Source: an optimization exercise on an open RTL-to-GDS flow (aim: small area and a short achievable clock period). Production flows keep margins and buffers that such runs may drop. At most, simulation tests tie the RTL to the original design; equivalence was not proved. Not every run is shown, and edits may drop behaviour that the tests do not exercise. For runs 2 to 6, only the layout was checked, not whether the RTL still works.

<file path="design/flow/design.v">
module counter_4bit(
    input clk, rstn,
    output reg [4-1:0] out
);
    always @ (posedge clk) begin
        if( !rstn) out <= 4'b0;
        else       out <= out + 1;
    end
endmodule
module counter_3bit(
    input clk, rstn,
    output reg [3-1:0] out
);
    always @ (posedge clk) begin
        if( !rstn) out <= 3'b0;
        else       out <= out + 1;
    end
endmodule
module counter_2bit(
    input clk, rstn,
    output reg [2-1:0] out
);
    always @ (posedge clk) begin
        if( !rstn) out <= 2'b0;
        else       out <= out + 1;
    end
endmodule
module Butterfly(
    output [24-1:0] C1, C2,
    input [24-1:0] A, B
);
    assign C1[23:12] = ({A[23], A[23:12]} + {B[23], B[23:12]}) >> 1;
    assign C1[11:0] = ({A[11], A[11:0]} + {B[11], B[11:0]}) >> 1;
    assign C2[23:12] = ({A[23], A[23:12]} - {B[23], B[23:12]}) >> 1;
    assign C2[11:0] = ({A[11], A[11:0]} - {B[11], B[11:0]}) >> 1;
endmodule
module Twiddle_Factor(
    output [24-1:0] out,
    input [24-1:0] C, T
);
    wire signed [12-1:0] Cr, Ci, Tr, Ti;
    assign Cr = C[23:12];
    assign Ci = C[11:0];
    assign Tr = T[23:12];
    assign Ti = T[11:0];
    wire signed [25-1:0] O_r, O_i;
    assign O_r = Cr * Tr - Ci * Ti;  
    assign O_i = Cr * Ti + Ci * Tr;  
    assign out[23:12] = O_r[21:10];
    assign out[11:0] = O_i[21:10];
endmodule
module top_FFT(
    output reg [24-1:0] out,
    input [24-1:0] in,
    input clk, reset
);
    reg [24-1:0] a_0, a_1, a_2, a_3, a_4, a_5, a_6, a_7;
    reg [24-1:0] b_0, b_1, b_2, b_3;
    reg [24-1:0] c_0, c_1;
    reg [24-1:0] d_0;
    reg [24-1:0] in_q0, in_q1, in_q2, in_q3, in_q4;
    reg [24-1:0] stage_out_0, stage_out_1, stage_out_2;
    reg [24-1:0] mux_out1, mux_out2, mux_out3, mux_out4, mux_out5, mux_out6, mux_out7, mux_out8;
    reg enable1, enable1_1, enable2, enable3;
    wire [4-1:0] mux_sel1;
    wire [3-1:0] mux_sel2;
    wire [2-1:0] mux_sel3;
    wire [24-1:0] but_out1, but_out2, but_out3, but_out4, but_out5, but_out6, but_out7, but_out8;
    wire [24-1:0] mul_out1, mul_out2, mul_out3;
    reg [24-1:0] twiddle_0, twiddle_1, twiddle_2;
    always @ (posedge clk) begin
        if (!reset) begin
            enable1 <= 1'b0;
        end else begin
            enable1 <= 1'b1;
        end
    end
    always @ (posedge clk) begin
        if (!reset) begin
            enable1_1 <= 1'b0;
        end else begin
            if (enable1 == 1'b1) 
                enable1_1 <= 1'b1;
        end
    end 
    counter_4bit counter1(.clk(clk), .rstn(enable1_1), .out(mux_sel1));  
    always @ (*) begin
        if ( mux_sel1[3] == 1'b0) begin
            mux_out1 = a_7;
            mux_out2 = in_q1;
            stage_out_0 = mul_out1;
        end else begin
            mux_out1 = but_out1;
            mux_out2 = but_out2;
            stage_out_0 = mux_out1;
        end
    end
    always @ (posedge clk) begin
        if (!reset) begin
            enable2 <= 1'b0;
        end else begin
           if (mux_sel1 == 4'b1000)
                enable2 <= 1'b1;
        end
    end
    counter_3bit counter2(.clk(clk), .rstn(enable2), .out(mux_sel2));
    always @ (*) begin
        if (mux_sel2[2] == 1'b0) begin
            mux_out3 = b_3;
            mux_out4 = in_q2;
            stage_out_1 = mul_out2;
        end else begin
            mux_out3 = but_out3;
            mux_out4 = but_out4;
            stage_out_1 = mux_out3;
        end
    end
    always @ (posedge clk) begin
        if (!reset) begin
            enable3 <= 1'b0;
        end else begin
            if ( mux_sel2 == 3'b100 )
                enable3 <= 1'b1;        
        end
    end
    counter_2bit counter3(.clk(clk), .rstn(enable3), .out(mux_sel3));
    always @ (*) begin
        if (mux_sel3[1] == 1'b0 ) begin
            mux_out5 = c_1;
            mux_out6 = in_q3;
            stage_out_2 = mul_out3;
        end else begin
            mux_out5 = but_out5;
            mux_out6 = but_out6;
            stage_out_2 = mux_out5;
        end
    end
    always @ (*) begin
        if (mux_sel3[0] == 1'b1) begin
            mux_out7 = d_0;
            mux_out8 = in_q4;
        end else begin
            mux_out7 = but_out7;
            mux_out8 = but_out8;
        end
    end
    Butterfly BU1(.C1(but_out1), .C2(but_out2), .A(a_7), .B(in_q1));
    Butterfly BU2(.C1(but_out3), .C2(but_out4), .A(b_3), .B(in_q2));
    Butterfly BU3(.C1(but_out5), .C2(but_out6), .A(c_1), .B(in_q3));
    Butterfly BU4(.C1(but_out7), .C2(but_out8), .A(d_0), .B(in_q4));
    Twiddle_Factor TU1(.out(mul_out1), .C(mux_out1), .T(twiddle_0));
    Twiddle_Factor TU2(.out(mul_out2), .C(mux_out3), .T(twiddle_1));
    Twiddle_Factor TU3(.out(mul_out3), .C(mux_out5), .T(twiddle_2));
    always @ (*) begin
        case (mux_sel1[2:0])
            3'b000: begin
                twiddle_0 = 24'h400000;
            end
            3'b001: begin
                twiddle_0 = 24'h3B2E78;
            end
            3'b010: begin
                twiddle_0 = 24'h2D4D2C;
            end
            3'b011: begin
                twiddle_0 = 24'h188C4E;
            end
            3'b100: begin
                twiddle_0 = 24'h000C00;
            end
            3'b101: begin
                twiddle_0 = 24'hE78C4E;
            end
            3'b110: begin
                twiddle_0 = 24'hD2CD2C;
            end
            3'b111: begin
                twiddle_0 = 24'hC4EE78;
            end
            default: begin
                twiddle_0 = 24'h400000;
            end
        endcase
    end
    always @ (*) begin
        case (mux_sel2[1:0]) 
            2'b00: begin
                twiddle_1 = 24'h400000;
            end
            2'b01: begin
                twiddle_1 = 24'h2D4D2C;
            end
            2'b10: begin
                twiddle_1 = 24'h000C00;
            end
            2'b11: begin
                twiddle_1 = 24'hD2CD2C;
            end
            default: begin
                twiddle_1 = 24'h400000;
            end
        endcase
    end
    always @ (*) begin
        case (mux_sel3[0])
            1'b0: begin
                twiddle_2 = 24'h400000;
            end
            1'b1: begin
                twiddle_2 = 24'h000C00;
            end
            default: begin
                twiddle_2 = 24'h400000;
            end
        endcase
    end
    always @ (posedge clk) begin
        if (!reset) begin
            in_q0 <= 24'b0;
        end else begin
            in_q0 <= in;
        end
    end
    always @ (posedge clk) begin
        if (!reset) begin
            in_q1 <= 24'b0;
        end else begin
            in_q1 <= in_q0;
        end
    end
    always @ (posedge clk) begin
        if (!reset) begin
            in_q2 <= 24'b0;
        end else begin
            in_q2 <= stage_out_0;
        end
    end
    always @ (posedge clk) begin
        if (!reset) begin
            in_q3 <= 24'b0;
        end else begin
            in_q3 <= stage_out_1;
        end
    end
    always @ (posedge clk) begin
        if (!reset) begin
            in_q4 <= 24'b0;
        end else begin
            in_q4 <= stage_out_2;
        end
    end
    always @ (posedge clk) begin
        if (!reset) begin
            a_0 <= 24'b0;
            a_1 <= 24'b0;
            a_2 <= 24'b0;
            a_3 <= 24'b0;
            a_4 <= 24'b0;
            a_5 <= 24'b0;
            a_6 <= 24'b0;
            a_7 <= 24'b0;
        end else begin
            a_0 <= mux_out2;
            a_1 <= a_0;
            a_2 <= a_1;
            a_3 <= a_2;
            a_4 <= a_3;
            a_5 <= a_4;
            a_6 <= a_5;
            a_7 <= a_6;
        end
    end
    always @ (posedge clk) begin
        if (!reset) begin
            b_0 <= 24'b0;
            b_1 <= 24'b0;
            b_2 <= 24'b0;
            b_3 <= 24'b0;
        end else begin
            b_0 <= mux_out4;
            b_1 <= b_0;
            b_2 <= b_1;
            b_3 <= b_2;
        end
    end
    always @ (posedge clk) begin
        if (!reset) begin
            c_0 <= 24'b0;
            c_1 <= 24'b0;
        end else begin
            c_0 <= mux_out6;
            c_1 <= c_0;
        end
    end
    always @ (posedge clk) begin
        if (!reset) begin
            d_0 <= 24'b0;
        end else begin
            d_0 <= mux_out8;
        end
    end
    assign out = mux_out7;
endmodule
</file>
<file path="design/flow/run.sh">
#!/bin/bash
# synth_recipe.tcl (not shown) runs the flow's synth.tcl, then flattens the netlist and writes it again
# the make line also repeats each setting of config.mk as NAME=value (left out here)
make -C /OpenROAD-flow-scripts/flow DESIGN_CONFIG=/design/flow/config.mk WORK_HOME=/design/flow/orfs CLKGATE_MAP_FILE= SYNTH_SCRIPT=/design/flow/synth_recipe.tcl finish
</file>
<file path="design/flow/config.mk">
export PLATFORM = sky130hd
export DESIGN_NAME = top_FFT
export DESIGN_NICKNAME = top_FFT
export VERILOG_FILES = /design/flow/design.v
export SDC_FILE = /design/flow/constraint.sdc
export NUM_CORES = 4
export LEC_CHECK = 0
export CAP_MARGIN = 20
export CORE_MARGIN = 2
export CORE_UTILIZATION = 40
export SLEW_MARGIN = 20
</file>
<file path="design/flow/constraint.sdc">
create_clock -name core_clock -period 10.0 [get_ports {clk}]
set_input_delay 2.0000 -clock core_clock [delete_from_list [all_inputs] [get_ports {clk}]]
set_output_delay 2.0000 -clock core_clock [all_outputs]
set_load 0.01 [all_outputs]
</file>
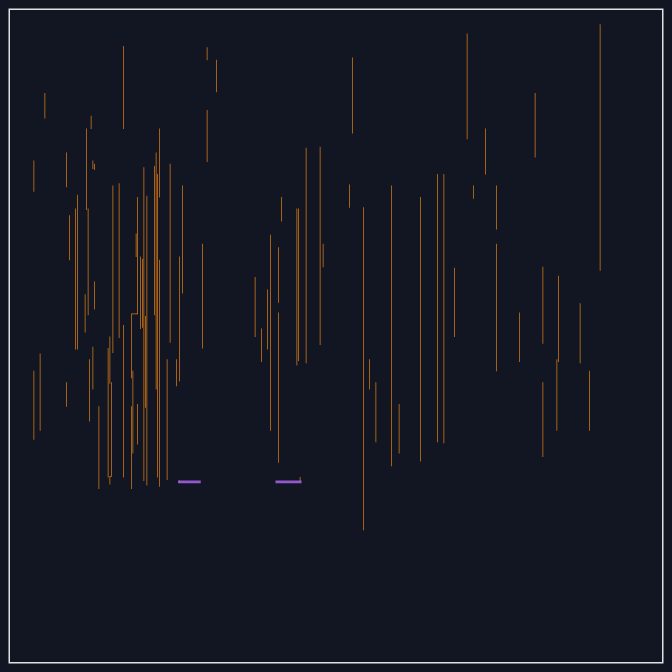
Fig. 1. Metal layers overlaid (run 1).
Two of the layers only.
Orange marks met4, wire length 5380 µm. Purple marks met5, wire length 25.8 µm.

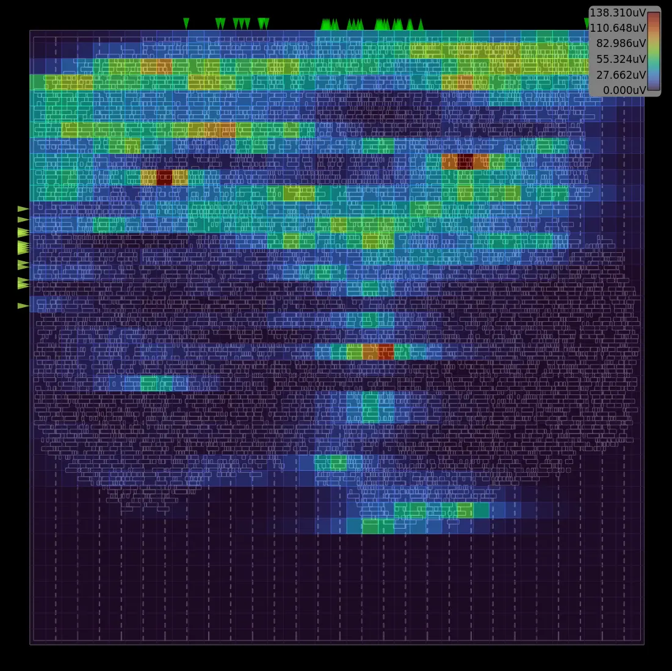
Fig. 2. IR drop map (run 1).

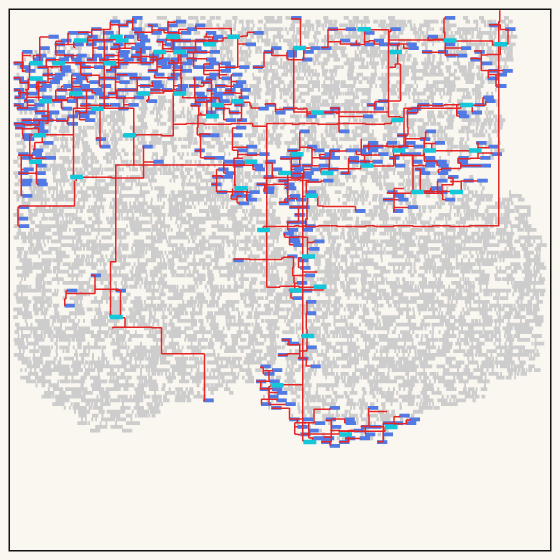
Fig. 3. Clock network drawn from the DEF (run 1).
Cyan marks cells driving clock nets, count 54. Red marks clock wires, length 7360 µm. Blue marks flip-flops, count 510.
There are 55 routed clock nets.

==> results_dict.tcl, run 1 <==
set metrics [dict create \
    cp-end-kind "flop" \
    area_growth_pct 7.73 \
    rsz0062_at_grt "no" \
    tightest_slew_ns 1.10 \
    yosysTopAreaCell "fa_1" \
    start_util_pct 40.4 \
    cts_buffers 54 \
    core_mm2 0.146 \
    slew_violations 0 \
    ys_ff_latch 510 \
    syn-cell-area_mm2 0.0589 \
    grt_start_max_net_pins 168 \
    dieArea_mm2 0.150 \
    fin_ws_ns 0.548 \
    synth_top_family_by_area "adder cells" \
    design_area_mm2 0.0635 \
    critPathBufInv 5 \
    place_inst 8341 \
    crit_fanout 9 \
    detail_route.wl_per_cell_um 17.3 \
    track_usage_pct 19.8 \
    r2r_end "in_q2[11]$_SDFF_PN0_" \
    finalCritPeriodShare_pct 94.5 \
    grt_pass1_wl_um 236000 \
    crit_required_ns 10.58 \
    final_common_cell "inv_1" \
    hp-class "reg2reg" \
    fin_cells 8442 \
    yosys.area_share.simple_pct 14.7 \
    setup-tns-final_ns 0 \
    drive_gt1_share_pct 3.53 \
    io_buffers 49 \
    via_per_inst 4.86 \
    synth_fa_ha_area_share_pct 44.9 \
    met1Wirelength_um 64200 \
    num_vias 41100 \
    clockBufferDepth 3 \
    max_slew_margin_pct 26.8 \
    hold_path_depth 1 \
    clock_skew_ns 0.0703 \
    status "no timing/DRC/antenna violations" \
    path_common_cell "fa_1" \
    place_area_mm2 0.0616 \
    cts.repair.resized 0 \
    startpoint "a_7[12]$_SDFF_PN0_" \
    hpwl_um 118000 \
    ctsHoldBuffers 0 \
    synth_edf_count 0 \
    post-cts-setup-buffers 0 \
    cts_sinks 510 \
    antenna_left 0 \
    cpMaxStageDelayCell "o21ai_1" \
    drcViolationCount 0 \
    async_flop_share_pct 0 \
    clkSlewWorstSetupHoldPaths_ns 0.08 \
    syn_inst 6516 \
    finalCoreUtilization_pct 43.5 \
    boundaryPins 50 \
    yosys.area.top_type_share_pct 28.8 \
    synth_compound_area_share_pct 7.55 \
    crit_type "reg2reg" \
    path_delay_family "adder cells" \
    whs_endpoint "a_6[9]$_SDFF_PN0_" \
]
[run 1: area by class of cell]
type | count | area (µm²) | share of cell area (%)
Antenna cell | 1 | 2.50 | 0.00394
Clock buffer | 76 | 1540 | 2.42
Clock inverter | 24 | 327 | 0.515
Inverter | 1467 | 5510 | 8.68
Multi-Input combinational cell | 4319 | 42400 | 66.8
Sequential cell | 510 | 10200 | 16.1
Tap cell | 1917 | 2400 | 3.78
Timing Repair Buffer | 128 | 1100 | 1.73
[run 1: layer usage]
metal,global-route usage (%),up-vias
met2,33.6,791
met5,0,-
met3,2.76,199
met4,6.28,4
li1,-,19800
met1,26.1,20200
==> run 2: a larger rewrite; changed files in full <==
==> design/flow/design.v <==
module fft_ctrl(
    input clk, reset,
    output reg [3:0] cnt,
    output reg u,
    output reg s1, s2, s3, s4,
    output s1n, s2n, s3n,
    output [2:0] t1n,
    output [1:0] t2n,
    output t3n
);
    reg f2n, f3n;
    wire [2:0] c2n = cnt[2:0] - 3'd1;
    assign s1n = cnt[3];
    assign t1n = cnt[2:0];
    assign s2n = f2n & c2n[2];
    assign t2n = f2n ? c2n[1:0] : 2'd0;
    assign s3n = f3n & ~cnt[1];
    assign t3n = f3n & cnt[0];
    wire s4n = t3n;
    always @(posedge clk) begin
        if (!reset) begin
            cnt <= 4'd0;
            u <= 1'b0;
            f2n <= 1'b0;
            f3n <= 1'b0;
        end else begin
            cnt <= cnt + 4'd1;
            if (cnt == 4'd6) u <= 1'b1;
            if (cnt == 4'd8) f2n <= 1'b1;
            if (cnt == 4'd13) f3n <= 1'b1;
        end
        s1 <= s1n; s2 <= s2n; s3 <= s3n; s4 <= s4n;
    end
endmodule
module Butterfly(
    output [24-1:0] C1, C2,
    input [24-1:0] A, B
);
    wire [12:0] sr = {A[23], A[23:12]} + {B[23], B[23:12]};
    wire [12:0] si = {A[11], A[11:0]} + {B[11], B[11:0]};
    wire [12:0] dr = {A[23], A[23:12]} - {B[23], B[23:12]};
    wire [12:0] di = {A[11], A[11:0]} - {B[11], B[11:0]};
    assign C1 = {sr[12:1], si[12:1]};
    assign C2 = {dr[12:1], di[12:1]};
endmodule
module Twiddle1(output [23:0] out, input [23:0] C, input [2:0] k);
    reg signed [11:0] Tr, Ti;
    always @(*) case (k)
        3'd0: begin Tr = 12'h400; Ti = 12'h000; end
        3'd1: begin Tr = 12'h3B2; Ti = 12'hE78; end
        3'd2: begin Tr = 12'h2D4; Ti = 12'hD2C; end
        3'd3: begin Tr = 12'h188; Ti = 12'hC4E; end
        3'd4: begin Tr = 12'h000; Ti = 12'hC00; end
        3'd5: begin Tr = 12'hE78; Ti = 12'hC4E; end
        3'd6: begin Tr = 12'hD2C; Ti = 12'hD2C; end
        default: begin Tr = 12'hC4E; Ti = 12'hE78; end
    endcase
    wire signed [11:0] Cr = C[23:12], Ci = C[11:0];
    wire signed [24:0] Or = Cr * Tr - Ci * Ti;
    wire signed [24:0] Oi = Cr * Ti + Ci * Tr;
    assign out = {Or[21:10], Oi[21:10]};
endmodule
module Twiddle2(output [23:0] out, input [23:0] C, input [1:0] k);
    reg signed [11:0] Tr, Ti;
    always @(*) case (k)
        2'd0: begin Tr = 12'h400; Ti = 12'h000; end
        2'd1: begin Tr = 12'h2D4; Ti = 12'hD2C; end
        2'd2: begin Tr = 12'h000; Ti = 12'hC00; end
        default: begin Tr = 12'hD2C; Ti = 12'hD2C; end
    endcase
    wire signed [11:0] Cr = C[23:12], Ci = C[11:0];
    wire signed [24:0] Or = Cr * Tr - Ci * Ti;
    wire signed [24:0] Oi = Cr * Ti + Ci * Tr;
    assign out = {Or[21:10], Oi[21:10]};
endmodule
module Twiddle3(output [23:0] out, input [23:0] C, input k);
    wire [11:0] Cr = C[23:12], Ci = C[11:0];
    assign out = k ? {Ci, 12'd0 - Cr} : C;
endmodule
module top_FFT(
    output [24-1:0] out,
    input  [24-1:0] in,
    input clk, reset
);
    wire [3:0] cnt;           
    wire       u;             
    wire       s1, s2, s3, s4;        
    wire       s1n, s2n, s3n;         
    wire [2:0] t1n;
    wire [1:0] t2n;
    wire       t3n;
    fft_ctrl ctrl(.clk(clk), .reset(reset), .cnt(cnt), .u(u),
                  .s1(s1), .s2(s2), .s3(s3), .s4(s4),
                  .s1n(s1n), .s2n(s2n), .s3n(s3n),
                  .t1n(t1n), .t2n(t2n), .t3n(t3n));
    wire m = reset & u;
    reg [23:0] r_in, r12, r23, r34, r_out;
    reg [23:0] a0, a1, a2, a3, a4, a5, a6, a7;
    reg [23:0] b0, b1, b2, b3;
    reg [23:0] c0, c1;
    reg [23:0] d0;
    wire [23:0] sum1, dif1, sum2, dif2, sum3, dif3, sum4, dif4;
    Butterfly bf1(.C1(sum1), .C2(dif1), .A(a7), .B(r_in));
    Butterfly bf2(.C1(sum2), .C2(dif2), .A(b3), .B(r12));
    Butterfly bf3(.C1(sum3), .C2(dif3), .A(c1), .B(r23));
    Butterfly bf4(.C1(sum4), .C2(dif4), .A(d0), .B(r34));
    wire [23:0] tw1, tw2, tw3;
    Twiddle1 mul1(.out(tw1), .C(a6), .k(t1n));
    Twiddle2 mul2(.out(tw2), .C(b2), .k(t2n));
    Twiddle3 mul3(.out(tw3), .C(c0), .k(t3n));
    always @(posedge clk) begin
        r_in <= reset ? in : 24'd0;
        r12 <= reset ? (s1 ? sum1 : a7) : 24'd0;
        a0 <= s1 ? dif1 : r_in;
        a1 <= a0; a2 <= a1; a3 <= a2; a4 <= a3; a5 <= a4; a6 <= a5;
        a7 <= m ? (s1n ? a6 : tw1) : 24'd0;
        r23 <= s2 ? sum2 : b3;
        b0 <= s2 ? dif2 : r12;
        b1 <= b0; b2 <= b1;
        b3 <= m ? (s2n ? b2 : tw2) : 24'd0;
        r34 <= s3 ? sum3 : c1;
        c0 <= s3 ? dif3 : r23;
        c1 <= m ? (s3n ? c0 : tw3) : 24'd0;
        r_out <= s4 ? d0 : sum4;
        d0 <= m ? (s4 ? r34 : dif4) : 24'd0;
    end
    assign out = r_out;
endmodule
==> results_dict.tcl, run 2 <==
set metrics [dict create \
    final_common_cell "inv_1" \
    grt_pass1_wl_um 211000 \
    yosysTopAreaCell "fa_1" \
    clkSlewWorstSetupHoldPaths_ns 0.08 \
    via_per_inst 4.85 \
    largest_cell_class "multi-input gates" \
    io_buffers 49 \
    clock_skew_ns 0.0379 \
    nNonClkInverters 1275 \
    place_inst 7381 \
    post-cts-setup-buffers 0 \
    synth_fa_ha_area_share_pct 46.3 \
    track_usage_pct 19.8 \
    finalCritPeriodShare_pct 87.6 \
    ys_ff_latch 491 \
    yosys.area.top_type_share_pct 30.8 \
    design_area_mm2 0.0572 \
    drcViolationCount 0 \
    clockBufferDepth 3 \
    async_flop_share_pct 0 \
    sh_seq_area_pct 17.2 \
    rsz0062_at_grt "no" \
    hpwl_um 105000 \
    r2r_end "a7[11]$_SDFF_PN0_" \
    tightest_slew_ns 1.15 \
    path_common_cell "fa_1" \
    clkbuf_count 66 \
    setup-tns-final_ns 0 \
    startpoint "ctrl.cnt[0]$_SDFF_PN0_" \
    detail_route.wl_per_cell_um 17.3 \
    n_antenna_cell 0 \
    status "no timing/DRC/antenna violations" \
    syn-cell-area_mm2 0.0529 \
    hold_path_depth 0 \
    multiInputGateArea_mm2 0.0376 \
    clkCellAreaFrac_pct 3.36 \
]
run 2: cell count changes after synthesis, sizes merged, moves of 19 or more:
cell | before | now
o21ai | 156 | 180
ha | 761 | 655
nand2 | 400 | 444
inv | 1464 | 1275
a211oi | 9 | 38
a21o | 42 | 23
buf | 35 | 10
dfxtp | 510 | 491
and2 | 570 | 245
fa | 847 | 814
nor2 | 368 | 297
run 2: how the worst min path moves through the flow:
stage,startpoint,to
final,a5[17]$_DFF_P_,a6[17]$_DFF_P_
after global routing,b0[6]$_DFF_P_,b1[6]$_DFF_P_
after CTS,b1[2]$_DFF_P_,b2[2]$_DFF_P_
after detailed placement,a0[12]$_DFF_P_,a1[12]$_DFF_P_
after global placement,a2[7]$_DFF_P_,a3[7]$_DFF_P_
after floorplan,a0[0]$_DFF_P_,a1[0]$_DFF_P_
run 2: per-stage QoR:
step | util [%]
global route | 43.5
CTS | 43.5
global placement | 42.1
detailed placement | 42.1
finish | 43.5
floorplan | -
run 2: layer usage:
layer	part of all wire, %	track usage, %
met1	46	27.7
met5	0.021	0
met3	5.5	2.79
met2	45	31.4
met4	3.5	6.27
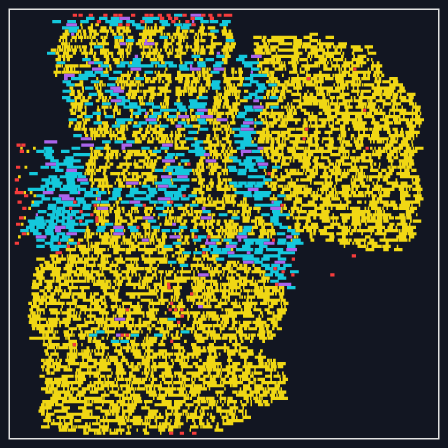
Fig. 4. Placed cells, one color a class (run 2).
Cyan marks flip-flops, cells 491, share of their area 18%. Red marks other buffers and delay cells, cells 98, share of their area 1.6%. Purple marks clock drivers and dummy loads, cells 96, share of their area 3.5%. Yellow marks all other logic, cells 5037, share of their area 77%.

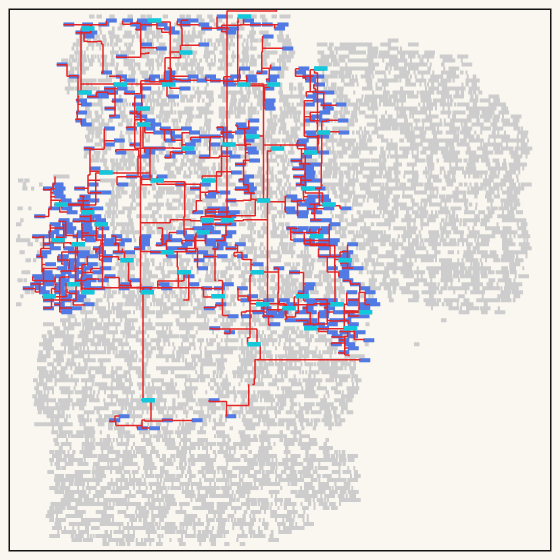
Fig. 5. Clock network drawn from the DEF (run 2).
Cyan marks cells driving clock nets, count 52. Red marks clock wires, length 6300 µm. Blue marks flip-flops, count 491.
There are 53 routed clock nets.

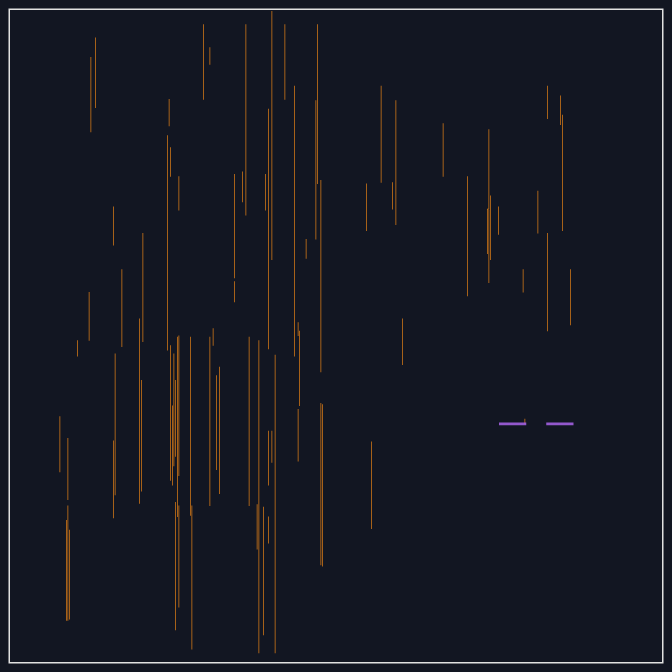
Fig. 6. Metal layers overlaid (run 2).
Two of the layers only.
Orange marks met4, wire length 4500 µm. Purple marks met5, wire length 27.6 µm.

==> run 3: a larger rewrite; changed files in full <==
==> design/flow/design.v <==
module fft_ctrl(
    input clk, reset,
    output m,                         
    output reg s1, s2, s3, s4,        
    output reg mul1t, mul1p,          
    output reg [2:0] k1t, k1p,
    output reg mul2t, mul2p,
    output reg [1:0] k2t, k2p,
    output reg mul3t                  
);
    reg [3:0] q;
    reg g6, g7, g8, g12, g13;
    assign m = reset & g6;
    wire [3:0] qm1 = q - 4'd1;
    wire [3:0] qp1 = q + 4'd1;
    wire [2:0] qm2 = q[2:0] - 3'd2;
    always @(posedge clk) begin
        if (!reset) begin
            q <= 4'd1;
            g6 <= 1'b0;
            g12 <= 1'b0;
        end else begin
            q <= q + 4'd1;
            if (q == 4'd7) g6 <= 1'b1;
            if (q == 4'd13) g12 <= 1'b1;
        end
        g7 <= g6; g8 <= g7; g13 <= g12;
        s1 <= qm1[3];
        mul1t <= ~q[3];  k1t <= q[2:0];
        mul1p <= ~qp1[3]; k1p <= qp1[2:0];
        s2 <= g8 & qm2[2];
        mul2t <= g7 & ~qm1[2];  k2t <= g7 ? qm1[1:0] : 2'd0;
        mul2p <= g6 & ~q[2];    k2p <= g6 ? q[1:0] : 2'd0;
        s3 <= g13 & qp1[1];
        s4 <= g13 & qp1[0];
        mul3t <= g12 & q[1] & q[0];
    end
endmodule
module Butterfly(
    output [24-1:0] C1, C2,
    input [24-1:0] A, B
);
    wire [12:0] sr = {A[23], A[23:12]} + {B[23], B[23:12]};
    wire [12:0] si = {A[11], A[11:0]} + {B[11], B[11:0]};
    wire [12:0] dr = {A[23], A[23:12]} - {B[23], B[23:12]};
    wire [12:0] di = {A[11], A[11:0]} - {B[11], B[11:0]};
    assign C1 = {sr[12:1], si[12:1]};
    assign C2 = {dr[12:1], di[12:1]};
endmodule
module TwPrep(output [27:0] out, input [23:0] C, input mul, input [2:0] k);
    wire signed [13:0] Cr = {{2{C[23]}}, C[23:12]};
    wire signed [13:0] Ci = {{2{C[11]}}, C[11:0]};
    reg  signed [13:0] U, V;
    always @(*) begin
        case (k)
            3'd0, 3'd1, 3'd2: begin U = Cr;  V = Ci;  end
            3'd3:             begin U = Ci;  V = Cr;  end
            3'd7:             begin U = -Cr; V = Ci;  end
            default:          begin U = Ci;  V = -Cr; end
        endcase
    end
    wire m2 = (k[1:0] == 2'd2);
    wire signed [13:0] S = U + V;
    wire signed [13:0] D = V - U;
    assign out = !mul ? {Cr, Ci} : m2 ? {S, D} : {U, V};
endmodule
module TwMul(output [23:0] out, input [27:0] P, input mul, input [2:0] k);
    wire [13:0] A = P[27:14], B = P[13:0];
    wire m1 = k[0];                  
    wire m2 = (k[1:0] == 2'd2);      
    wire neg = k[1] & k[0];          
    wire [21:0] a = {{8{A[13]}}, A};
    wire [21:0] b = {{8{B[13]}}, B};
    wire [21:0] r3 = m2 ? (a << 8) : (a << 4);
    wire [21:0] r4 = m2 ? (a << 4) : (a << 1);
    wire [21:0] r5 = m2 ? (a << 2) : (b << 9);
    wire [21:0] r6 = m2 ? 22'd0 : (b << 7);
    wire [21:0] r7 = m2 ? 22'd0 : (b << 3);
    wire [21:0] pr = (a << 10) - (a << 6) - r3 + r4 + r5 - r6 + r7;
    wire [21:0] x = m2 ? b : (b ^ {22{neg}});
    wire [21:0] y = a ^ {22{~neg}};
    wire [21:0] i3 = m2 ? (x << 8) : (x << 4);
    wire [21:0] i4 = m2 ? (x << 4) : (x << 1);
    wire [21:0] i5 = m2 ? (x << 2) : (y << 9);
    wire [21:0] i6 = m2 ? 22'd0 : (y << 7);
    wire [21:0] i7 = m2 ? 22'd0 : (y << 3);
    wire [21:0] corr = m2 ? 22'd0 : neg ? 22'd946 : 22'd392;
    wire [21:0] pi = (x << 10) - (x << 6) - i3 + i4 + i5 - i6 + i7 + corr;
    assign out = (mul & (m1 | m2)) ? {pr[21:10], pi[21:10]} : {A[11:0], B[11:0]};
endmodule
module Twiddle3(output [23:0] out, input [23:0] C, input k);
    wire [11:0] Cr = C[23:12], Ci = C[11:0];
    assign out = k ? {Ci, 12'd0 - Cr} : C;
endmodule
module top_FFT(
    output [24-1:0] out,
    input  [24-1:0] in,
    input clk, reset
);
    wire m, s1, s2, s3, s4, mul1t, mul1p, mul2t, mul2p, mul3t;
    wire [2:0] k1t, k1p;
    wire [1:0] k2t, k2p;
    fft_ctrl ctrl(.clk(clk), .reset(reset), .m(m),
                  .s1(s1), .s2(s2), .s3(s3), .s4(s4),
                  .mul1t(mul1t), .mul1p(mul1p), .k1t(k1t), .k1p(k1p),
                  .mul2t(mul2t), .mul2p(mul2p), .k2t(k2t), .k2p(k2p),
                  .mul3t(mul3t));
    reg [23:0] r_in, r12, r23, r34, r_out;
    reg [23:0] a0, a1, a2, a3, a4, a5, a7;
    reg [27:0] a6;
    reg [23:0] b0, b1, b3;
    reg [27:0] b2;
    reg [23:0] c0, c1;
    reg [23:0] d0;
    wire [23:0] sum1, dif1, sum2, dif2, sum3, dif3, sum4, dif4;
    Butterfly bf1(.C1(sum1), .C2(dif1), .A(a7), .B(r_in));
    Butterfly bf2(.C1(sum2), .C2(dif2), .A(b3), .B(r12));
    Butterfly bf3(.C1(sum3), .C2(dif3), .A(c1), .B(r23));
    Butterfly bf4(.C1(sum4), .C2(dif4), .A(d0), .B(r34));
    wire [27:0] p1, p2;
    wire [23:0] tw1, tw2, tw3;
    TwPrep prep1(.out(p1), .C(a5), .mul(mul1p), .k(k1p));
    TwMul  mult1(.out(tw1), .P(a6), .mul(mul1t), .k(k1t));
    TwPrep prep2(.out(p2), .C(b1), .mul(mul2p), .k({k2p, 1'b0}));
    TwMul  mult2(.out(tw2), .P(b2), .mul(mul2t), .k({k2t, 1'b0}));
    Twiddle3 mult3(.out(tw3), .C(c0), .k(mul3t));
    always @(posedge clk) begin
        r_in <= reset ? in : 24'd0;
        r12 <= reset ? (s1 ? sum1 : a7) : 24'd0;
        a0 <= s1 ? dif1 : r_in;
        a1 <= a0; a2 <= a1; a3 <= a2; a4 <= a3; a5 <= a4;
        a6 <= p1;
        a7 <= m ? tw1 : 24'd0;
        r23 <= s2 ? sum2 : b3;
        b0 <= s2 ? dif2 : r12;
        b1 <= b0;
        b2 <= p2;
        b3 <= m ? tw2 : 24'd0;
        r34 <= s3 ? sum3 : c1;
        c0 <= s3 ? dif3 : r23;
        c1 <= m ? tw3 : 24'd0;
        r_out <= s4 ? d0 : sum4;
        d0 <= m ? (s4 ? r34 : dif4) : 24'd0;
    end
    assign out = r_out;
endmodule
==> results_dict.tcl, run 3 <==
set metrics [dict create \
    status "no timing/DRC/antenna violations" \
    ys_ff_latch 514 \
    startpoint "ctrl.k1t[1]$_DFF_P_" \
    setup-tns-final_ns 0 \
    largest_cell_class "multi-input gates" \
    critPathBufInv 0 \
    multi_input_area_share_pct 59.2 \
    place_area_mm2 0.0397 \
    fin_cells 5703 \
    yosys.area.top_type_share_pct 27.0 \
    rsz0062_at_grt "no" \
    buffer_area_share_pct 1.55 \
    track_usage_pct 19.3 \
    cts_tree "done" \
    yosys.area_share.simple_pct 12.9 \
    ctsHoldBuffers 0 \
    cts.repair.resized 0 \
    top_layer_used "met5" \
    path_delay_family "compound AO/OA/AOI/OAI gates" \
    core_mm2 0.0947 \
    grt_start_max_net_pins 92 \
    r2r_end "a7[11]$_SDFF_PN0_" \
    dieArea_mm2 0.0978 \
    n_antenna_cell 2 \
    finalCritPeriodShare_pct 65.6 \
    clkbuf_count 61 \
    place_inst 5614 \
    cts_sinks 514 \
    clkSlewWorstSetupHoldPaths_ns 0.07 \
    drcViolationCount 0 \
    synth_edf_count 0 \
    design_area_mm2 0.0414 \
    tap_cells 1265 \
    drive_gt1_share_pct 3.54 \
    yosysTopAreaCell "dfxtp_1" \
    nNonClkInverters 708 \
    maxCapViolCount 0 \
    max_freq_mhz 152 \
    syn-cell-area_mm2 0.0381 \
    clockBufferDepth 3 \
    num_vias 28900 \
    seqCellArea_mm2 0.0103 \
    antenna_left 0 \
    cp-end-kind "flop" \
    final_common_cell "inv_1" \
    ys_seq_area_share_pct 27.0 \
    grt_pass1_wl_um 151000 \
    drtIter0Drc 2015 \
    drtPass1Iterations 6 \
    sh_seq_area_pct 24.9 \
    detail_route.wl_per_cell_um 16.6 \
    area_growth_pct 8.68 \
    async_flop_share_pct 0 \
    max_slew_margin_pct 31.9 \
    syn_inst 4448 \
    crit_required_ns 10.51 \
    cts_buffers 51 \
    buffers 69 \
    boundaryPins 50 \
    start_util_pct 40.2 \
    tightest_slew_ns 1.02 \
    met1Wirelength_um 43500 \
    finalCoreUtilization_pct 43.7 \
    num-multi-input-gates 3058 \
    die_x_um 313 \
    post-synth-top-count-cell "inv_1" \
    hp-class "reg2reg" \
    slew_violations 0 \
    clock_skew_ns 0.0281 \
    crit_type "reg2reg" \
    post-cts-setup-buffers 0 \
    clkCellAreaFrac_pct 4.12 \
    dr_wl_met2_um 42700 \
    synth_compound_area_share_pct 15.7 \
    r2r_slack_ns 3.44 \
    synth_top_flop_cell "dfxtp_1" \
    via_per_inst 5.06 \
    route.met3.wl_um 4660 \
    fin_ws_ns 3.44 \
    synth_top_family_by_area "adder cells" \
    hpwl_um 75300 \
    ys_top_cells_by_area "dfxtp_1 27%, fa_1 15%, ha_1 12%" \
    crit_fanout 25 \
    synth.avg_cell_area_um2 8.57 \
    yosysUniqueCellTypes 78 \
    io_buffers 49 \
    synth_fa_ha_area_share_pct 27.4 \
    cpMaxStageDelayCell "dfxtp_1" \
    ff2ff_path_depth 21 \
    design.seq.count 514 \
    multiInputGateArea_mm2 0.0245 \
]
run 3: worst min-delay path by stage:
stage                    from        endpoint  depth (start not counted)
2_1_floorplan   a0[0]$_DFF_P_   a1[0]$_DFF_P_                          0
3_3_place_gp   a1[19]$_DFF_P_  a2[19]$_DFF_P_                          0
3_5_place_dp   a4[16]$_DFF_P_  a5[16]$_DFF_P_                          0
4_1_cts         a3[1]$_DFF_P_   a4[1]$_DFF_P_                          0
6_report        a4[7]$_DFF_P_   a5[7]$_DFF_P_                          0
5_1_grt         a3[1]$_DFF_P_   a4[1]$_DFF_P_                          0
run 3: layer usage:
metal / track usage (%) / up-vias
li1: - / 14500
met1: 26.2 / 13600
met2: 31.3 / 620
met3: 2.76 / 146
met4: 7.12 / 2
met5: 0 / -
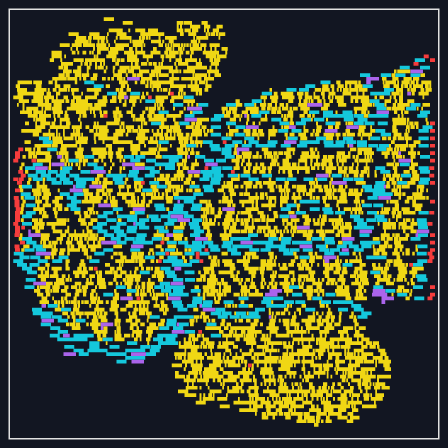
Fig. 7. Placed cells, one color a class (run 3).
Red marks other buffers and delay cells, cells 69, share of their area 1.6%. Purple marks clock drivers and dummy loads, cells 87, share of their area 4.3%. Yellow marks all other logic, cells 3766, share of their area 68%. Cyan marks flip-flops, cells 514, share of their area 26%.

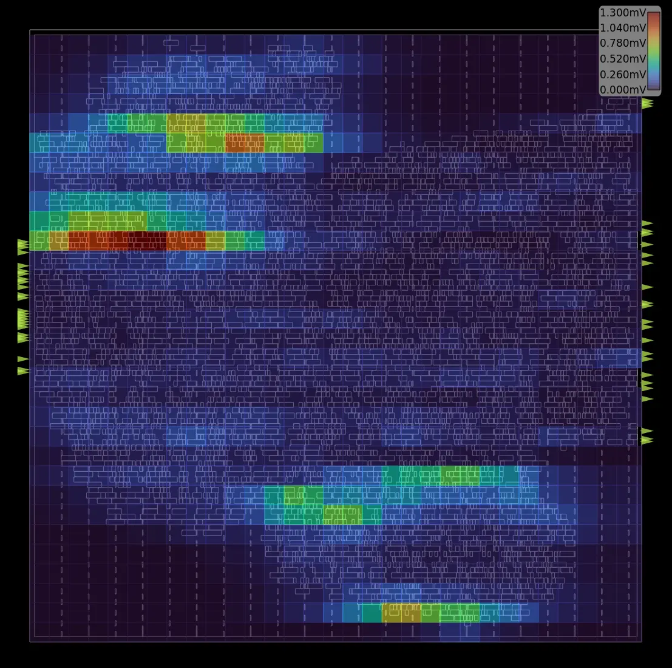
Fig. 8. IR drop map (run 3).

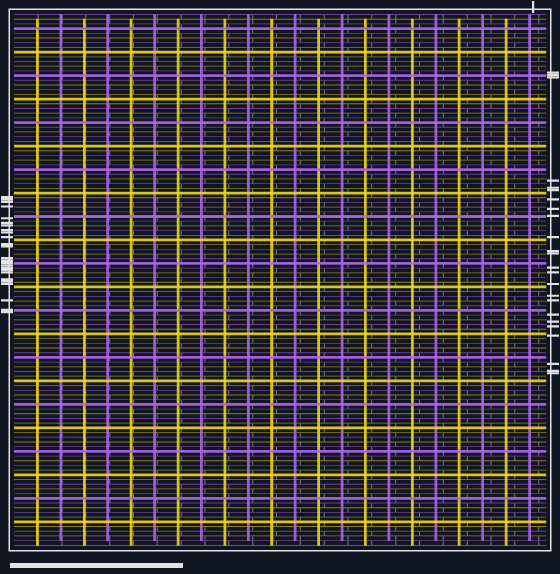
Fig. 9. Power grid (run 3).
Scale bar: 100 µm. Pins as bars on the die edge. Tap cells in gray.
Purple marks VDD. Yellow marks VSS.
22 straps on met5. 1265 tap cells. 114 met1 rails follow the rows. The core has 113 rows. 22 straps on met4.

--- run 4: outline of the changes from run 3 ---
design/flow/design.v: 146 -> 1103 lines; modules unchanged: 0
  fft_ctrl: edited, 38 -> 39 lines
  Butterfly: edited, 11 -> 12 lines
  Butterfly4: new, 11 lines
  TwPrep: edited, 17 -> 20 lines
  TwTap1: new, 9 lines
  TwTap2: new, 9 lines
  TwTap3: new, 5 lines
  tw1_tree: new, 594 lines
  tw2_tree: new, 338 lines
  top_FFT: edited, 52 -> 66 lines
  removed: TwMul, Twiddle3
==> module TwPrep as of run 4 <==
module TwPrep(output [25:0] out, input [23:0] C, input mul, input [2:0] k);
    wire [12:0] Cr = {C[23], C[23:12]};
    wire [12:0] Ci = {C[11], C[11:0]};
    wire [12:0] nCr = ~Cr;
    wire k6 = k[2];
    wire [12:0] S = (k6 ? nCr : Cr) + Ci + {12'd0, k6};
    wire [12:0] D = nCr + (k6 ? ~Ci : Ci) + 13'd1;
    reg [12:0] A, B;
    always @(*) begin
        if (!mul) begin A = Cr; B = Ci; end
        else case (k)
            3'd0, 3'd1: begin A = Cr;  B = Ci;  end
            3'd3:       begin A = Ci;  B = Cr;  end
            3'd4, 3'd5: begin A = Ci;  B = nCr; end
            3'd7:       begin A = nCr; B = Ci;  end
            default:    begin A = S;   B = D;   end
        endcase
    end
    assign out = {A, B};
endmodule
==> module TwTap1 as of run 4 <==
module TwTap1(output [49:0] out, input [25:0] P, input mul, input [2:0] k);
    wire [11:0] Sr, Cr, Si, Ci;
    wire cr, ci;
    tw1_tree t(.A(P[25:13]), .B(P[12:0]), .k(k), .Sr(Sr), .Cr(Cr), .cr(cr),
               .Si(Si), .Ci(Ci), .ci(ci));
    wire [12:0] xr = mul ? {Sr, cr} : P[25:13];
    wire [12:0] xi = mul ? {Si, ci} : P[12:0];
    assign out = {xr, Cr, xi, Ci};
endmodule
==> module Butterfly4 as of run 4 <==
module Butterfly4(
    output [24-1:0] C1, C2,
    input [24-1:0] A, B
);
    wire [12:0] sr = {A[23], A[23:12]} + {B[23], B[23:12]};
    wire [12:0] si = {A[11], A[11:0]} + {B[11], B[11:0]};
    wire [12:0] dr = {A[23], A[23:12]} - {B[23], B[23:12]};
    wire [12:0] di = {A[11], A[11:0]} - {B[11], B[11:0]};
    assign C1 = {sr[12:1], si[12:1]};
    assign C2 = {dr[12:1], di[12:1]};
endmodule
==> module fft_ctrl as of run 4 <==
module fft_ctrl(
    input clk, reset,
    output m,
    output reg s1, s2, s3, s4,
    output reg mul1t, mul1p,
    output reg [2:0] k1t, k1p,
    output reg mul2t, mul2p,
    output reg [1:0] k2t, k2p,
    output reg s3n, k3t
);
    reg [3:0] q;
    reg g6, g7, g8, g12, g13;
    assign m = reset & g6;            
    wire [3:0] qm1 = q - 4'd1;
    wire [3:0] qp1 = q + 4'd1;
    wire [2:0] qm2 = q[2:0] - 3'd2;
    always @(posedge clk) begin
        if (!reset) begin
            q <= 4'd1;
            g6 <= 1'b0;
            g12 <= 1'b0;
        end else begin
            q <= q + 4'd1;
            if (q == 4'd7) g6 <= 1'b1;
            if (q == 4'd13) g12 <= 1'b1;
        end
        g7 <= g6; g8 <= g7; g13 <= g12;
        s1 <= qm1[3];
        mul1t <= ~q[3];   k1t <= q[2:0];
        mul1p <= ~qp1[3]; k1p <= qp1[2:0];
        s2 <= g8 & qm2[2];
        mul2t <= ~(g7 & qm1[2]); k2t <= g7 ? qm1[1:0] : 2'd0;
        mul2p <= ~(g6 & q[2]);   k2p <= g6 ? q[1:0] : 2'd0;
        s3 <= g13 & qp1[1];
        s4 <= g13 & qp1[0];
        s3n <= g12 & ~q[1];
        k3t <= g12 & q[0];
    end
endmodule
==> module top_FFT as of run 4 <==
module top_FFT(
    output [24-1:0] out,
    input  [24-1:0] in,
    input clk, reset
);
    wire m, s1, s2, s3, s4, mul1t, mul1p, mul2t, mul2p, s3n, k3t;
    wire [2:0] k1t, k1p;
    wire [1:0] k2t, k2p;
    fft_ctrl ctrl(.clk(clk), .reset(reset), .m(m),
                  .s1(s1), .s2(s2), .s3(s3), .s4(s4),
                  .mul1t(mul1t), .mul1p(mul1p), .k1t(k1t), .k1p(k1p),
                  .mul2t(mul2t), .mul2p(mul2p), .k2t(k2t), .k2p(k2p),
                  .s3n(s3n), .k3t(k3t));
    reg [23:0] r_in, r12, r23, r34, r_out;
    reg [23:0] a0, a1, a2, a3, a4, a5;
    reg [25:0] a6;
    reg [49:0] a7;
    reg [23:0] b0, b1;
    reg [25:0] b2;
    reg [49:0] b3;
    reg [23:0] c0;
    reg [25:0] c1;
    reg [23:0] d0;
    wire [12:0] a7xr = a7[49:37], a7xi = a7[24:12];
    wire [11:0] a7cr = a7[36:25], a7ci = a7[11:0];
    wire [12:0] b3xr = b3[49:37], b3xi = b3[24:12];
    wire [11:0] b3cr = b3[36:25], b3ci = b3[11:0];
    wire [12:0] c1xr = c1[25:13], c1xi = c1[12:0];
    wire [23:0] sum1, dif1, sum2, dif2, sum3, dif3, sum4, dif4;
    Butterfly bf1(.C1(sum1), .C2(dif1), .Xr(a7xr), .Xi(a7xi),
                  .Yr(s1 ? {r_in[23], r_in[23:12]} : {a7cr, a7xr[0]}),
                  .Yi(s1 ? {r_in[11], r_in[11:0]}  : {a7ci, a7xi[0]}), .R(r_in));
    Butterfly bf2(.C1(sum2), .C2(dif2), .Xr(b3xr), .Xi(b3xi),
                  .Yr(s2 ? {r12[23], r12[23:12]} : {b3cr, b3xr[0]}),
                  .Yi(s2 ? {r12[11], r12[11:0]}  : {b3ci, b3xi[0]}), .R(r12));
    Butterfly bf3(.C1(sum3), .C2(dif3), .Xr(c1xr), .Xi(c1xi),
                  .Yr(s3 ? {r23[23], r23[23:12]} : {12'd0, c1xr[0]}),
                  .Yi(s3 ? {r23[11], r23[11:0]}  : {12'd0, c1xi[0]}), .R(r23));
    Butterfly4 bf4(.C1(sum4), .C2(dif4), .A(d0), .B(r34));
    wire [25:0] p1, p2, t3;
    wire [49:0] t1, t2;
    TwPrep prep1(.out(p1), .C(a5), .mul(mul1p), .k(k1p));
    TwTap1 tap1(.out(t1), .P(a6), .mul(mul1t), .k(k1t));
    TwPrep prep2(.out(p2), .C(b1), .mul(mul2p), .k({k2p, 1'b0}));
    TwTap2 tap2(.out(t2), .P(b2), .mul(mul2t), .k({k2t, 1'b0}));
    TwTap3 tap3(.out(t3), .C(c0), .raw(s3n), .k(k3t));
    always @(posedge clk) begin
        r_in <= reset ? in : 24'd0;
        r12 <= reset ? sum1 : 24'd0;
        a0 <= s1 ? dif1 : r_in;
        a1 <= a0; a2 <= a1; a3 <= a2; a4 <= a3; a5 <= a4;
        a6 <= p1;
        a7 <= m ? t1 : 50'd0;
        r23 <= sum2;
        b0 <= s2 ? dif2 : r12;
        b1 <= b0;
        b2 <= p2;
        b3 <= m ? t2 : 50'd0;
        r34 <= sum3;
        c0 <= s3 ? dif3 : r23;
        c1 <= m ? t3 : 26'd0;
        r_out <= s4 ? d0 : sum4;
        d0 <= m ? (s4 ? r34 : dif4) : 24'd0;
    end
    assign out = r_out;
endmodule
==> module Butterfly as of run 4 <==
module Butterfly(
    output [24-1:0] C1, C2,
    input [12:0] Xr, Xi, Yr, Yi,
    input [23:0] R
);
    wire [12:0] sr = Xr + Yr;
    wire [12:0] si = Xi + Yi;
    wire [12:0] dr = Xr - {R[23], R[23:12]};
    wire [12:0] di = Xi - {R[11], R[11:0]};
    assign C1 = {sr[12:1], si[12:1]};
    assign C2 = {dr[12:1], di[12:1]};
endmodule
==> module TwTap2 as of run 4 <==
module TwTap2(output [49:0] out, input [25:0] P, input mul, input [2:0] k);
    wire [11:0] Sr, Cr, Si, Ci;
    wire cr, ci;
    tw2_tree t(.A(P[25:13]), .B(P[12:0]), .k(k), .Sr(Sr), .Cr(Cr), .cr(cr),
               .Si(Si), .Ci(Ci), .ci(ci));
    wire [12:0] xr = mul ? {Sr, cr} : P[25:13];
    wire [12:0] xi = mul ? {Si, ci} : P[12:0];
    assign out = {xr, Cr, xi, Ci};
endmodule
==> module TwTap3 as of run 4 <==
module TwTap3(output [25:0] out, input [23:0] C, input raw, input k);
    wire [11:0] Cr = C[23:12], Ci = C[11:0];
    assign out = raw ? {C[23], Cr, C[11], Ci} :
                 k   ? {Ci, 1'b0, ~Cr, 1'b1} : {Cr, 1'b0, Ci, 1'b0};
endmodule
==> results_dict.tcl, run 4 <==
set metrics [dict create \
    status "no timing/DRC/antenna violations" \
    tap_cells 1176 \
    antenna_left 0 \
    top_layer_used "met4" \
    synth_edf_count 0 \
    cpMaxStageDelayCell "dfxtp_2" \
    path_delay_family "adder cells" \
    yosysUniqueCellTypes 87 \
    critPathBufInv 6 \
    area_growth_pct 9.97 \
    crit_fanout 61 \
    drtIter0Drc 2255 \
    die_x_um 307 \
    route.met3.wl_um 5460 \
    hold_path_depth 0 \
    clock_skew_ns 0.0201 \
    r2r_slack_ns 4.66 \
    syn_inst 4089 \
    met1Wirelength_um 45300 \
    grt_pass1_wl_um 148000 \
    final_common_cell "dfxtp_1" \
    hp-class "reg2reg" \
    finalCoreUtilization_pct 44.5 \
    clkbuf_count 88 \
    drtPass1Iterations 5 \
    detail_route.wl_per_cell_um 17.7 \
    track_usage_pct 19.8 \
    ff2ff_path_depth 17 \
    ctsHoldBuffers 0 \
    multiInputGateArea_mm2 0.0223 \
    fin_ws_ns 4.66 \
    syn-cell-area_mm2 0.0366 \
    ys_top_cells_by_area "dfxtp_1 32%, fa_1 12%, ha_1 10%" \
    grt_start_max_net_pins 73 \
    start_util_pct 40.5 \
    max_slew_margin_pct 24.2 \
    multi_input_area_share_pct 55.5 \
    yosysTopAreaCell "dfxtp_1" \
    dieArea_mm2 0.0940 \
    yosys.area.top_type_share_pct 31.8 \
    cts_sinks 581 \
    ys_ff_latch 581 \
    cts_tree "done" \
    post-cts-setup-buffers 0 \
    n_antenna_cell 0 \
    drcViolationCount 0 \
    sh_seq_area_pct 28.9 \
    fin_cells 5260 \
    synth.avg_cell_area_um2 8.96 \
    clockBufferDepth 3 \
    via_per_inst 5.14 \
    boundaryPins 50 \
    largest_cell_class "multi-input gates" \
    cp-end-kind "flop" \
    seqCellArea_mm2 0.0116 \
    cts.repair.resized 0 \
    crit_required_ns 10.46 \
    rsz0062_at_grt "no" \
]
## run 4: worst paths after layout
path | start | to
max reg2reg | tap1.t.rK105[20]$_DFF_P_ | a7[37]$_SDFF_PN0_
min | a1[0]$_DFF_P_ | a2[0]$_DFF_P_
max | tap1.t.rK105[20]$_DFF_P_ | a7[37]$_SDFF_PN0_
min reg2reg | a1[0]$_DFF_P_ | a2[0]$_DFF_P_
## run 4: layer usage
metal | track usage [%] | vias to the layer above
met5 | 0 | -
met4 | 4.65 | 0
met3 | 3.36 | 99
met2 | 30.7 | 633
met1 | 28.8 | 12900
li1 | - | 13400
## run 4: kinds of logic after synthesis
family,count (synthesis),synth area share (%)
AOI/OAI and AO/OA,816,14.1
buffers and inverters,705,7.28
DFF,581,31.8
adders and majority gates,526,22.6
muxes,149,4.24
xor gates and xnor gates,292,6.98
and+or+nand+nor,1020,13.1
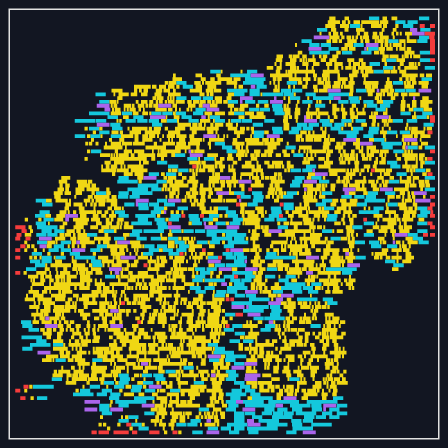
Fig. 10. Placed cells, one color a class (run 4).
Purple marks clock drivers and dummy loads, cells 117, share of their area 5.8%. Yellow marks all other logic, cells 3313, share of their area 62%. Cyan marks flip-flops, cells 581, share of their area 30%. Red marks other buffers and delay cells, cells 73, share of their area 1.7%.

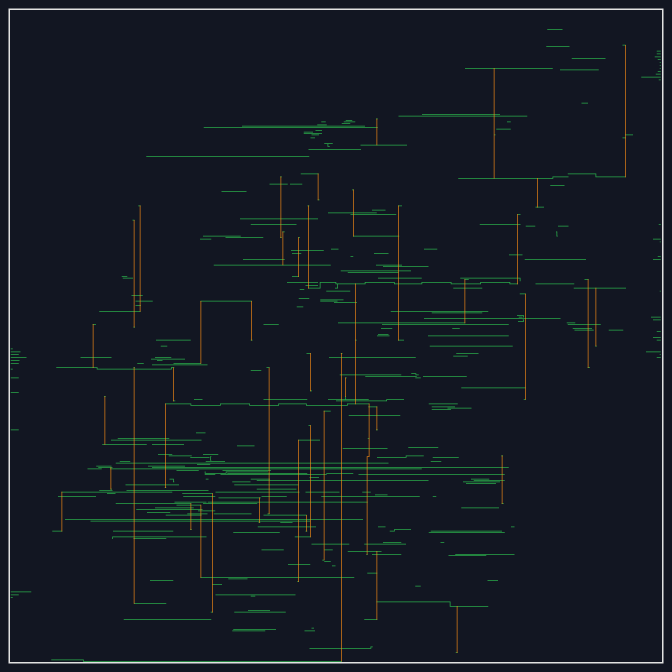
Fig. 11. Metal layers overlaid (run 4).
Two of the layers only.
Orange marks met4, wire length 1660 µm. Green marks met3, wire length 5460 µm.

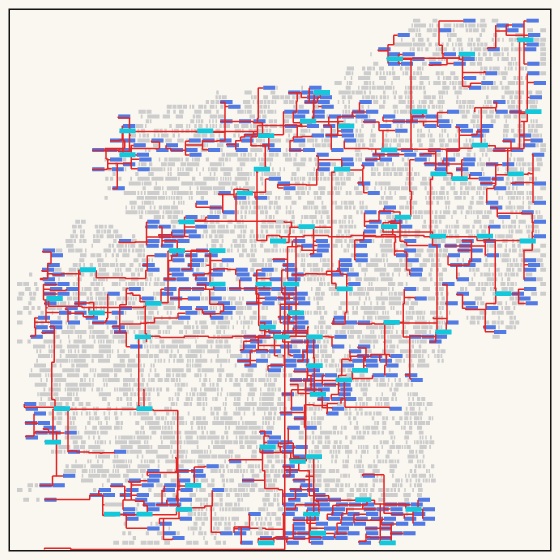
Fig. 12. Clock network drawn from the DEF (run 4).
Blue marks flip-flops, count 581. Cyan marks cells driving clock nets, count 66. Red marks clock wires, length 7580 µm.
Position of the flops: widely spread. There are 67 routed clock nets.

==> run 5, diff against run 4 <==
--- a/design/flow/config.mk
+++ b/design/flow/config.mk
@@ -5,7 +5,8 @@
 export SDC_FILE = /design/flow/constraint.sdc
 export NUM_CORES = 4
 export LEC_CHECK = 0
-export CAP_MARGIN = 20
+export CAP_MARGIN = 40
 export CORE_MARGIN = 2
 export CORE_UTILIZATION = 40
-export SLEW_MARGIN = 20
+export SETUP_SLACK_MARGIN = 5
+export SLEW_MARGIN = 60
==> results_dict.tcl, run 5 <==
set metrics [dict create \
    drtIter0Drc 2160 \
    clkbuf_count 84 \
    critPathBufInv 6 \
    multiInputGateArea_mm2 0.0224 \
    syn-cell-area_mm2 0.0366 \
    cts_sinks 581 \
    crit_fanout 61 \
    ys_top_cells_by_area "dfxtp_1 32%, fa_1 12%, ha_1 10%" \
    synthMuxAreaShare_pct 4.24 \
    synth_edf_count 0 \
    synth.avg_cell_area_um2 8.96 \
    grt_pass1_wl_um 148000 \
    hp-class "reg2reg" \
    yosysTopAreaCell "dfxtp_1" \
    synth_fa_ha_area_share_pct 22.6 \
    startpoint "tap1.t.rK105[20]$_DFF_P_" \
    hpwl_um 71100 \
    grt_start_max_net_pins 73 \
    clock_skew_ns 0.0303 \
    drive_gt1_share_pct 6.29 \
    boundaryPins 50 \
    r2r_slack_ns 5.25 \
    num-multi-input-gates 2803 \
    syn_inst 4089 \
    ctsHoldBuffers 0 \
    regToRegStartpoint "tap1.t.rK105[20]$_DFF_P_" \
    nNonClkInverters 510 \
    antenna_left 0 \
    clkSlewWorstSetupHoldPaths_ns 0.06 \
    place_area_mm2 0.0381 \
    area_growth_pct 10.3 \
    cp-end-kind "flop" \
    status "no timing/DRC/antenna violations" \
    path_delay_family "adder cells" \
    num_vias 27000 \
    clkCellAreaFrac_pct 5.63 \
    multi_input_area_share_pct 55.4 \
    io_buffers 49 \
    seqCellArea_mm2 0.0117 \
    post-synth-top-count-cell "dfxtp_1" \
    finalCritPeriodShare_pct 47.5 \
    synth_compound_area_share_pct 14.1 \
    design_area_mm2 0.0404 \
    ys_seq_area_share_pct 31.8 \
    endpoint "a7[37]$_SDFF_PN0_" \
    clockBufferDepth 3 \
    buffers 73 \
    detail_route.wl_per_cell_um 17.7 \
    yosys.area.top_type_share_pct 31.8 \
    start_util_pct 40.5 \
    cts_tree "done" \
    r2r_end "a7[37]$_SDFF_PN0_" \
    tap_cells 1176 \
    sh_seq_area_pct 28.9 \
    buffer_area_share_pct 1.72 \
    cpMaxStageDelayCell "fa_1" \
    via_per_inst 5.14 \
    drtPass1Iterations 6 \
    crit_type "reg2reg" \
    core_mm2 0.0904 \
    tightest_slew_ns 0.629 \
    final_common_cell "dfxtp_1" \
    max_slew_margin_pct 58.0 \
    setup-tns-final_ns 0 \
]
-- run 5: cell types whose count changed in the layout (fill, tap and decap cells not counted), sizes merged, moves of 2 or more --
cell and change:
bufinv +3, inv -2, clkbuf -3, clkinv +5
-- run 5: stage by stage --
step	instances	worst slack [ns]	util, %
after floorplan	4089	5.76	-
after global placement	5143	4.81	42.1
after detailed placement	5143	5.01	42.1
after CTS	5261	5.16	44.7
after global routing	5261	5.03	44.7
final	5262	5.25	44.7
-- run 5: kinds of logic after synthesis --
| kind of cell | Yosys count |
|---|---|
| simple gates | 1020 |
| xor+xnor | 292 |
| buf+inv | 705 |
| fa+ha+maj | 526 |
| flops | 581 |
| compound gates | 816 |
| mux | 149 |
-- run 5: per-layer routing --
layer  vias up  global-route usage (%)  wire length [µm]
met2       600                    30.5             40300
met4         0                    5.06              1670
met1     12900                    29.2             45800
li1      13400                       -                 -
met5         -                       0                 0
met3       105                    3.15              5240
-- run 5: timing repair --
action / 4_1_cts / 5_1_grt
pin swaps: 0 / 0
resized for setup: 1 / 1
endpoints found under the setup margin: 1 / 6
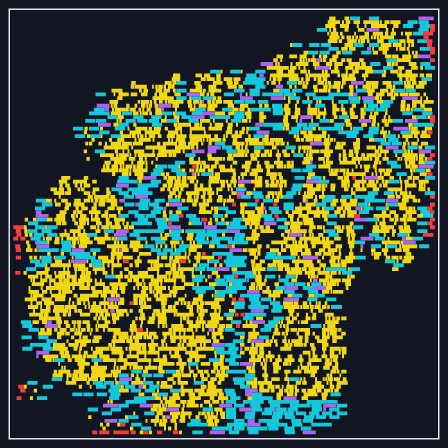
Fig. 13. Placed cells, one color a class (run 5).
Purple marks clock drivers and dummy loads, cells 118, share of their area 5.8%. Cyan marks flip-flops, cells 581, share of their area 30%. Yellow marks all other logic, cells 3313, share of their area 62%. Red marks other buffers and delay cells, cells 73, share of their area 1.8%.

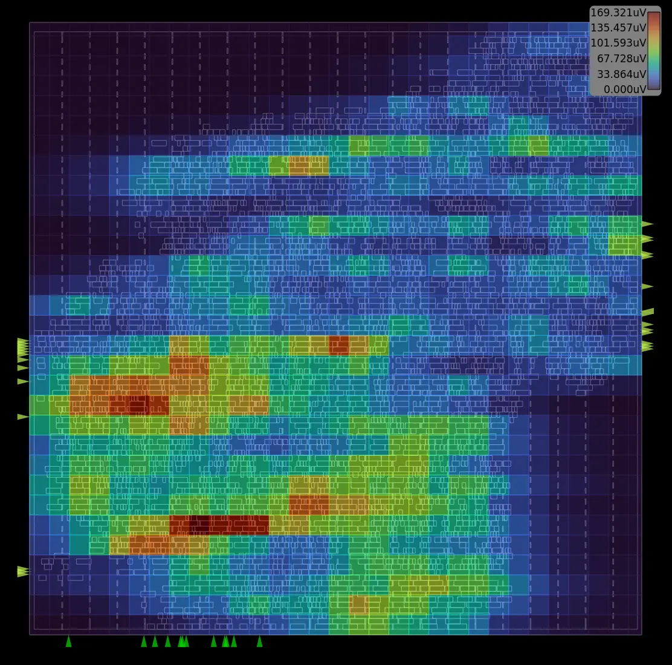
Fig. 14. IR drop map (run 5).

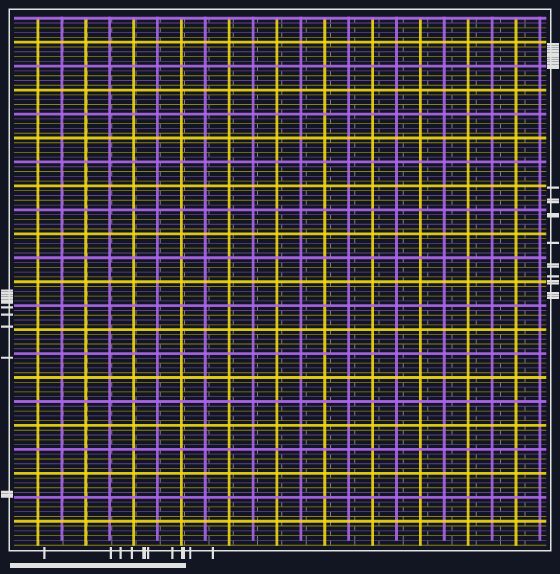
Fig. 15. Power grid (run 5).
Scale bar: 100 µm. Pins as bars on the die edge. Tap cells in gray.
Purple marks VDD. Yellow marks VSS.
111 met1 rails follow the rows. 22 straps on met4. 22 straps on met5. The core has 110 rows.

==> run 6: too many edits to list; what changed since run 5 <==
design/flow/design.v: 1103 -> 1105 lines; modules unchanged: 3
  fft_ctrl: edited, 39 -> 37 lines
  TwPrep: edited, 20 -> 19 lines
  FA: new, 4 lines
  HA: new, 4 lines
  tw1_tree: edited, 594 -> 602 lines
  tw2_tree: edited, 338 -> 339 lines
  top_FFT: edited, 66 -> 72 lines
  removed: TwTap1, TwTap2
==> module fft_ctrl as of run 6 <==
module fft_ctrl(
    input clk, reset,
    output m,
    output reg s1, s2, s3, s4,
    output reg [2:0] k1t, k1p,
    output reg [1:0] k2t, k2p,
    output reg s3n, k3t
);
    reg [3:0] q;
    reg g6, g7, g8, g12, g13;
    assign m = reset & g6;            
    wire [3:0] qm1 = q - 4'd1;
    wire [3:0] qp1 = q + 4'd1;
    wire [2:0] qm2 = q[2:0] - 3'd2;
    always @(posedge clk) begin
        if (!reset) begin
            q <= 4'd1;
            g6 <= 1'b0;
            g12 <= 1'b0;
        end else begin
            q <= q + 4'd1;
            if (q == 4'd7) g6 <= 1'b1;
            if (q == 4'd13) g12 <= 1'b1;
        end
        g7 <= g6; g8 <= g7; g13 <= g12;
        s1 <= qm1[3];
        k1t <= q[3] ? 3'd0 : q[2:0];
        k1p <= qp1[3] ? 3'd0 : qp1[2:0];
        s2 <= g8 & qm2[2];
        k2t <= (g7 & ~qm1[2]) ? qm1[1:0] : 2'd0;
        k2p <= (g6 & ~q[2]) ? q[1:0] : 2'd0;
        s3 <= g13 & qp1[1];
        s4 <= g13 & qp1[0];
        s3n <= g12 & ~q[1];
        k3t <= g12 & q[0];
    end
endmodule
==> module HA as of run 6 <==
module HA(input a, b, output s, co);
    assign s = a ^ b;
    assign co = a & b;
endmodule
==> module top_FFT as of run 6 <==
module top_FFT(
    output [24-1:0] out,
    input  [24-1:0] in,
    input clk, reset
);
    wire m, s1, s2, s3, s4, s3n, k3t;
    wire [2:0] k1t, k1p;
    wire [1:0] k2t, k2p;
    fft_ctrl ctrl(.clk(clk), .reset(reset), .m(m),
                  .s1(s1), .s2(s2), .s3(s3), .s4(s4),
                  .k1t(k1t), .k1p(k1p), .k2t(k2t), .k2p(k2p),
                  .s3n(s3n), .k3t(k3t));
    reg [23:0] r_in, r12, r23, r34, r_out;
    reg [23:0] a0, a1, a2, a3, a4, a5;
    reg [25:0] a6;
    reg [49:0] a7;
    reg [23:0] b0, b1;
    reg [25:0] b2;
    reg [49:0] b3;
    reg [23:0] c0;
    reg [25:0] c1;
    reg [23:0] d0;
    wire [11:0] a7sr = a7[49:38], a7cr = a7[36:25], a7si = a7[24:13], a7ci = a7[11:0];
    wire        a7nr = a7[37],    a7ni = a7[12];
    wire [11:0] b3sr = b3[49:38], b3cr = b3[36:25], b3si = b3[24:13], b3ci = b3[11:0];
    wire        b3nr = b3[37],    b3ni = b3[12];
    wire [12:0] c1xr = c1[25:13], c1xi = c1[12:0];
    wire [23:0] sum1, dif1, sum2, dif2, sum3, dif3, sum4, dif4;
    Butterfly bf1(.C1(sum1), .C2(dif1),
                  .Xr(s1 ? {a7sr[11], a7sr} : {a7sr, a7nr}),
                  .Xi(s1 ? {a7si[11], a7si} : {a7si, a7ni}),
                  .Yr(s1 ? {r_in[23], r_in[23:12]} : {a7cr, a7nr}),
                  .Yi(s1 ? {r_in[11], r_in[11:0]}  : {a7ci, a7ni}), .R(r_in));
    Butterfly bf2(.C1(sum2), .C2(dif2),
                  .Xr(s2 ? {b3sr[11], b3sr} : {b3sr, b3nr}),
                  .Xi(s2 ? {b3si[11], b3si} : {b3si, b3ni}),
                  .Yr(s2 ? {r12[23], r12[23:12]} : {b3cr, b3nr}),
                  .Yi(s2 ? {r12[11], r12[11:0]}  : {b3ci, b3ni}), .R(r12));
    Butterfly bf3(.C1(sum3), .C2(dif3), .Xr(c1xr), .Xi(c1xi),
                  .Yr(s3 ? {r23[23], r23[23:12]} : {12'd0, c1xr[0]}),
                  .Yi(s3 ? {r23[11], r23[11:0]}  : {12'd0, c1xi[0]}), .R(r23));
    Butterfly4 bf4(.C1(sum4), .C2(dif4), .A(d0), .B(r34));
    wire [25:0] p1, p2, t3;
    wire [11:0] t1sr, t1cr, t1si, t1ci, t2sr, t2cr, t2si, t2ci;
    wire t1nr, t1ni, t2nr, t2ni;
    TwPrep prep1(.out(p1), .C(m ? a5 : 24'd0), .k(k1p));
    tw1_tree tree1(.A(a6[25:13]), .B(a6[12:0]), .k(k1t),
                   .Sr(t1sr), .Cr(t1cr), .cr(t1nr), .Si(t1si), .Ci(t1ci), .ci(t1ni));
    TwPrep prep2(.out(p2), .C(m ? b1 : 24'd0), .k({k2p, 1'b0}));
    tw2_tree tree2(.A(b2[25:13]), .B(b2[12:0]), .k({k2t, 1'b0}),
                   .Sr(t2sr), .Cr(t2cr), .cr(t2nr), .Si(t2si), .Ci(t2ci), .ci(t2ni));
    TwTap3 tap3(.out(t3), .C(c0), .raw(s3n), .k(k3t));
    always @(posedge clk) begin
        r_in <= reset ? in : 24'd0;
        r12 <= sum1;
        a0 <= s1 ? dif1 : r_in;
        a1 <= a0; a2 <= a1; a3 <= a2; a4 <= a3; a5 <= a4;
        a6 <= p1;
        a7 <= {t1sr, t1nr, t1cr, t1si, t1ni, t1ci};
        r23 <= reset ? sum2 : 24'd0;
        b0 <= s2 ? dif2 : r12;
        b1 <= b0;
        b2 <= p2;
        b3 <= {t2sr, t2nr, t2cr, t2si, t2ni, t2ci};
        r34 <= sum3;
        c0 <= s3 ? dif3 : r23;
        c1 <= m ? t3 : 26'd0;
        r_out <= s4 ? d0 : sum4;
        d0 <= m ? (s4 ? r34 : dif4) : 24'd0;
    end
    assign out = r_out;
endmodule
==> module FA as of run 6 <==
module FA(input a, b, c, output s, co);
    assign s = a ^ b ^ c;
    assign co = (a & b) | (a & c) | (b & c);
endmodule
==> module TwPrep as of run 6 <==
module TwPrep(output [25:0] out, input [23:0] C, input [2:0] k);
    wire [12:0] Cr = {C[23], C[23:12]};
    wire [12:0] Ci = {C[11], C[11:0]};
    wire [12:0] nCr = ~Cr;
    wire k6 = k[2];
    wire [12:0] S = (k6 ? nCr : Cr) + Ci + {12'd0, k6};
    wire [12:0] D = nCr + (k6 ? ~Ci : Ci) + 13'd1;
    reg [12:0] A, B;
    always @(*) begin
        case (k)
            3'd0, 3'd1: begin A = Cr;  B = Ci;  end
            3'd3:       begin A = Ci;  B = Cr;  end
            3'd4, 3'd5: begin A = Ci;  B = nCr; end
            3'd7:       begin A = nCr; B = Ci;  end
            default:    begin A = S;   B = D;   end
        endcase
    end
    assign out = {A, B};
endmodule
==> results_dict.tcl, run 6 <==
set metrics [dict create \
    status "no timing/DRC/antenna violations" \
    tap_cells 1176 \
    nNonClkInverters 491 \
    hold_path_depth 0 \
    synth_compound_area_share_pct 14.4 \
    grt_busiest_layer "met2" \
    rsz0062_at_grt "yes" \
    dieArea_mm2 0.0933 \
    detail_route.wl_per_cell_um 16.8 \
    synthMuxAreaShare_pct 4.67 \
    r2r_end "a7[37]$_DFF_P_" \
    num-multi-input-gates 2818 \
    r2r_slack_ns 5.32 \
    final_common_cell "dfxtp_1" \
    drcViolationCount 0 \
    use_met1_pct 24.2 \
    ys_seq_area_share_pct 31.0 \
    slew_violations 0 \
    finalCoreUtilization_pct 44.6 \
    io_buffers 49 \
    crit_type "in2reg" \
    drive_gt1_share_pct 6.84 \
    synth_top_family_by_area "adder cells" \
    cts_buffers 59 \
    boundaryPins 50 \
    grt_util_met3_pct 2.00 \
    yosysUniqueCellTypes 89 \
    core_mm2 0.0900 \
    antenna_left 0 \
    hpwl_um 68400 \
    fin_ws_ns 5.22 \
    fin_cells 5228 \
    synth_top_flop_cell "dfxtp_1" \
    cts_sinks 563 \
    finalCritPeriodShare_pct 47.8 \
    sh_seq_area_pct 28.1 \
    clkbuf_count 73 \
    post-synth-top-count-cell "dfxtp_1" \
    hp-class "reg2reg" \
    syn-cell-area_mm2 0.0364 \
    place_area_mm2 0.0379 \
    clkCellAreaFrac_pct 5.24 \
    cpMaxStageDelayCell "fa_1" \
    post-cts-setup-buffers 0 \
    n_antenna_cell 0 \
    synth.avg_cell_area_um2 9.00 \
    yosys.area_share.simple_pct 14.0 \
    setup-tns-final_ns 0 \
    drtIter0Drc 1686 \
    ctsHoldBuffers 0 \
    yosysTopAreaCell "dfxtp_1" \
    num_vias 27100 \
    crit_fanout 53 \
    grt_start_max_net_pins 83 \
    cp-end-kind "flop" \
    path_delay_family "compound AO/OA/AOI/OAI gates" \
    ff2ff_path_depth 15 \
    cts.repair.resized 2 \
    clockBufferDepth 3 \
    crit_required_ns 10.54 \
    maxCapViolCount 0 \
    design_area_mm2 0.0401 \
    synth-xor-area-share_pct 6.19 \
    max_freq_mhz 209 \
    via_per_inst 5.18 \
    multi_input_area_share_pct 56.5 \
    tightest_slew_ns 0.599 \
    regToRegStartpoint "ctrl.k1t[1]$_SDFF_PP0_" \
    cts_tree "done" \
    die_x_um 306 \
    design.seq.count 563 \
    gr-usage-met2_pct 32.9 \
    async_flop_share_pct 0 \
    multiInputGateArea_mm2 0.0227 \
    clkSlewWorstSetupHoldPaths_ns 0.06 \
    start_util_pct 40.4 \
    ys_ff_latch 563 \
    synth_fa_ha_area_share_pct 22.9 \
]
[run 6: cell count changes in the layout (fill, tap and decap cells not counted), sizes merged, moves of 19 or more]
cell   previous run  this run
inv             512       493
nand3            41        63
nor2b            61        39
nand2           278       304
nor2            338       293
o21ai           220       170
mux2             48        89
nor3             44        66
mux2i           101        69
[run 6: routing by layer]
layer  up-vias  routed length [µm]  share of wire [%]
li1      13600                   -                  -
met1     12900               39400                 45
met2       480               42600                 48
met3       147                3210                3.6
met4         2                2770                3.1
met5         -                  13              0.015
[run 6: how the worst max path moves through the flow]
stage | slack (ns) | startpoint | depth (start not counted) | end
global route | 5.00 | reset | 14 | b2[8]$_DFF_P_
finish | 5.22 | reset | 14 | b2[8]$_DFF_P_
floorplan | 5.07 | reset | 15 | a6[10]$_DFF_P_
global placement | 4.03 | reset | 15 | b2[10]$_DFF_P_
CTS | 5.10 | reset | 15 | b2[10]$_DFF_P_
detailed placement | 4.10 | reset | 15 | b2[10]$_DFF_P_
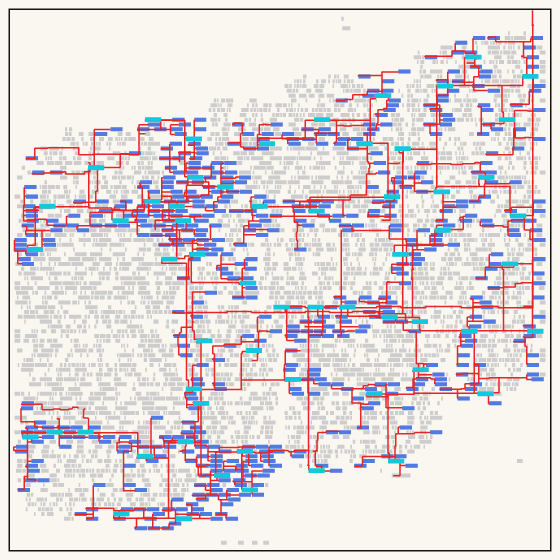
Fig. 16. Clock network drawn from the DEF (run 6).
Blue marks flip-flops, count 563. Cyan marks cells driving clock nets, count 59. Red marks clock wires, length 7230 µm.
Position of the flops: widely spread.

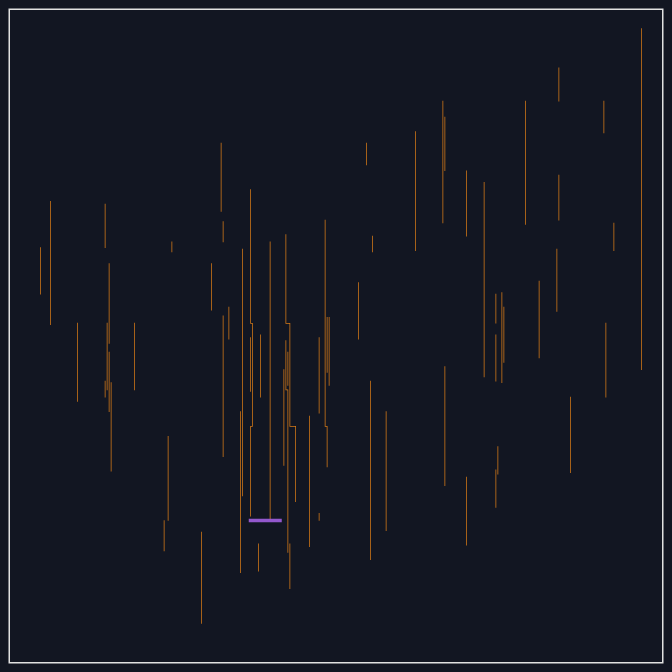
Fig. 17. Metal layers overlaid (run 6).
Two of the layers only.
Orange marks met4, wire length 2770 µm. Purple marks met5, wire length 13.8 µm.

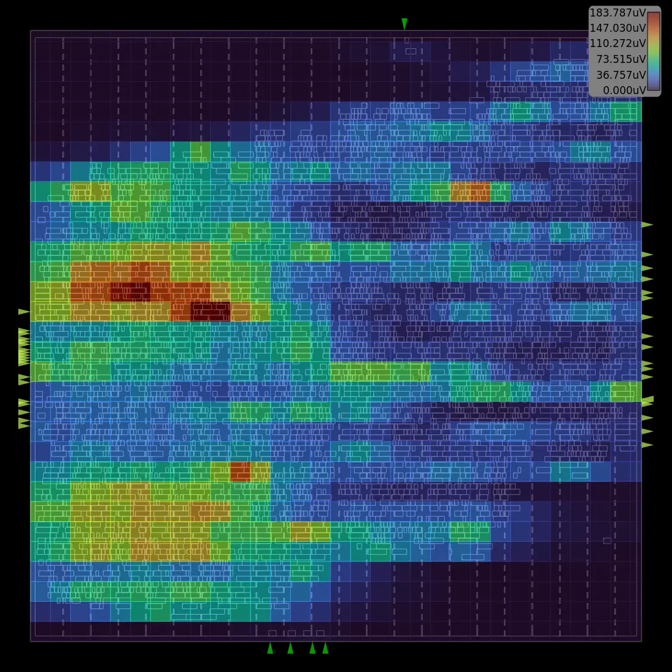
Fig. 18. IR drop map (run 6).

==> run 7, diff against run 6 <==
--- a/design/flow/design.v
+++ b/design/flow/design.v
@@ -3,11 +3,11 @@
     output m,
     output reg s1, s2, s3, s4,
     output reg [2:0] k1t, k1p,
-    output reg [1:0] k2t, k2p,
+    output reg [1:0] k2t, k2p,        
     output reg s3n, k3t
 );
     reg [3:0] q;
-    reg g6, g7, g8, g12, g13;
+    reg g5, g6, g7, g8, g12, g13;
     assign m = reset & g6;            
     wire [3:0] qm1 = q - 4'd1;
     wire [3:0] qp1 = q + 4'd1;
@@ -15,20 +15,20 @@
     always @(posedge clk) begin
         if (!reset) begin
             q <= 4'd1;
-            g6 <= 1'b0;
+            g5 <= 1'b0;
             g12 <= 1'b0;
         end else begin
             q <= q + 4'd1;
-            if (q == 4'd7) g6 <= 1'b1;
+            if (q == 4'd6) g5 <= 1'b1;
             if (q == 4'd13) g12 <= 1'b1;
         end
-        g7 <= g6; g8 <= g7; g13 <= g12;
+        g6 <= g5; g7 <= g6; g8 <= g7; g13 <= g12;
         s1 <= qm1[3];
         k1t <= q[3] ? 3'd0 : q[2:0];
         k1p <= qp1[3] ? 3'd0 : qp1[2:0];
         s2 <= g8 & qm2[2];
         k2t <= (g7 & ~qm1[2]) ? qm1[1:0] : 2'd0;
-        k2p <= (g6 & ~q[2]) ? q[1:0] : 2'd0;
+        k2p <= (g5 & ~qp1[2]) ? qp1[1:0] : 2'd0;
         s3 <= g13 & qp1[1];
         s4 <= g13 & qp1[0];
         s3n <= g12 & ~q[1];
@@ -58,13 +58,17 @@
     assign C1 = {sr[12:1], si[12:1]};
     assign C2 = {dr[12:1], di[12:1]};
 endmodule
-module TwPrep(output [25:0] out, input [23:0] C, input [2:0] k);
+module PrepAdd(output [12:0] S, D, input [23:0] C, input k6);
+    wire [12:0] Cr = {C[23], C[23:12]};
+    wire [12:0] Ci = {C[11], C[11:0]};
+    assign S = (k6 ? ~Cr : Cr) + Ci + {12'd0, k6};
+    assign D = ~Cr + (k6 ? ~Ci : Ci) + 13'd1;
+endmodule
+module TwPrep(output [25:0] out, input [23:0] C, input [2:0] k,
+              input [12:0] S, D);
     wire [12:0] Cr = {C[23], C[23:12]};
     wire [12:0] Ci = {C[11], C[11:0]};
     wire [12:0] nCr = ~Cr;
-    wire k6 = k[2];
-    wire [12:0] S = (k6 ? nCr : Cr) + Ci + {12'd0, k6};
-    wire [12:0] D = nCr + (k6 ? ~Ci : Ci) + 13'd1;
     reg [12:0] A, B;
     always @(*) begin
         case (k)
@@ -1047,8 +1051,8 @@
     reg [23:0] a0, a1, a2, a3, a4, a5;
     reg [25:0] a6;
     reg [49:0] a7;
-    reg [23:0] b0, b1;
-    reg [25:0] b2;
+    reg [23:0] b0;
+    reg [25:0] b1, b2;
     reg [49:0] b3;
     reg [23:0] c0;
     reg [25:0] c1;
@@ -1076,10 +1080,15 @@
     wire [25:0] p1, p2, t3;
     wire [11:0] t1sr, t1cr, t1si, t1ci, t2sr, t2cr, t2si, t2ci;
     wire t1nr, t1ni, t2nr, t2ni;
-    TwPrep prep1(.out(p1), .C(m ? a5 : 24'd0), .k(k1p));
+    wire [23:0] a5m = m ? a5 : 24'd0;
+    wire [23:0] b0m = m ? b0 : 24'd0;
+    wire sel_a = (k1p[1:0] == 2'd2);
+    wire [12:0] pS, pD;
+    PrepAdd padd(.S(pS), .D(pD), .C(sel_a ? a5m : b0m), .k6(sel_a ? k1p[2] : k2p[1]));
+    TwPrep prep1(.out(p1), .C(a5m), .k(k1p), .S(pS), .D(pD));
     tw1_tree tree1(.A(a6[25:13]), .B(a6[12:0]), .k(k1t),
                    .Sr(t1sr), .Cr(t1cr), .cr(t1nr), .Si(t1si), .Ci(t1ci), .ci(t1ni));
-    TwPrep prep2(.out(p2), .C(m ? b1 : 24'd0), .k({k2p, 1'b0}));
+    TwPrep prep2(.out(p2), .C(b0m), .k({k2p, 1'b0}), .S(pS), .D(pD));
     tw2_tree tree2(.A(b2[25:13]), .B(b2[12:0]), .k({k2t, 1'b0}),
                    .Sr(t2sr), .Cr(t2cr), .cr(t2nr), .Si(t2si), .Ci(t2ci), .ci(t2ni));
     TwTap3 tap3(.out(t3), .C(c0), .raw(s3n), .k(k3t));
@@ -1092,8 +1101,8 @@
         a7 <= {t1sr, t1nr, t1cr, t1si, t1ni, t1ci};
         r23 <= reset ? sum2 : 24'd0;
         b0 <= s2 ? dif2 : r12;
-        b1 <= b0;
-        b2 <= p2;
+        b1 <= p2;
+        b2 <= b1;
         b3 <= {t2sr, t2nr, t2cr, t2si, t2ni, t2ci};
         r34 <= sum3;
         c0 <= s3 ? dif3 : r23;
==> results_dict.tcl, run 7 <==
set metrics [dict create \
    detail_route.wl_per_cell_um 17.2 \
    dr_wl_met2_um 39700 \
    yosysTopAreaCell "dfxtp_1" \
    final_common_cell "dfxtp_1" \
    clockBufferDepth 3 \
    endpoint "a7[37]$_DFF_P_" \
    drive_gt1_share_pct 6.73 \
    clock_skew_ns 0.0285 \
    cts_sinks 566 \
    io_buffers 49 \
    finalCoreUtilization_pct 44.8 \
    setup-tns-final_ns 0 \
    async_flop_share_pct 0 \
    dieArea_mm2 0.0887 \
    area_growth_pct 10.8 \
    grt_busiest_layer "met2" \
    synth_edf_count 0 \
    crit_type "reg2reg" \
    syn-cell-area_mm2 0.0345 \
    boundaryPins 50 \
    ys_top_cells_by_area "dfxtp_1 33%, fa_1 13%, ha_1 10%" \
    met1Wirelength_um 39100 \
    hp-class "reg2reg" \
    tightest_slew_ns 0.608 \
    r2r_slack_ns 5.28 \
    finalCritPeriodShare_pct 47.2 \
    maxCapViolCount 0 \
    antenna_left 0 \
    ys_seq_area_share_pct 32.8 \
    post-synth-top-count-cell "dfxtp_1" \
    place_area_mm2 0.0361 \
    cts_buffers 60 \
    num_vias 25200 \
    drcViolationCount 0 \
    hp-start "a4[16]$_DFF_P_" \
    ff2ff_path_depth 14 \
    path_delay_family "adder cells" \
    synth_compound_area_share_pct 13.9 \
    grt_pass1_wl_um 135000 \
    regToRegStartpoint "ctrl.k1t[1]$_SDFF_PP0_" \
    grt_util_met3_pct 2.24 \
    drtIter0Drc 1589 \
    crit_required_ns 10.50 \
    ctsHoldBuffers 0 \
    whs_endpoint "a5[16]$_DFF_P_" \
    gp_congestion 0.895 \
    synth_fa_ha_area_share_pct 23.2 \
    die_x_um 298 \
    cpMaxStageDelayCell "clkinv_1" \
    cp_num_cells 14 \
    r2r_end "a7[37]$_DFF_P_" \
    rsz0062_at_grt "no" \
    yosys_warnings 3 \
    syn_inst 3785 \
    synth_top_family_by_area "adder cells" \
    path_common_cell "fa_1" \
    drtPass1Iterations 6 \
    max_freq_mhz 212 \
    status "no timing/DRC/antenna violations" \
    critPathBufInv 4 \
    synthMuxAreaShare_pct 4.75 \
    crit_fanout 54 \
    route.met3.wl_um 3770 \
    synth_top_flop_cell "dfxtp_1" \
    synth-xor-area-share_pct 5.88 \
    startpoint "ctrl.k1t[1]$_SDFF_PP0_" \
    synth.avg_cell_area_um2 9.12 \
    use_met1_pct 25.9 \
    cp-end-kind "flop" \
    gr-usage-met2_pct 31.6 \
]
-- run 7: cell types whose count changed in the layout (fill, tap and decap cells not counted), moves of 16 or more --
cell / before / now
o21ai_0: 151 / 198
nand3_1: 63 / 28
nor2_1: 293 / 265
nor3_1: 66 / 40
nand2_1: 302 / 325
ha_1: 302 / 280
inv_1: 483 / 462
and3_1: 49 / 29
nor2b_1: 38 / 57
xor2_1: 85 / 67
a21o_1: 41 / 57
-- run 7: area by class of cell --
cell class,instances,area (µm²),area share (%)
Multi-Input combinational cell,2598,20900,54.7
Sequential cell,566,11300,29.7
Inverter,469,1760,4.61
Clock buffer,83,1710,4.46
Tap cell,1144,1430,3.74
Timing Repair Buffer,75,772,2.02
Clock inverter,27,298,0.778
-- run 7: stage by stage --
stage	cells	hold WS (ns)	setup WS, ns
after floorplan	3785	0.310	5.00
after global placement	4849	0.310	3.91
after detailed placement	4850	0.312	4.36
after CTS	4960	0.318	5.03
after global routing	4962	0.326	5.00
final	4962	0.306	5.28
-- run 7: repair_timing --
| item | CTS | global route |
|---|---|---|
| resized for setup | 0 | 10 |
| endpoints found under the setup margin | 0 | 14 |
| hold endpoints to repair | 0 | 0 |
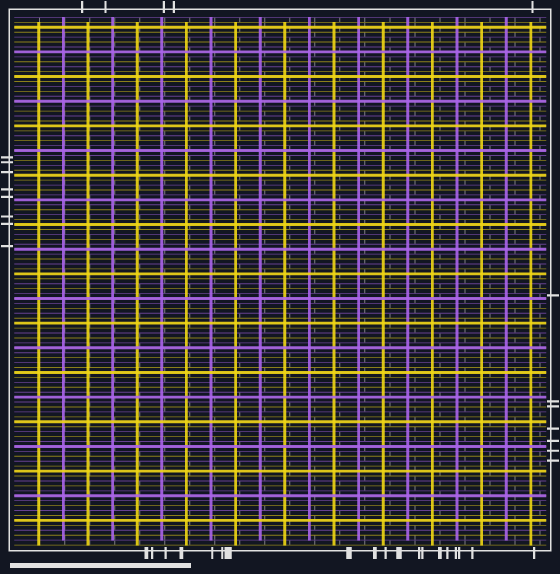
Fig. 19. Power grid (run 7).
Scale bar: 100 µm. Pins as bars on the die edge. Tap cells in gray.
Purple marks VDD. Yellow marks VSS.
1144 tap cells. The core has 107 rows. 21 straps on met5. 108 met1 rails follow the rows. 21 straps on met4.

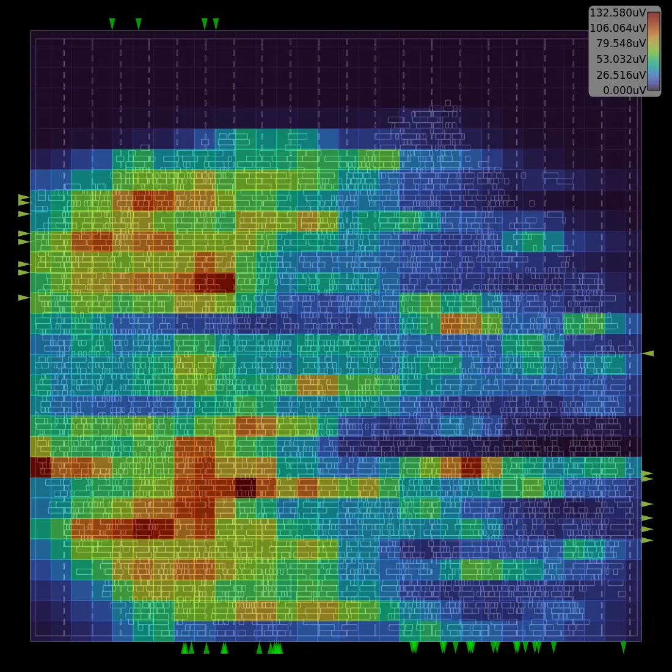
Fig. 20. IR drop map (run 7).

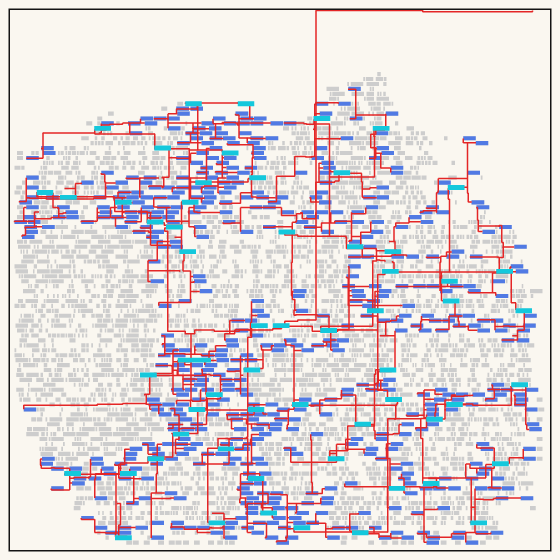
Fig. 21. Clock network drawn from the DEF (run 7).
Red marks clock wires, length 7290 µm. Cyan marks cells driving clock nets, count 60. Blue marks flip-flops, count 566.
There are 61 routed clock nets. Position of the flops: widely spread.

==> run 8, diff against run 7 <==
--- a/design/flow/design.v
+++ b/design/flow/design.v
@@ -3,36 +3,49 @@
     output m,
     output reg s1, s2, s3, s4,
     output reg [2:0] k1t, k1p,
-    output reg [1:0] k2t, k2p,        
+    output reg mI1, m1p1, m1n1, m11, m21,
+    output reg [1:0] k2t, k2p,
     output reg s3n, k3t
 );
     reg [3:0] q;
-    reg g5, g6, g7, g8, g12, g13;
-    assign m = reset & g6;            
+    reg g5;
+    reg g6, g7, g8, g12, g13;
+    assign m = reset & g5;            
     wire [3:0] qm1 = q - 4'd1;
     wire [3:0] qp1 = q + 4'd1;
     wire [2:0] qm2 = q[2:0] - 3'd2;
+    wire [2:0] n1t = q[3] ? 3'd0 : q[2:0];
     always @(posedge clk) begin
         if (!reset) begin
             q <= 4'd1;
             g5 <= 1'b0;
             g12 <= 1'b0;
+            g6 <= 1'b0; g7 <= 1'b0; g8 <= 1'b0; g13 <= 1'b0;
+            s1 <= 1'b0; s2 <= 1'b0; s3 <= 1'b0; s4 <= 1'b0;
+            k1t <= 3'd0; k1p <= 3'd0; k2t <= 2'd0; k2p <= 2'd0;
+            mI1 <= 1'b1; m1p1 <= 1'b0; m1n1 <= 1'b0; m11 <= 1'b0; m21 <= 1'b0;
+            s3n <= 1'b0; k3t <= 1'b0;
         end else begin
             q <= q + 4'd1;
             if (q == 4'd6) g5 <= 1'b1;
             if (q == 4'd13) g12 <= 1'b1;
+            g6 <= g5; g7 <= g6; g8 <= g7; g13 <= g12;
+            s1 <= qm1[3];
+            k1t <= n1t;
+            mI1 <= (n1t[1:0] == 2'd0);
+            m1p1 <= (n1t[1:0] == 2'd1);
+            m1n1 <= (n1t[1:0] == 2'd3);
+            m11 <= n1t[0];
+            m21 <= (n1t[1:0] == 2'd2);
+            k1p <= qp1[3] ? 3'd0 : qp1[2:0];
+            s2 <= g8 & qm2[2];
+            k2t <= (g7 & ~qm1[2]) ? qm1[1:0] : 2'd0;
+            k2p <= (g5 & ~qp1[2]) ? qp1[1:0] : 2'd0;
+            s3 <= g13 & qp1[1];
+            s4 <= g13 & qp1[0];
+            s3n <= g12 & ~q[1];
+            k3t <= g12 & q[0];
         end
-        g6 <= g5; g7 <= g6; g8 <= g7; g13 <= g12;
-        s1 <= qm1[3];
-        k1t <= q[3] ? 3'd0 : q[2:0];
-        k1p <= qp1[3] ? 3'd0 : qp1[2:0];
-        s2 <= g8 & qm2[2];
-        k2t <= (g7 & ~qm1[2]) ? qm1[1:0] : 2'd0;
-        k2p <= (g5 & ~qp1[2]) ? qp1[1:0] : 2'd0;
-        s3 <= g13 & qp1[1];
-        s4 <= g13 & qp1[0];
-        s3n <= g12 & ~q[1];
-        k3t <= g12 & q[0];
     end
 endmodule
 module Butterfly(
@@ -94,14 +107,9 @@
     assign s = a ^ b;
     assign co = a & b;
 endmodule
-module tw1_tree(input [12:0] A, B, input [2:0] k,
+module tw1_tree(input [12:0] A, B, input [2:0] k, input mI, m1p, m1n, m2, m1,
     output [11:0] Sr, Cr, output cr, output [11:0] Si, Ci, output ci);
     wire [12:0] nA = ~A, nB = ~B;
-    wire mI = (k[1:0] == 2'd0);
-    wire m1p = (k[1:0] == 2'd1);
-    wire m1n = (k[1:0] == 2'd3);
-    wire m2 = (k[1:0] == 2'd2);
-    wire m1 = m1p | m1n;
     wire rp1 = A[0];
     wire rp2 = A[1];
     wire rp3 = A[2];
@@ -696,11 +704,9 @@
     assign Si = {is584, is582, is580, is578, is576, is574, is572, is570, is568, is566, is564, is562};
     assign Ci = {ic583, ic581, ic579, ic577, ic575, ic573, ic571, ic569, ic567, ic565, ic563, ic561};
 endmodule
-module tw2_tree(input [12:0] A, B, input [2:0] k,
+module tw2_tree(input [12:0] A, B, input [2:0] k, input mI, m2,
     output [11:0] Sr, Cr, output cr, output [11:0] Si, Ci, output ci);
     wire [12:0] nA = ~A, nB = ~B;
-    wire mI = (k[1:0] == 2'd0);
-    wire m2 = (k[1:0] == 2'd2);
     wire rp586 = A[0];
     wire rp587 = A[1];
     wire rp588 = A[2];
@@ -1040,12 +1046,13 @@
     input  [24-1:0] in,
     input clk, reset
 );
-    wire m, s1, s2, s3, s4, s3n, k3t;
+    wire m, s1, s2, s3, s4, s3n, k3t, mI1, m1p1, m1n1, m11, m21;
     wire [2:0] k1t, k1p;
     wire [1:0] k2t, k2p;
     fft_ctrl ctrl(.clk(clk), .reset(reset), .m(m),
                   .s1(s1), .s2(s2), .s3(s3), .s4(s4),
                   .k1t(k1t), .k1p(k1p), .k2t(k2t), .k2p(k2p),
+                  .mI1(mI1), .m1p1(m1p1), .m1n1(m1n1), .m11(m11), .m21(m21),
                   .s3n(s3n), .k3t(k3t));
     reg [23:0] r_in, r12, r23, r34, r_out;
     reg [23:0] a0, a1, a2, a3, a4, a5;
@@ -1080,29 +1087,29 @@
     wire [25:0] p1, p2, t3;
     wire [11:0] t1sr, t1cr, t1si, t1ci, t2sr, t2cr, t2si, t2ci;
     wire t1nr, t1ni, t2nr, t2ni;
-    wire [23:0] a5m = m ? a5 : 24'd0;
-    wire [23:0] b0m = m ? b0 : 24'd0;
     wire sel_a = (k1p[1:0] == 2'd2);
     wire [12:0] pS, pD;
-    PrepAdd padd(.S(pS), .D(pD), .C(sel_a ? a5m : b0m), .k6(sel_a ? k1p[2] : k2p[1]));
-    TwPrep prep1(.out(p1), .C(a5m), .k(k1p), .S(pS), .D(pD));
+    PrepAdd padd(.S(pS), .D(pD), .C(sel_a ? a5 : b0), .k6(sel_a ? k1p[2] : k2p[1]));
+    TwPrep prep1(.out(p1), .C(a5), .k(k1p), .S(pS), .D(pD));
     tw1_tree tree1(.A(a6[25:13]), .B(a6[12:0]), .k(k1t),
+                   .mI(mI1), .m1p(m1p1), .m1n(m1n1), .m1(m11), .m2(m21),
                    .Sr(t1sr), .Cr(t1cr), .cr(t1nr), .Si(t1si), .Ci(t1ci), .ci(t1ni));
-    TwPrep prep2(.out(p2), .C(b0m), .k({k2p, 1'b0}), .S(pS), .D(pD));
+    TwPrep prep2(.out(p2), .C(b0), .k({k2p, 1'b0}), .S(pS), .D(pD));
     tw2_tree tree2(.A(b2[25:13]), .B(b2[12:0]), .k({k2t, 1'b0}),
+                   .mI(~k2t[0]), .m2(k2t[0]),
                    .Sr(t2sr), .Cr(t2cr), .cr(t2nr), .Si(t2si), .Ci(t2ci), .ci(t2ni));
     TwTap3 tap3(.out(t3), .C(c0), .raw(s3n), .k(k3t));
     always @(posedge clk) begin
         r_in <= reset ? in : 24'd0;
         r12 <= sum1;
         a0 <= s1 ? dif1 : r_in;
-        a1 <= a0; a2 <= a1; a3 <= a2; a4 <= a3; a5 <= a4;
+        a1 <= a0; a2 <= a1; a3 <= a2; a4 <= a3; a5 <= m ? a4 : 24'd0;
         a6 <= p1;
         a7 <= {t1sr, t1nr, t1cr, t1si, t1ni, t1ci};
-        r23 <= reset ? sum2 : 24'd0;
+        r23 <= sum2;
         b0 <= s2 ? dif2 : r12;
         b1 <= p2;
-        b2 <= b1;
+        b2 <= m ? b1 : 26'd0;
         b3 <= {t2sr, t2nr, t2cr, t2si, t2ni, t2ci};
         r34 <= sum3;
         c0 <= s3 ? dif3 : r23;
==> results_dict.tcl, run 8 <==
set metrics [dict create \
    clkSlewWorstSetupHoldPaths_ns 0.07 \
    hp-start "a2[9]$_DFF_P_" \
    io_buffers 49 \
    drtPass1Iterations 6 \
    fin_cells 5083 \
    drtIter0Drc 2068 \
    cts_tree "done" \
    finalHoldViolCount 0 \
    regToRegStartpoint "ctrl.m21$_SDFF_PN0_" \
    syn-cell-area_mm2 0.0355 \
    multi_input_area_share_pct 54.7 \
    synthMuxAreaShare_pct 7.02 \
    rsz0062_at_grt "no" \
    status "no timing/DRC/antenna violations" \
    gp_congestion 0.902 \
    drive_gt1_share_pct 7.15 \
    synth_fa_ha_area_share_pct 22.7 \
    post-synth-top-count-cell "dfxtp_1" \
    largest_cell_class "multi-input gates" \
    hpwl_um 67000 \
    clkCellAreaFrac_pct 5.78 \
    seqCellArea_mm2 0.0114 \
    hold_path_depth 0 \
    clockBufferDepth 3 \
    drcViolationCount 0 \
    design_area_mm2 0.0394 \
    via_per_inst 5.09 \
    buffers 77 \
    grt_start_max_net_pins 90 \
    yosys.area_share.simple_pct 13.1 \
    final_nets 4398 \
    cts.repair.resized 0 \
    area_growth_pct 10.9 \
    boundaryPins 50 \
    nNonClkInverters 519 \
    num-multi-input-gates 2631 \
    async_flop_share_pct 0 \
    hp-class "reg2reg" \
    synth-xor-area-share_pct 4.29 \
    cp-end-kind "flop" \
    ys_ff_latch 570 \
    startpoint "ctrl.m21$_SDFF_PN0_" \
    max_slew_margin_pct 60.2 \
    max_freq_mhz 215 \
    yosys.area.top_type_share_pct 32.2 \
    cts_sinks 570 \
    r2r_slack_ns 5.35 \
    buffer_area_share_pct 1.88 \
    die_x_um 302 \
    sh_seq_area_pct 29.0 \
    whs_endpoint "a3[9]$_DFF_P_" \
    crit_fanout 33 \
    synth.avg_cell_area_um2 9.14 \
    cts_buffers 66 \
    place_area_mm2 0.0371 \
    synth_edf_count 0 \
    yosysTopAreaCell "dfxtp_1" \
    finalCritPeriodShare_pct 46.5 \
    core_mm2 0.0881 \
    n_antenna_cell 1 \
    tap_cells 1165 \
    num_vias 25900 \
    synth_compound_area_share_pct 13.5 \
    ff2ff_path_depth 16 \
    grt_pass1_wl_um 139000 \
    slew_violations 0 \
    final_common_cell "dfxtp_1" \
    maxCapViolCount 0 \
    crit_type "reg2reg" \
    fillers 8678 \
    dieArea_mm2 0.0911 \
    ys_top_cells_by_area "dfxtp_1 32%, fa_1 13%, ha_1 9.8%" \
    synth_top_family_by_area "adder cells" \
    synth_top_flop_cell "dfxtp_1" \
    finalCoreUtilization_pct 44.7 \
    tightest_slew_ns 0.593 \
    crit_required_ns 10.51 \
    whs_ns 0.319 \
    track_usage_pct 19.3 \
    r2r_end "a7[37]$_DFF_P_" \
    pre_cts_slack_ns 5.43 \
    ys_seq_area_share_pct 32.2 \
    design.seq.count 570 \
    yosys_warnings 3 \
    post-cts-setup-buffers 0 \
    clock_skew_ns 0.0521 \
    detail_route.wl_per_cell_um 17.1 \
]
==> run 8: worst max-delay path, stage by stage (launching register included) <==
cell and delay [ns]:
dfxtp_1 0.31, buf_4 0.32, clkinv_1 0.33, buf_4 0.32
o22ai_1 0.29, inv_1 0.11, fa_1 0.52, inv_1 0.05
fa_1 0.48, fa_1 0.53, inv_1 0.06, fa_1 0.50
inv_1 0.04, ha_1 0.29, nor3_1 0.18, nor2_1 0.07
o41a_1 0.10
==> run 8: metal layers <==
metal  share of wire [%]  GRT usage, %  wire (µm)
met1                  47          26.4      41100
met2                  46          31.6      39600
met3                 4.2          2.38       3630
met4                 2.9          6.53       2560
met5                   0             0          0
==> run 8: worst max path at each step <==
stage | to | slack [ns] | cells after the start
2_1_floorplan | a7[12]$_DFF_P_ | 5.96 | 14
6_report | a7[37]$_DFF_P_ | 5.35 | 16
4_1_cts | a7[37]$_DFF_P_ | 5.40 | 16
3_3_place_gp | a7[37]$_DFF_P_ | 5.45 | 16
5_1_grt | a7[37]$_DFF_P_ | 5.12 | 16
3_5_place_dp | a7[37]$_DFF_P_ | 5.43 | 16
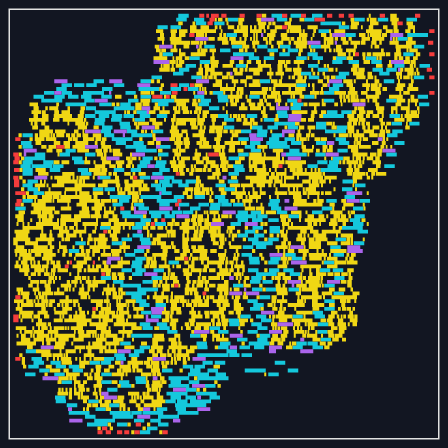
Fig. 22. Placed cells, one color a class (run 8).
Cyan marks flip-flops, cells 570, share of their area 30%. Purple marks clock drivers and dummy loads, cells 120, share of their area 6.0%. Yellow marks all other logic, cells 3150, share of their area 62%. Red marks other buffers and delay cells, cells 77, share of their area 1.9%.

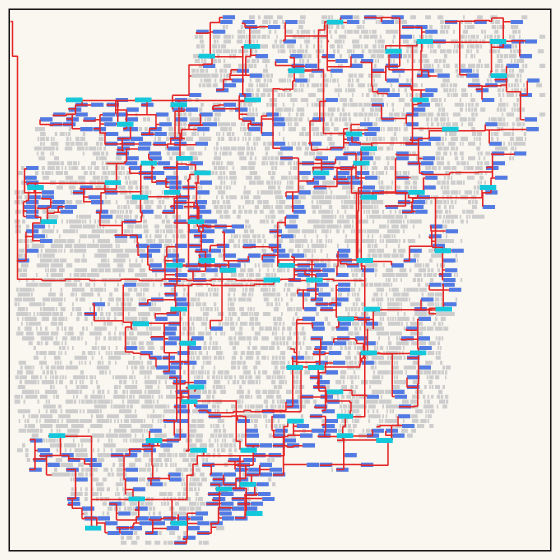
Fig. 23. Clock network drawn from the DEF (run 8).
Cyan marks cells driving clock nets, count 66. Red marks clock wires, length 7610 µm. Blue marks flip-flops, count 570.
There are 67 routed clock nets.

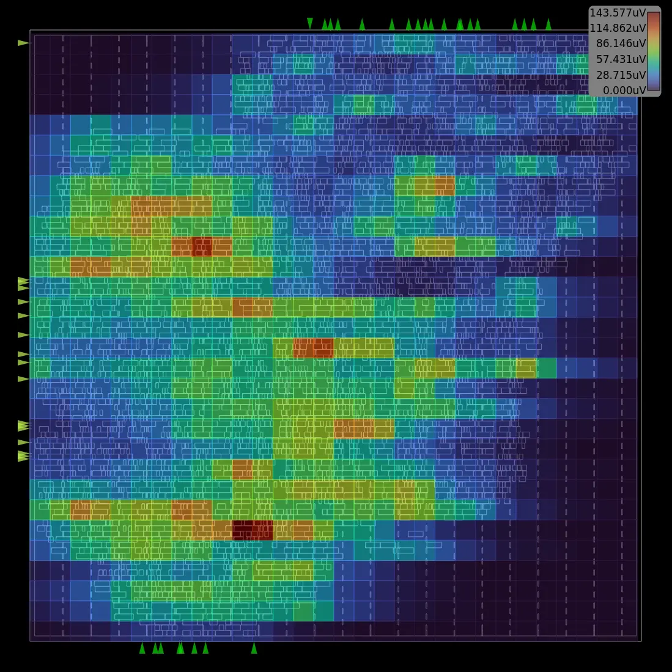
Fig. 24. IR drop map (run 8).

==> run 9, diff against run 8 <==
==> design/flow/flow/run.sh (new file) <==
#!/bin/bash
# Layout flow: standard.sh (unchanged synthesis and ORFS steps) with
#  - port buffers of a plain buffer cell instead of the default delay cell,
#  - clock tree synthesis without dummy loads,
#  - the resizer's setup repair aiming at a larger slack margin,
#  - after synthesis, inverters pushed through full adders (flow/bubble.py;
#    registers and all other cells untouched).
# Each tool's output goes to a log file in this folder.
set -euo pipefail
export BUFFER_PORTS_ARGS="-buffer_cell sky130_fd_sc_hd__buf_2"
export CTS_ARGS="-sink_clustering_enable -repair_clock_nets -dont_use_dummy_load"
export SETUP_SLACK_MARGIN=6.5
R=orfs/results/sky130hd/top_FFT/base
bash standard.sh synth > synth.log 2>&1
python3 flow/bubble.py $R/1_2_yosys.v $R/1_2_yosys_bub.v > bubble.log 2>&1
cp $R/1_2_yosys.v $R/1_2_yosys_presub.v
mv $R/1_2_yosys_bub.v $R/1_2_yosys.v
rm -f $R/1_synth.odb
bash standard.sh > standard.log 2>&1
==> design/flow/flow/bubble.py (new file) <==
#!/usr/bin/env python3
"""Push inverters through full adders in a synthesized sky130 netlist.

A full adder is self-dual: FA(~a, ~b, ~c) = (~sum, ~cout).  Yosys's adder
extraction leaves many inverters between full adders.  This pass chooses,
for every full adder, whether to implement it on complemented signals, so as
to minimize the number of distinct inverted signals, then rebuilds the data
inverters (one per signal that is needed inverted).  Registers, ports and
all other cells are left as they are.

usage: bubble.py IN.v OUT.v
"""
import re, sys, collections

OUTPINS = {'X', 'Y', 'Q', 'Q_N', 'SUM', 'COUT', 'HI', 'LO'}
src = open(sys.argv[1]).read()

m = re.search(r'^module\s+(\S+)\s*\(', src, re.M)
start = m.start()
body_start = src.index(';', m.end()) + 1
end = src.index('endmodule', body_start)
header = src[:body_start]
body = src[body_start:end]
tail = src[end:]

# statements
stmts = [s.strip() for s in body.split(';')]
decls, cells, others = [], [], []
cell_re = re.compile(r'^(sky130_fd_sc_hd__\w+)\s+(\S+)\s*\((.*)\)$', re.S)
pin_re = re.compile(r'\.(\w+)\(\s*((?:\\\S+\s*)|[^()\s]*(?:\[\d+\])?)\s*\)')
ports_in, ports_out = set(), set()
for s in stmts:
    if not s:
        continue
    cm = cell_re.match(s)
    if cm:
        pins = {}
        for p, n in pin_re.findall(cm.group(3)):
            pins[p] = n.strip()
        cells.append([cm.group(1), cm.group(2), pins])
        continue
    w = s.split()[0]
    if w in ('wire', 'input', 'output', 'inout', 'reg'):
        decls.append(s)
        if w in ('input', 'output'):
            # input [23:0] in  /  input clk
            mm = re.match(r'(input|output)\s*(\[(\d+):(\d+)\])?\s*(\S+)', s)
            name = mm.group(5)
            if mm.group(2):
                hi, lo = int(mm.group(3)), int(mm.group(4))
                names = [f"{name}[{i}]" for i in range(min(hi, lo), max(hi, lo) + 1)]
            else:
                names = [name]
            (ports_in if w == 'input' else ports_out).update(names)
            if not mm.group(2):
                (ports_in if w == 'input' else ports_out).add(name)
    else:
        others.append(s)

def is_inv(t):
    return re.fullmatch(r'sky130_fd_sc_hd__inv_\d+', t) is not None
def is_fa(t):
    return re.fullmatch(r'sky130_fd_sc_hd__fa_\d+', t) is not None

# nets referenced in assigns count as (fixed) loads of their RHS
assign_re = re.compile(r'^assign\s+(.*?)\s*=\s*(.*)$', re.S)
assign_rhs = []
for s in others:
    am = assign_re.match(s)
    if am:
        assign_rhs.append(am.group(2).strip())

driver = {}
for c in cells:
    for p, n in c[2].items():
        if p in OUTPINS:
            driver[n] = c

# removable inverters: output drives an internal net, not a port, not in assigns
assign_nets = set()
for s in others:
    for tok in re.findall(r'\\\S+|[A-Za-z_][\w$]*(?:\[\d+\])?', s):
        assign_nets.add(tok)
removable = set()
for c in cells:
    if is_inv(c[0]):
        y = c[2].get('Y')
        a = c[2].get('A')
        if y is None or a is None:
            continue
        if y in ports_out or y in assign_nets or y in ports_in:
            continue
        removable.add(id(c))

def base(net):
    pol = 0
    seen = 0
    while True:
        d = driver.get(net)
        if d is not None and id(d) in removable:
            net = d[2]['A']
            pol ^= 1
            seen += 1
            if seen > 50:
                raise SystemExit("inverter loop")
        else:
            return net, pol

# loads: (cell, pin) of every input pin of kept cells
loads = []   # entries: [cell, pin, base, pol]
for c in cells:
    if id(c) in removable:
        continue
    for p, n in c[2].items():
        if p in OUTPINS or n == '' or n.startswith("1'b"):
            continue
        b, pol = base(n)
        loads.append([c, p, b, pol])

fas = [c for c in cells if is_fa(c[0])]
fa_idx = {id(c): i for i, c in enumerate(fas)}
flip = [0] * len(fas)
fa_out_bases = [[c[2][p] for p in ('SUM', 'COUT') if p in c[2]] for c in fas]
fa_in_loads = [[] for _ in fas]
cnt = collections.defaultdict(lambda: [0, 0])
for L in loads:
    c, p, b, pol = L
    cnt[b][pol] += 1
    if id(c) in fa_idx:
        fa_in_loads[fa_idx[id(c)]].append(L)
def drv_flip(b):
    d = driver.get(b)
    if d is not None and id(d) in fa_idx:
        return flip[fa_idx[id(d)]]
    return 0
# physical polarity wanted = logical pol ^ flip(driver of base) ^ flip(load fa)
# cnt holds physical polarities; initially no flips
def cost_of(b):
    return 1 if cnt[b][1] > 0 else 0
before = sum(cost_of(b) for b in cnt)

def flip_delta(i, apply=False):
    touched = set()
    changes = []
    for L in fa_in_loads[i]:
        b = L[2]
        touched.add(b)
    for b in fa_out_bases[i]:
        touched.add(b)
    old = sum(cost_of(b) for b in touched)
    saved = {b: list(cnt[b]) for b in touched}
    for L in fa_in_loads[i]:
        b = L[2]
        cur = L[3] ^ drv_flip(b) ^ flip[i]
        cnt[b][cur] -= 1
        cnt[b][cur ^ 1] += 1
    for b in fa_out_bases[i]:
        cnt[b][0], cnt[b][1] = cnt[b][1], cnt[b][0]
    new = sum(cost_of(b) for b in touched)
    if not apply:
        for b in touched:
            cnt[b] = saved[b]
    return new - old

changed = True
passes = 0
while changed and passes < 20:
    changed = False
    passes += 1
    for i in range(len(fas)):
        d = flip_delta(i)
        if d < 0:
            flip_delta(i, apply=True)
            flip[i] ^= 1
            changed = True
after = sum(cost_of(b) for b in cnt)

# rebuild
newcells = []
invs = {}
k = 0
def inv_of(b):
    global k
    if b not in invs:
        k += 1
        nn = f"bub_n{k}"
        invs[b] = nn
    return invs[b]
for L in loads:
    c, p, b, pol = L
    phys = pol ^ drv_flip(b) ^ (flip[fa_idx[id(c)]] if id(c) in fa_idx else 0)
    c[2][p] = inv_of(b) if phys else b
out = [header]
for d in decls:
    out.append("  " + d + " ;")
for b, nn in invs.items():
    out.append(f"  wire {nn};")
for c in cells:
    if id(c) in removable:
        continue
    pins = ", ".join(f".{p}({n}{' ' if n.startswith(chr(92)) else ''})" for p, n in c[2].items())
    out.append(f"  {c[0]} {c[1]} ({pins});")
for b, nn in invs.items():
    bb = b + (' ' if b.startswith('\\') else '')
    out.append(f"  sky130_fd_sc_hd__inv_1 {nn}_i (.A({bb}), .Y({nn}));")
for s in others:
    out.append("  " + s + " ;")
out.append(tail)
open(sys.argv[2], 'w').write("\n".join(out))
nrem = len(removable)
print(f"full adders {len(fas)}, flipped {sum(flip)}; inverters {nrem} -> {len(invs)} "
      f"(cost before {before}, after {after}), passes {passes}")
==> design/flow/standard.sh (new file) <==
#!/bin/bash
# synth_recipe.tcl (not shown) runs the flow's synth.tcl, then flattens the netlist and writes it again
# the make line also repeats each setting of config.mk as NAME=value (left out here)
make -C /OpenROAD-flow-scripts/flow DESIGN_CONFIG=/design/flow/config.mk WORK_HOME=/design/flow/orfs CLKGATE_MAP_FILE= SYNTH_SCRIPT=/design/flow/synth_recipe.tcl "${@:-finish}"
--- a/design/flow/config.mk
+++ b/design/flow/config.mk
@@ -8,5 +8,4 @@
 export CAP_MARGIN = 40
 export CORE_MARGIN = 2
 export CORE_UTILIZATION = 40
-export SETUP_SLACK_MARGIN = 5
 export SLEW_MARGIN = 60
removed: design/flow/run.sh
==> results_dict.tcl, run 9 <==
set metrics [dict create \
    status "no timing/DRC/antenna violations" \
    syn-cell-area_mm2 0.0349 \
    cpMaxStageDelayCell "dfxtp_1" \
    syn_inst 3727 \
    drtPass1Iterations 6 \
    cp-end-kind "flop" \
    drive_gt1_share_pct 10.3 \
    clock_skew_ns 0.115 \
    core_mm2 0.0866 \
    cts_buffers 69 \
    via_per_inst 5.21 \
    grt_util_met3_pct 2.88 \
    dr_wl_met2_um 41700 \
    slew_violations 0 \
    finalCritPeriodShare_pct 37.0 \
    fin_ws_ns 6.30 \
    grt_start_max_net_pins 90 \
    drcViolationCount 0 \
    gp_congestion 0.873 \
    use_met1_pct 25.8 \
    crit_fanout 8 \
    crit_chain "a21oi_1 > fa_1 > inv_1 > fa_1 > fa_1 > fa_1 > ha_1 > nor3_1 > nor2_1 > o41a_1" \
    grt_pass1_wl_um 139000 \
    path_common_cell "fa_1" \
    gr-usage-met2_pct 32.9 \
    track_usage_pct 19.6 \
    clkSlewWorstSetupHoldPaths_ns 0.07 \
    n_antenna_cell 0 \
    crit_type "reg2reg" \
    final_common_cell "dfxtp_1" \
    place_inst 4792 \
    tightest_slew_ns 0.638 \
    design_area_mm2 0.0388 \
    io_buffers 49 \
    met1Wirelength_um 39400 \
    path_delay_family "adder cells" \
    pre_cts_slack_ns 5.60 \
    rsz0062_at_grt "yes" \
    grt_busiest_layer "met2" \
    fin_cells 4902 \
    die_x_um 299 \
    fillers 8281 \
    critPathBufInv 1 \
    start_util_pct 40.3 \
    r2r_slack_ns 6.30 \
    top_layer_used "met4" \
    num_vias 25600 \
    dieArea_mm2 0.0896 \
    cts_sinks 570 \
    boundaryPins 50 \
    crit_required_ns 10.52 \
    max_freq_mhz 270 \
    area_growth_pct 11.1 \
    whs_ns 0.302 \
]
run 9: cell count changes in the layout (fill, tap and decap cells not counted), sizes merged, moves of 6 or more:
cell	previous run	this run
buf	28	104
bufinv	6	0
clkbuf	92	73
clkdlybuf4s50	48	0
clkinv	16	2
inv	521	360
run 9: worst paths after layout:
kind	startpoint	endpoint	cells past startpoint
max	a6[20]$_DFF_P_	a7[37]$_DFF_P_	10
min	a0[10]$_DFF_P_	a1[10]$_DFF_P_	0
max reg2reg	a6[20]$_DFF_P_	a7[37]$_DFF_P_	10
min reg2reg	a0[10]$_DFF_P_	a1[10]$_DFF_P_	0
run 9: timing repair:
item / CTS / global route
endpoints found under the setup margin: 59 / 31
resized for setup: 50 / 29
hold buffers: 0 / 0
hold endpoints to repair: 0 / 0
gates cloned: 5 / 2
setup buffers: 17 / 17
pin swaps: 4 / 9
run 9: layout make-up:
type | instances | area [µm²] | area share [%]
Multi-Input combinational cell | 2631 | 21700 | 56.0
Sequential cell | 570 | 11500 | 29.6
Clock buffer | 69 | 1730 | 4.45
Timing Repair Buffer | 113 | 1050 | 2.71
Tap cell | 1155 | 1450 | 3.73
Inverter | 364 | 1390 | 3.58
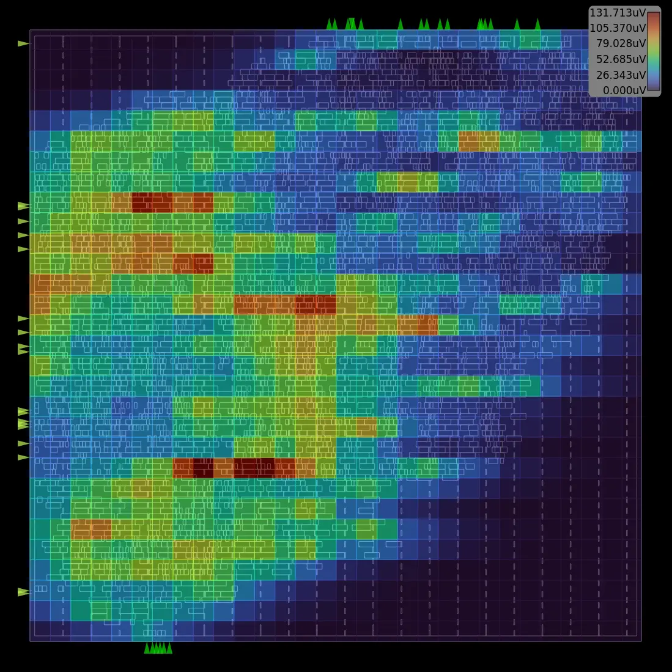
Fig. 25. IR drop map (run 9).

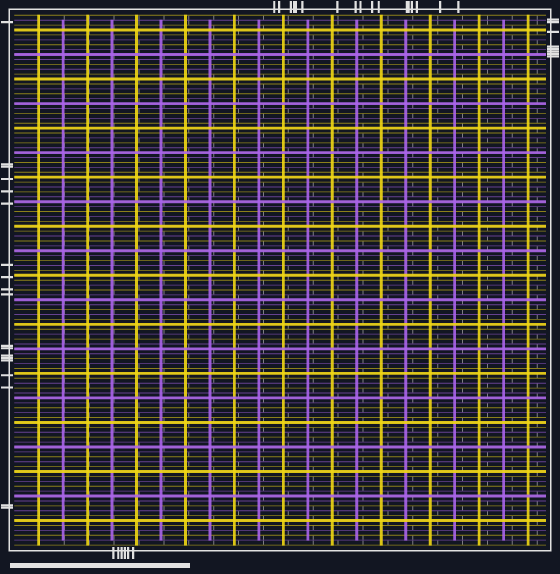
Fig. 26. Power grid (run 9).
Scale bar: 100 µm. Pins as bars on the die edge. Tap cells in gray.
Purple marks VDD. Yellow marks VSS.
21 straps on met5. 50 signal pins sit on the boundary. 109 met1 rails follow the rows. 1155 tap cells. The core has 108 rows.

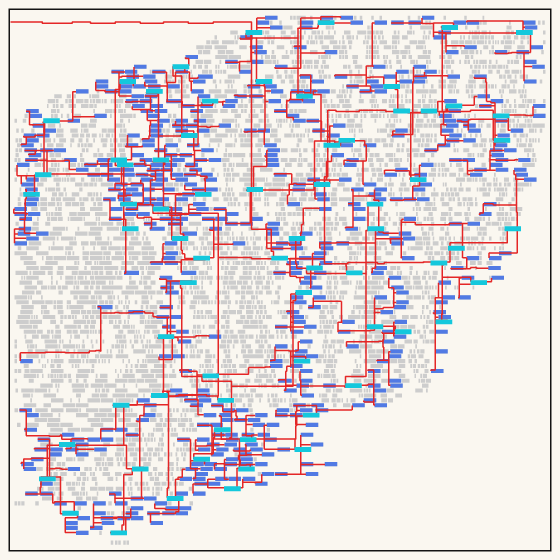
Fig. 27. Clock network drawn from the DEF (run 9).
Red marks clock wires, length 7520 µm. Cyan marks cells driving clock nets, count 69. Blue marks flip-flops, count 570.
Position of the flops: widely spread.

==> run 10, diff against run 9 <==
--- a/design/flow/config.mk
+++ b/design/flow/config.mk
@@ -8,4 +8,6 @@
 export CAP_MARGIN = 40
 export CORE_MARGIN = 2
 export CORE_UTILIZATION = 40
+export CTS_CLUSTER_DIAMETER = 80
+export CTS_CLUSTER_SIZE = 24
 export SLEW_MARGIN = 60
==> results_dict.tcl, run 10 <==
set metrics [dict create \
    route.met3.wl_um 4200 \
    cts_sinks 570 \
    final_common_cell "dfxtp_1" \
    slew_violations 0 \
    crit_chain "a21oi_1 > fa_1 > inv_1 > fa_1 > fa_1 > fa_1 > ha_1 > nor3_1 > nor2_1 > o41a_1" \
    cts_tree "done" \
    critPathBufInv 1 \
    drtIter0Drc 1500 \
    clock_skew_ns 0.115 \
    grt_util_met3_pct 2.88 \
    yosys_warnings 3 \
    seqCellArea_mm2 0.0115 \
    path_delay_family "adder cells" \
    finalHoldViolCount 0 \
    design_area_mm2 0.0388 \
    crit_type "reg2reg" \
    gp_congestion 0.873 \
    status "no timing/DRC/antenna violations" \
    hold_path_depth 0 \
    drtPass1Iterations 6 \
    whs_endpoint "a1[10]$_DFF_P_" \
    boundaryPins 50 \
    maxCapViolCount 0 \
    core_mm2 0.0866 \
    dieArea_mm2 0.0896 \
    multiInputGateArea_mm2 0.0217 \
    cp_slowest_stage_delay_ns 0.73 \
    mostFrequentLayoutCells "549 x dfxtp_1, 355 x inv_1, 289 x nor2_1" \
    cpMaxStageDelayCell "dfxtp_1" \
    tightest_slew_ns 0.638 \
    crit_fanout 8 \
    n_antenna_cell 0 \
    drive_gt1_share_pct 10.3 \
    final_nets 4282 \
    setup-tns-final_ns 0 \
    finalCoreUtilization_pct 44.8 \
    synth.avg_cell_area_um2 9.37 \
    hpwl_um 66800 \
    drcViolationCount 0 \
    die_x_um 299 \
    start_util_pct 40.3 \
    regToRegStartpoint "a6[20]$_DFF_P_" \
    grt_start_max_net_pins 90 \
    max_slew_margin_pct 57.4 \
    dr_wl_met2_um 41700 \
    r2r_end "a7[37]$_DFF_P_" \
    clkSlewWorstSetupHoldPaths_ns 0.07 \
    antenna_left 0 \
    ff2ff_path_depth 10 \
    met1Wirelength_um 39400 \
    cp-end-kind "flop" \
    io_buffers 49 \
    use_met1_pct 25.8 \
    crit_required_ns 10.52 \
    gr-usage-met2_pct 32.9 \
    cts_buffers 69 \
    syn-cell-area_mm2 0.0349 \
    track_usage_pct 19.6 \
    finalCritPeriodShare_pct 37.0 \
    ctsHoldBuffers 0 \
    min_period_ns 3.70 \
    place_area_mm2 0.0363 \
    num_vias 25600 \
    syn_inst 3727 \
    fillers 8281 \
    hp-start "a0[10]$_DFF_P_" \
    top_layer_used "met4" \
    path_common_cell "fa_1" \
    clockBufferDepth 3 \
    grt_pass1_wl_um 139000 \
    hp-class "reg2reg" \
    r2r_slack_ns 6.30 \
    rsz0062_at_grt "yes" \
]
==> run 10: area by class of cell <==
cell class,count,area share [%]
sequential,570,29.6
inverter,364,3.58
clock buffer,69,4.45
multi-input combinational,2631,56.0
timing repair buffer,113,2.71
tap,1155,3.73
==> run 10: worst max path at each step <==
stage	slack (ns)	start	cells past startpoint	endpoint
after global placement	5.36	reset	8	d0[6]$_SDFF_PN0_
after floorplan	6.35	ctrl.m1n1$_SDFF_PN0_	12	a7[12]$_DFF_P_
final	6.30	a6[20]$_DFF_P_	10	a7[37]$_DFF_P_
after detailed placement	5.60	ctrl.k1t[0]$_SDFF_PN0_	11	a7[37]$_DFF_P_
after CTS	6.24	a6[17]$_DFF_P_	12	a7[37]$_DFF_P_
after global routing	6.15	ctrl.m1p1$_SDFF_PN0_	11	a7[12]$_DFF_P_
==> run 10: stage by stage <==
stage	instances	setup WS, ns	hold slack, ns
global placement	4790	5.36	0.310
floorplan	3727	6.35	0.310
detailed placement	4792	5.60	0.312
finish	4902	6.30	0.302
CTS	4883	6.24	0.300
global route	4902	6.15	0.305
==> run 10: repair_timing <==
action,CTS,global route
resized for setup,50,29
cloned,5,2
setup buffers,17,17
setup endpoints to repair,59,31
pin swaps,4,9
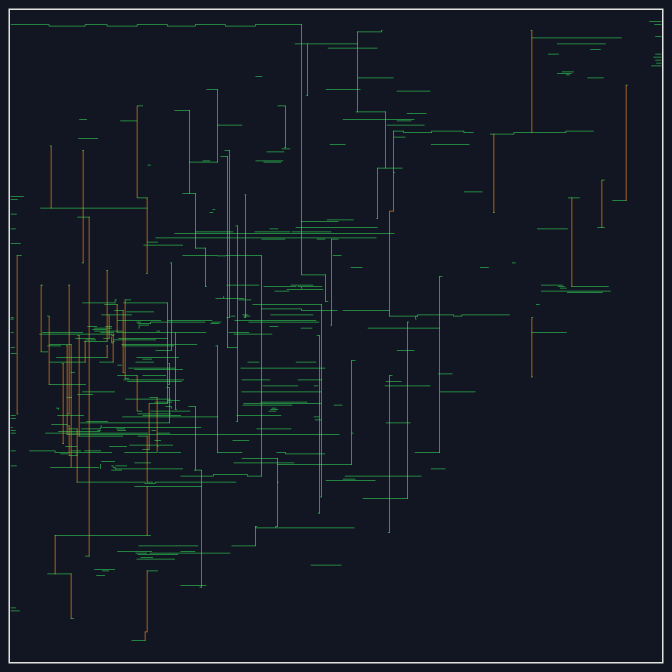
Fig. 28. Metal layers overlaid (run 10).
Two of the layers only.
Green marks met3, wire length 4200 µm. Orange marks met4, wire length 2960 µm.

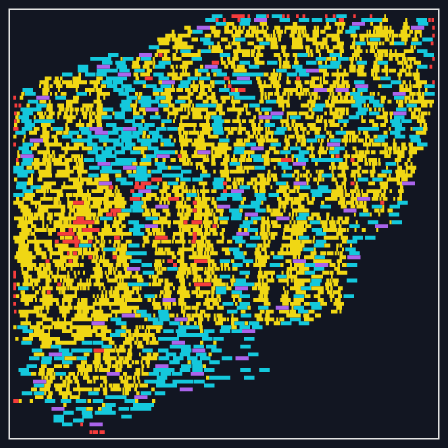
Fig. 29. Placed cells, one color a class (run 10).
Yellow marks all other logic, cells 2995, share of their area 62%. Cyan marks flip-flops, cells 570, share of their area 31%. Red marks other buffers and delay cells, cells 113, share of their area 2.8%. Purple marks cells driving clock nets, cells 69, share of their area 4.6%.

==> static timing again, ports no longer ideal <==
How much do the figures lean on ideal ports? The routed layouts below were timed once more, with nothing changed but the port constraints. Step 1, drivers: a clkbuf_16 drives clk and a buf_2 each remaining input, both assumed. Step 2 times the ports against the registers' clock, not the clock port: input delays grow and output delays shrink by t, the midpoint of the rising clock arrivals with the driver on. Three values: no drivers, after step 1, after step 2; two values: the first two.
run	t (ns)	slack for setup (ns)	slew at the worst register clock pin (ns)
run 1	0.719	0.548 / 0.548 / 0.548	0.08 / 0.08
run 2	0.647	1.235 / 1.235 / 1.235	0.08 / 0.08
run 3	0.664	3.436 / 3.436 / 3.436	0.07 / 0.07
run 4	0.662	4.665 / 4.665 / 4.665	0.07 / 0.07
run 5	0.672	5.252 / 5.252 / 5.252	0.06 / 0.06
run 6	0.709	5.220 / 5.274 / 4.565	0.07 / 0.07
run 7	0.690	5.283 / 5.283 / 4.648	0.07 / 0.07
run 8	0.664	5.347 / 5.347 / 5.347	0.07 / 0.07
run 9	0.633	6.297 / 6.297 / 6.052	0.07 / 0.07
run 10	0.633	6.297 / 6.297 / 6.052	0.07 / 0.07
After both steps every run listed still meets setup and hold. The setup slack of run 6, which loses most, moves by +0.054 ns with the drivers and by -0.655 ns with both steps.
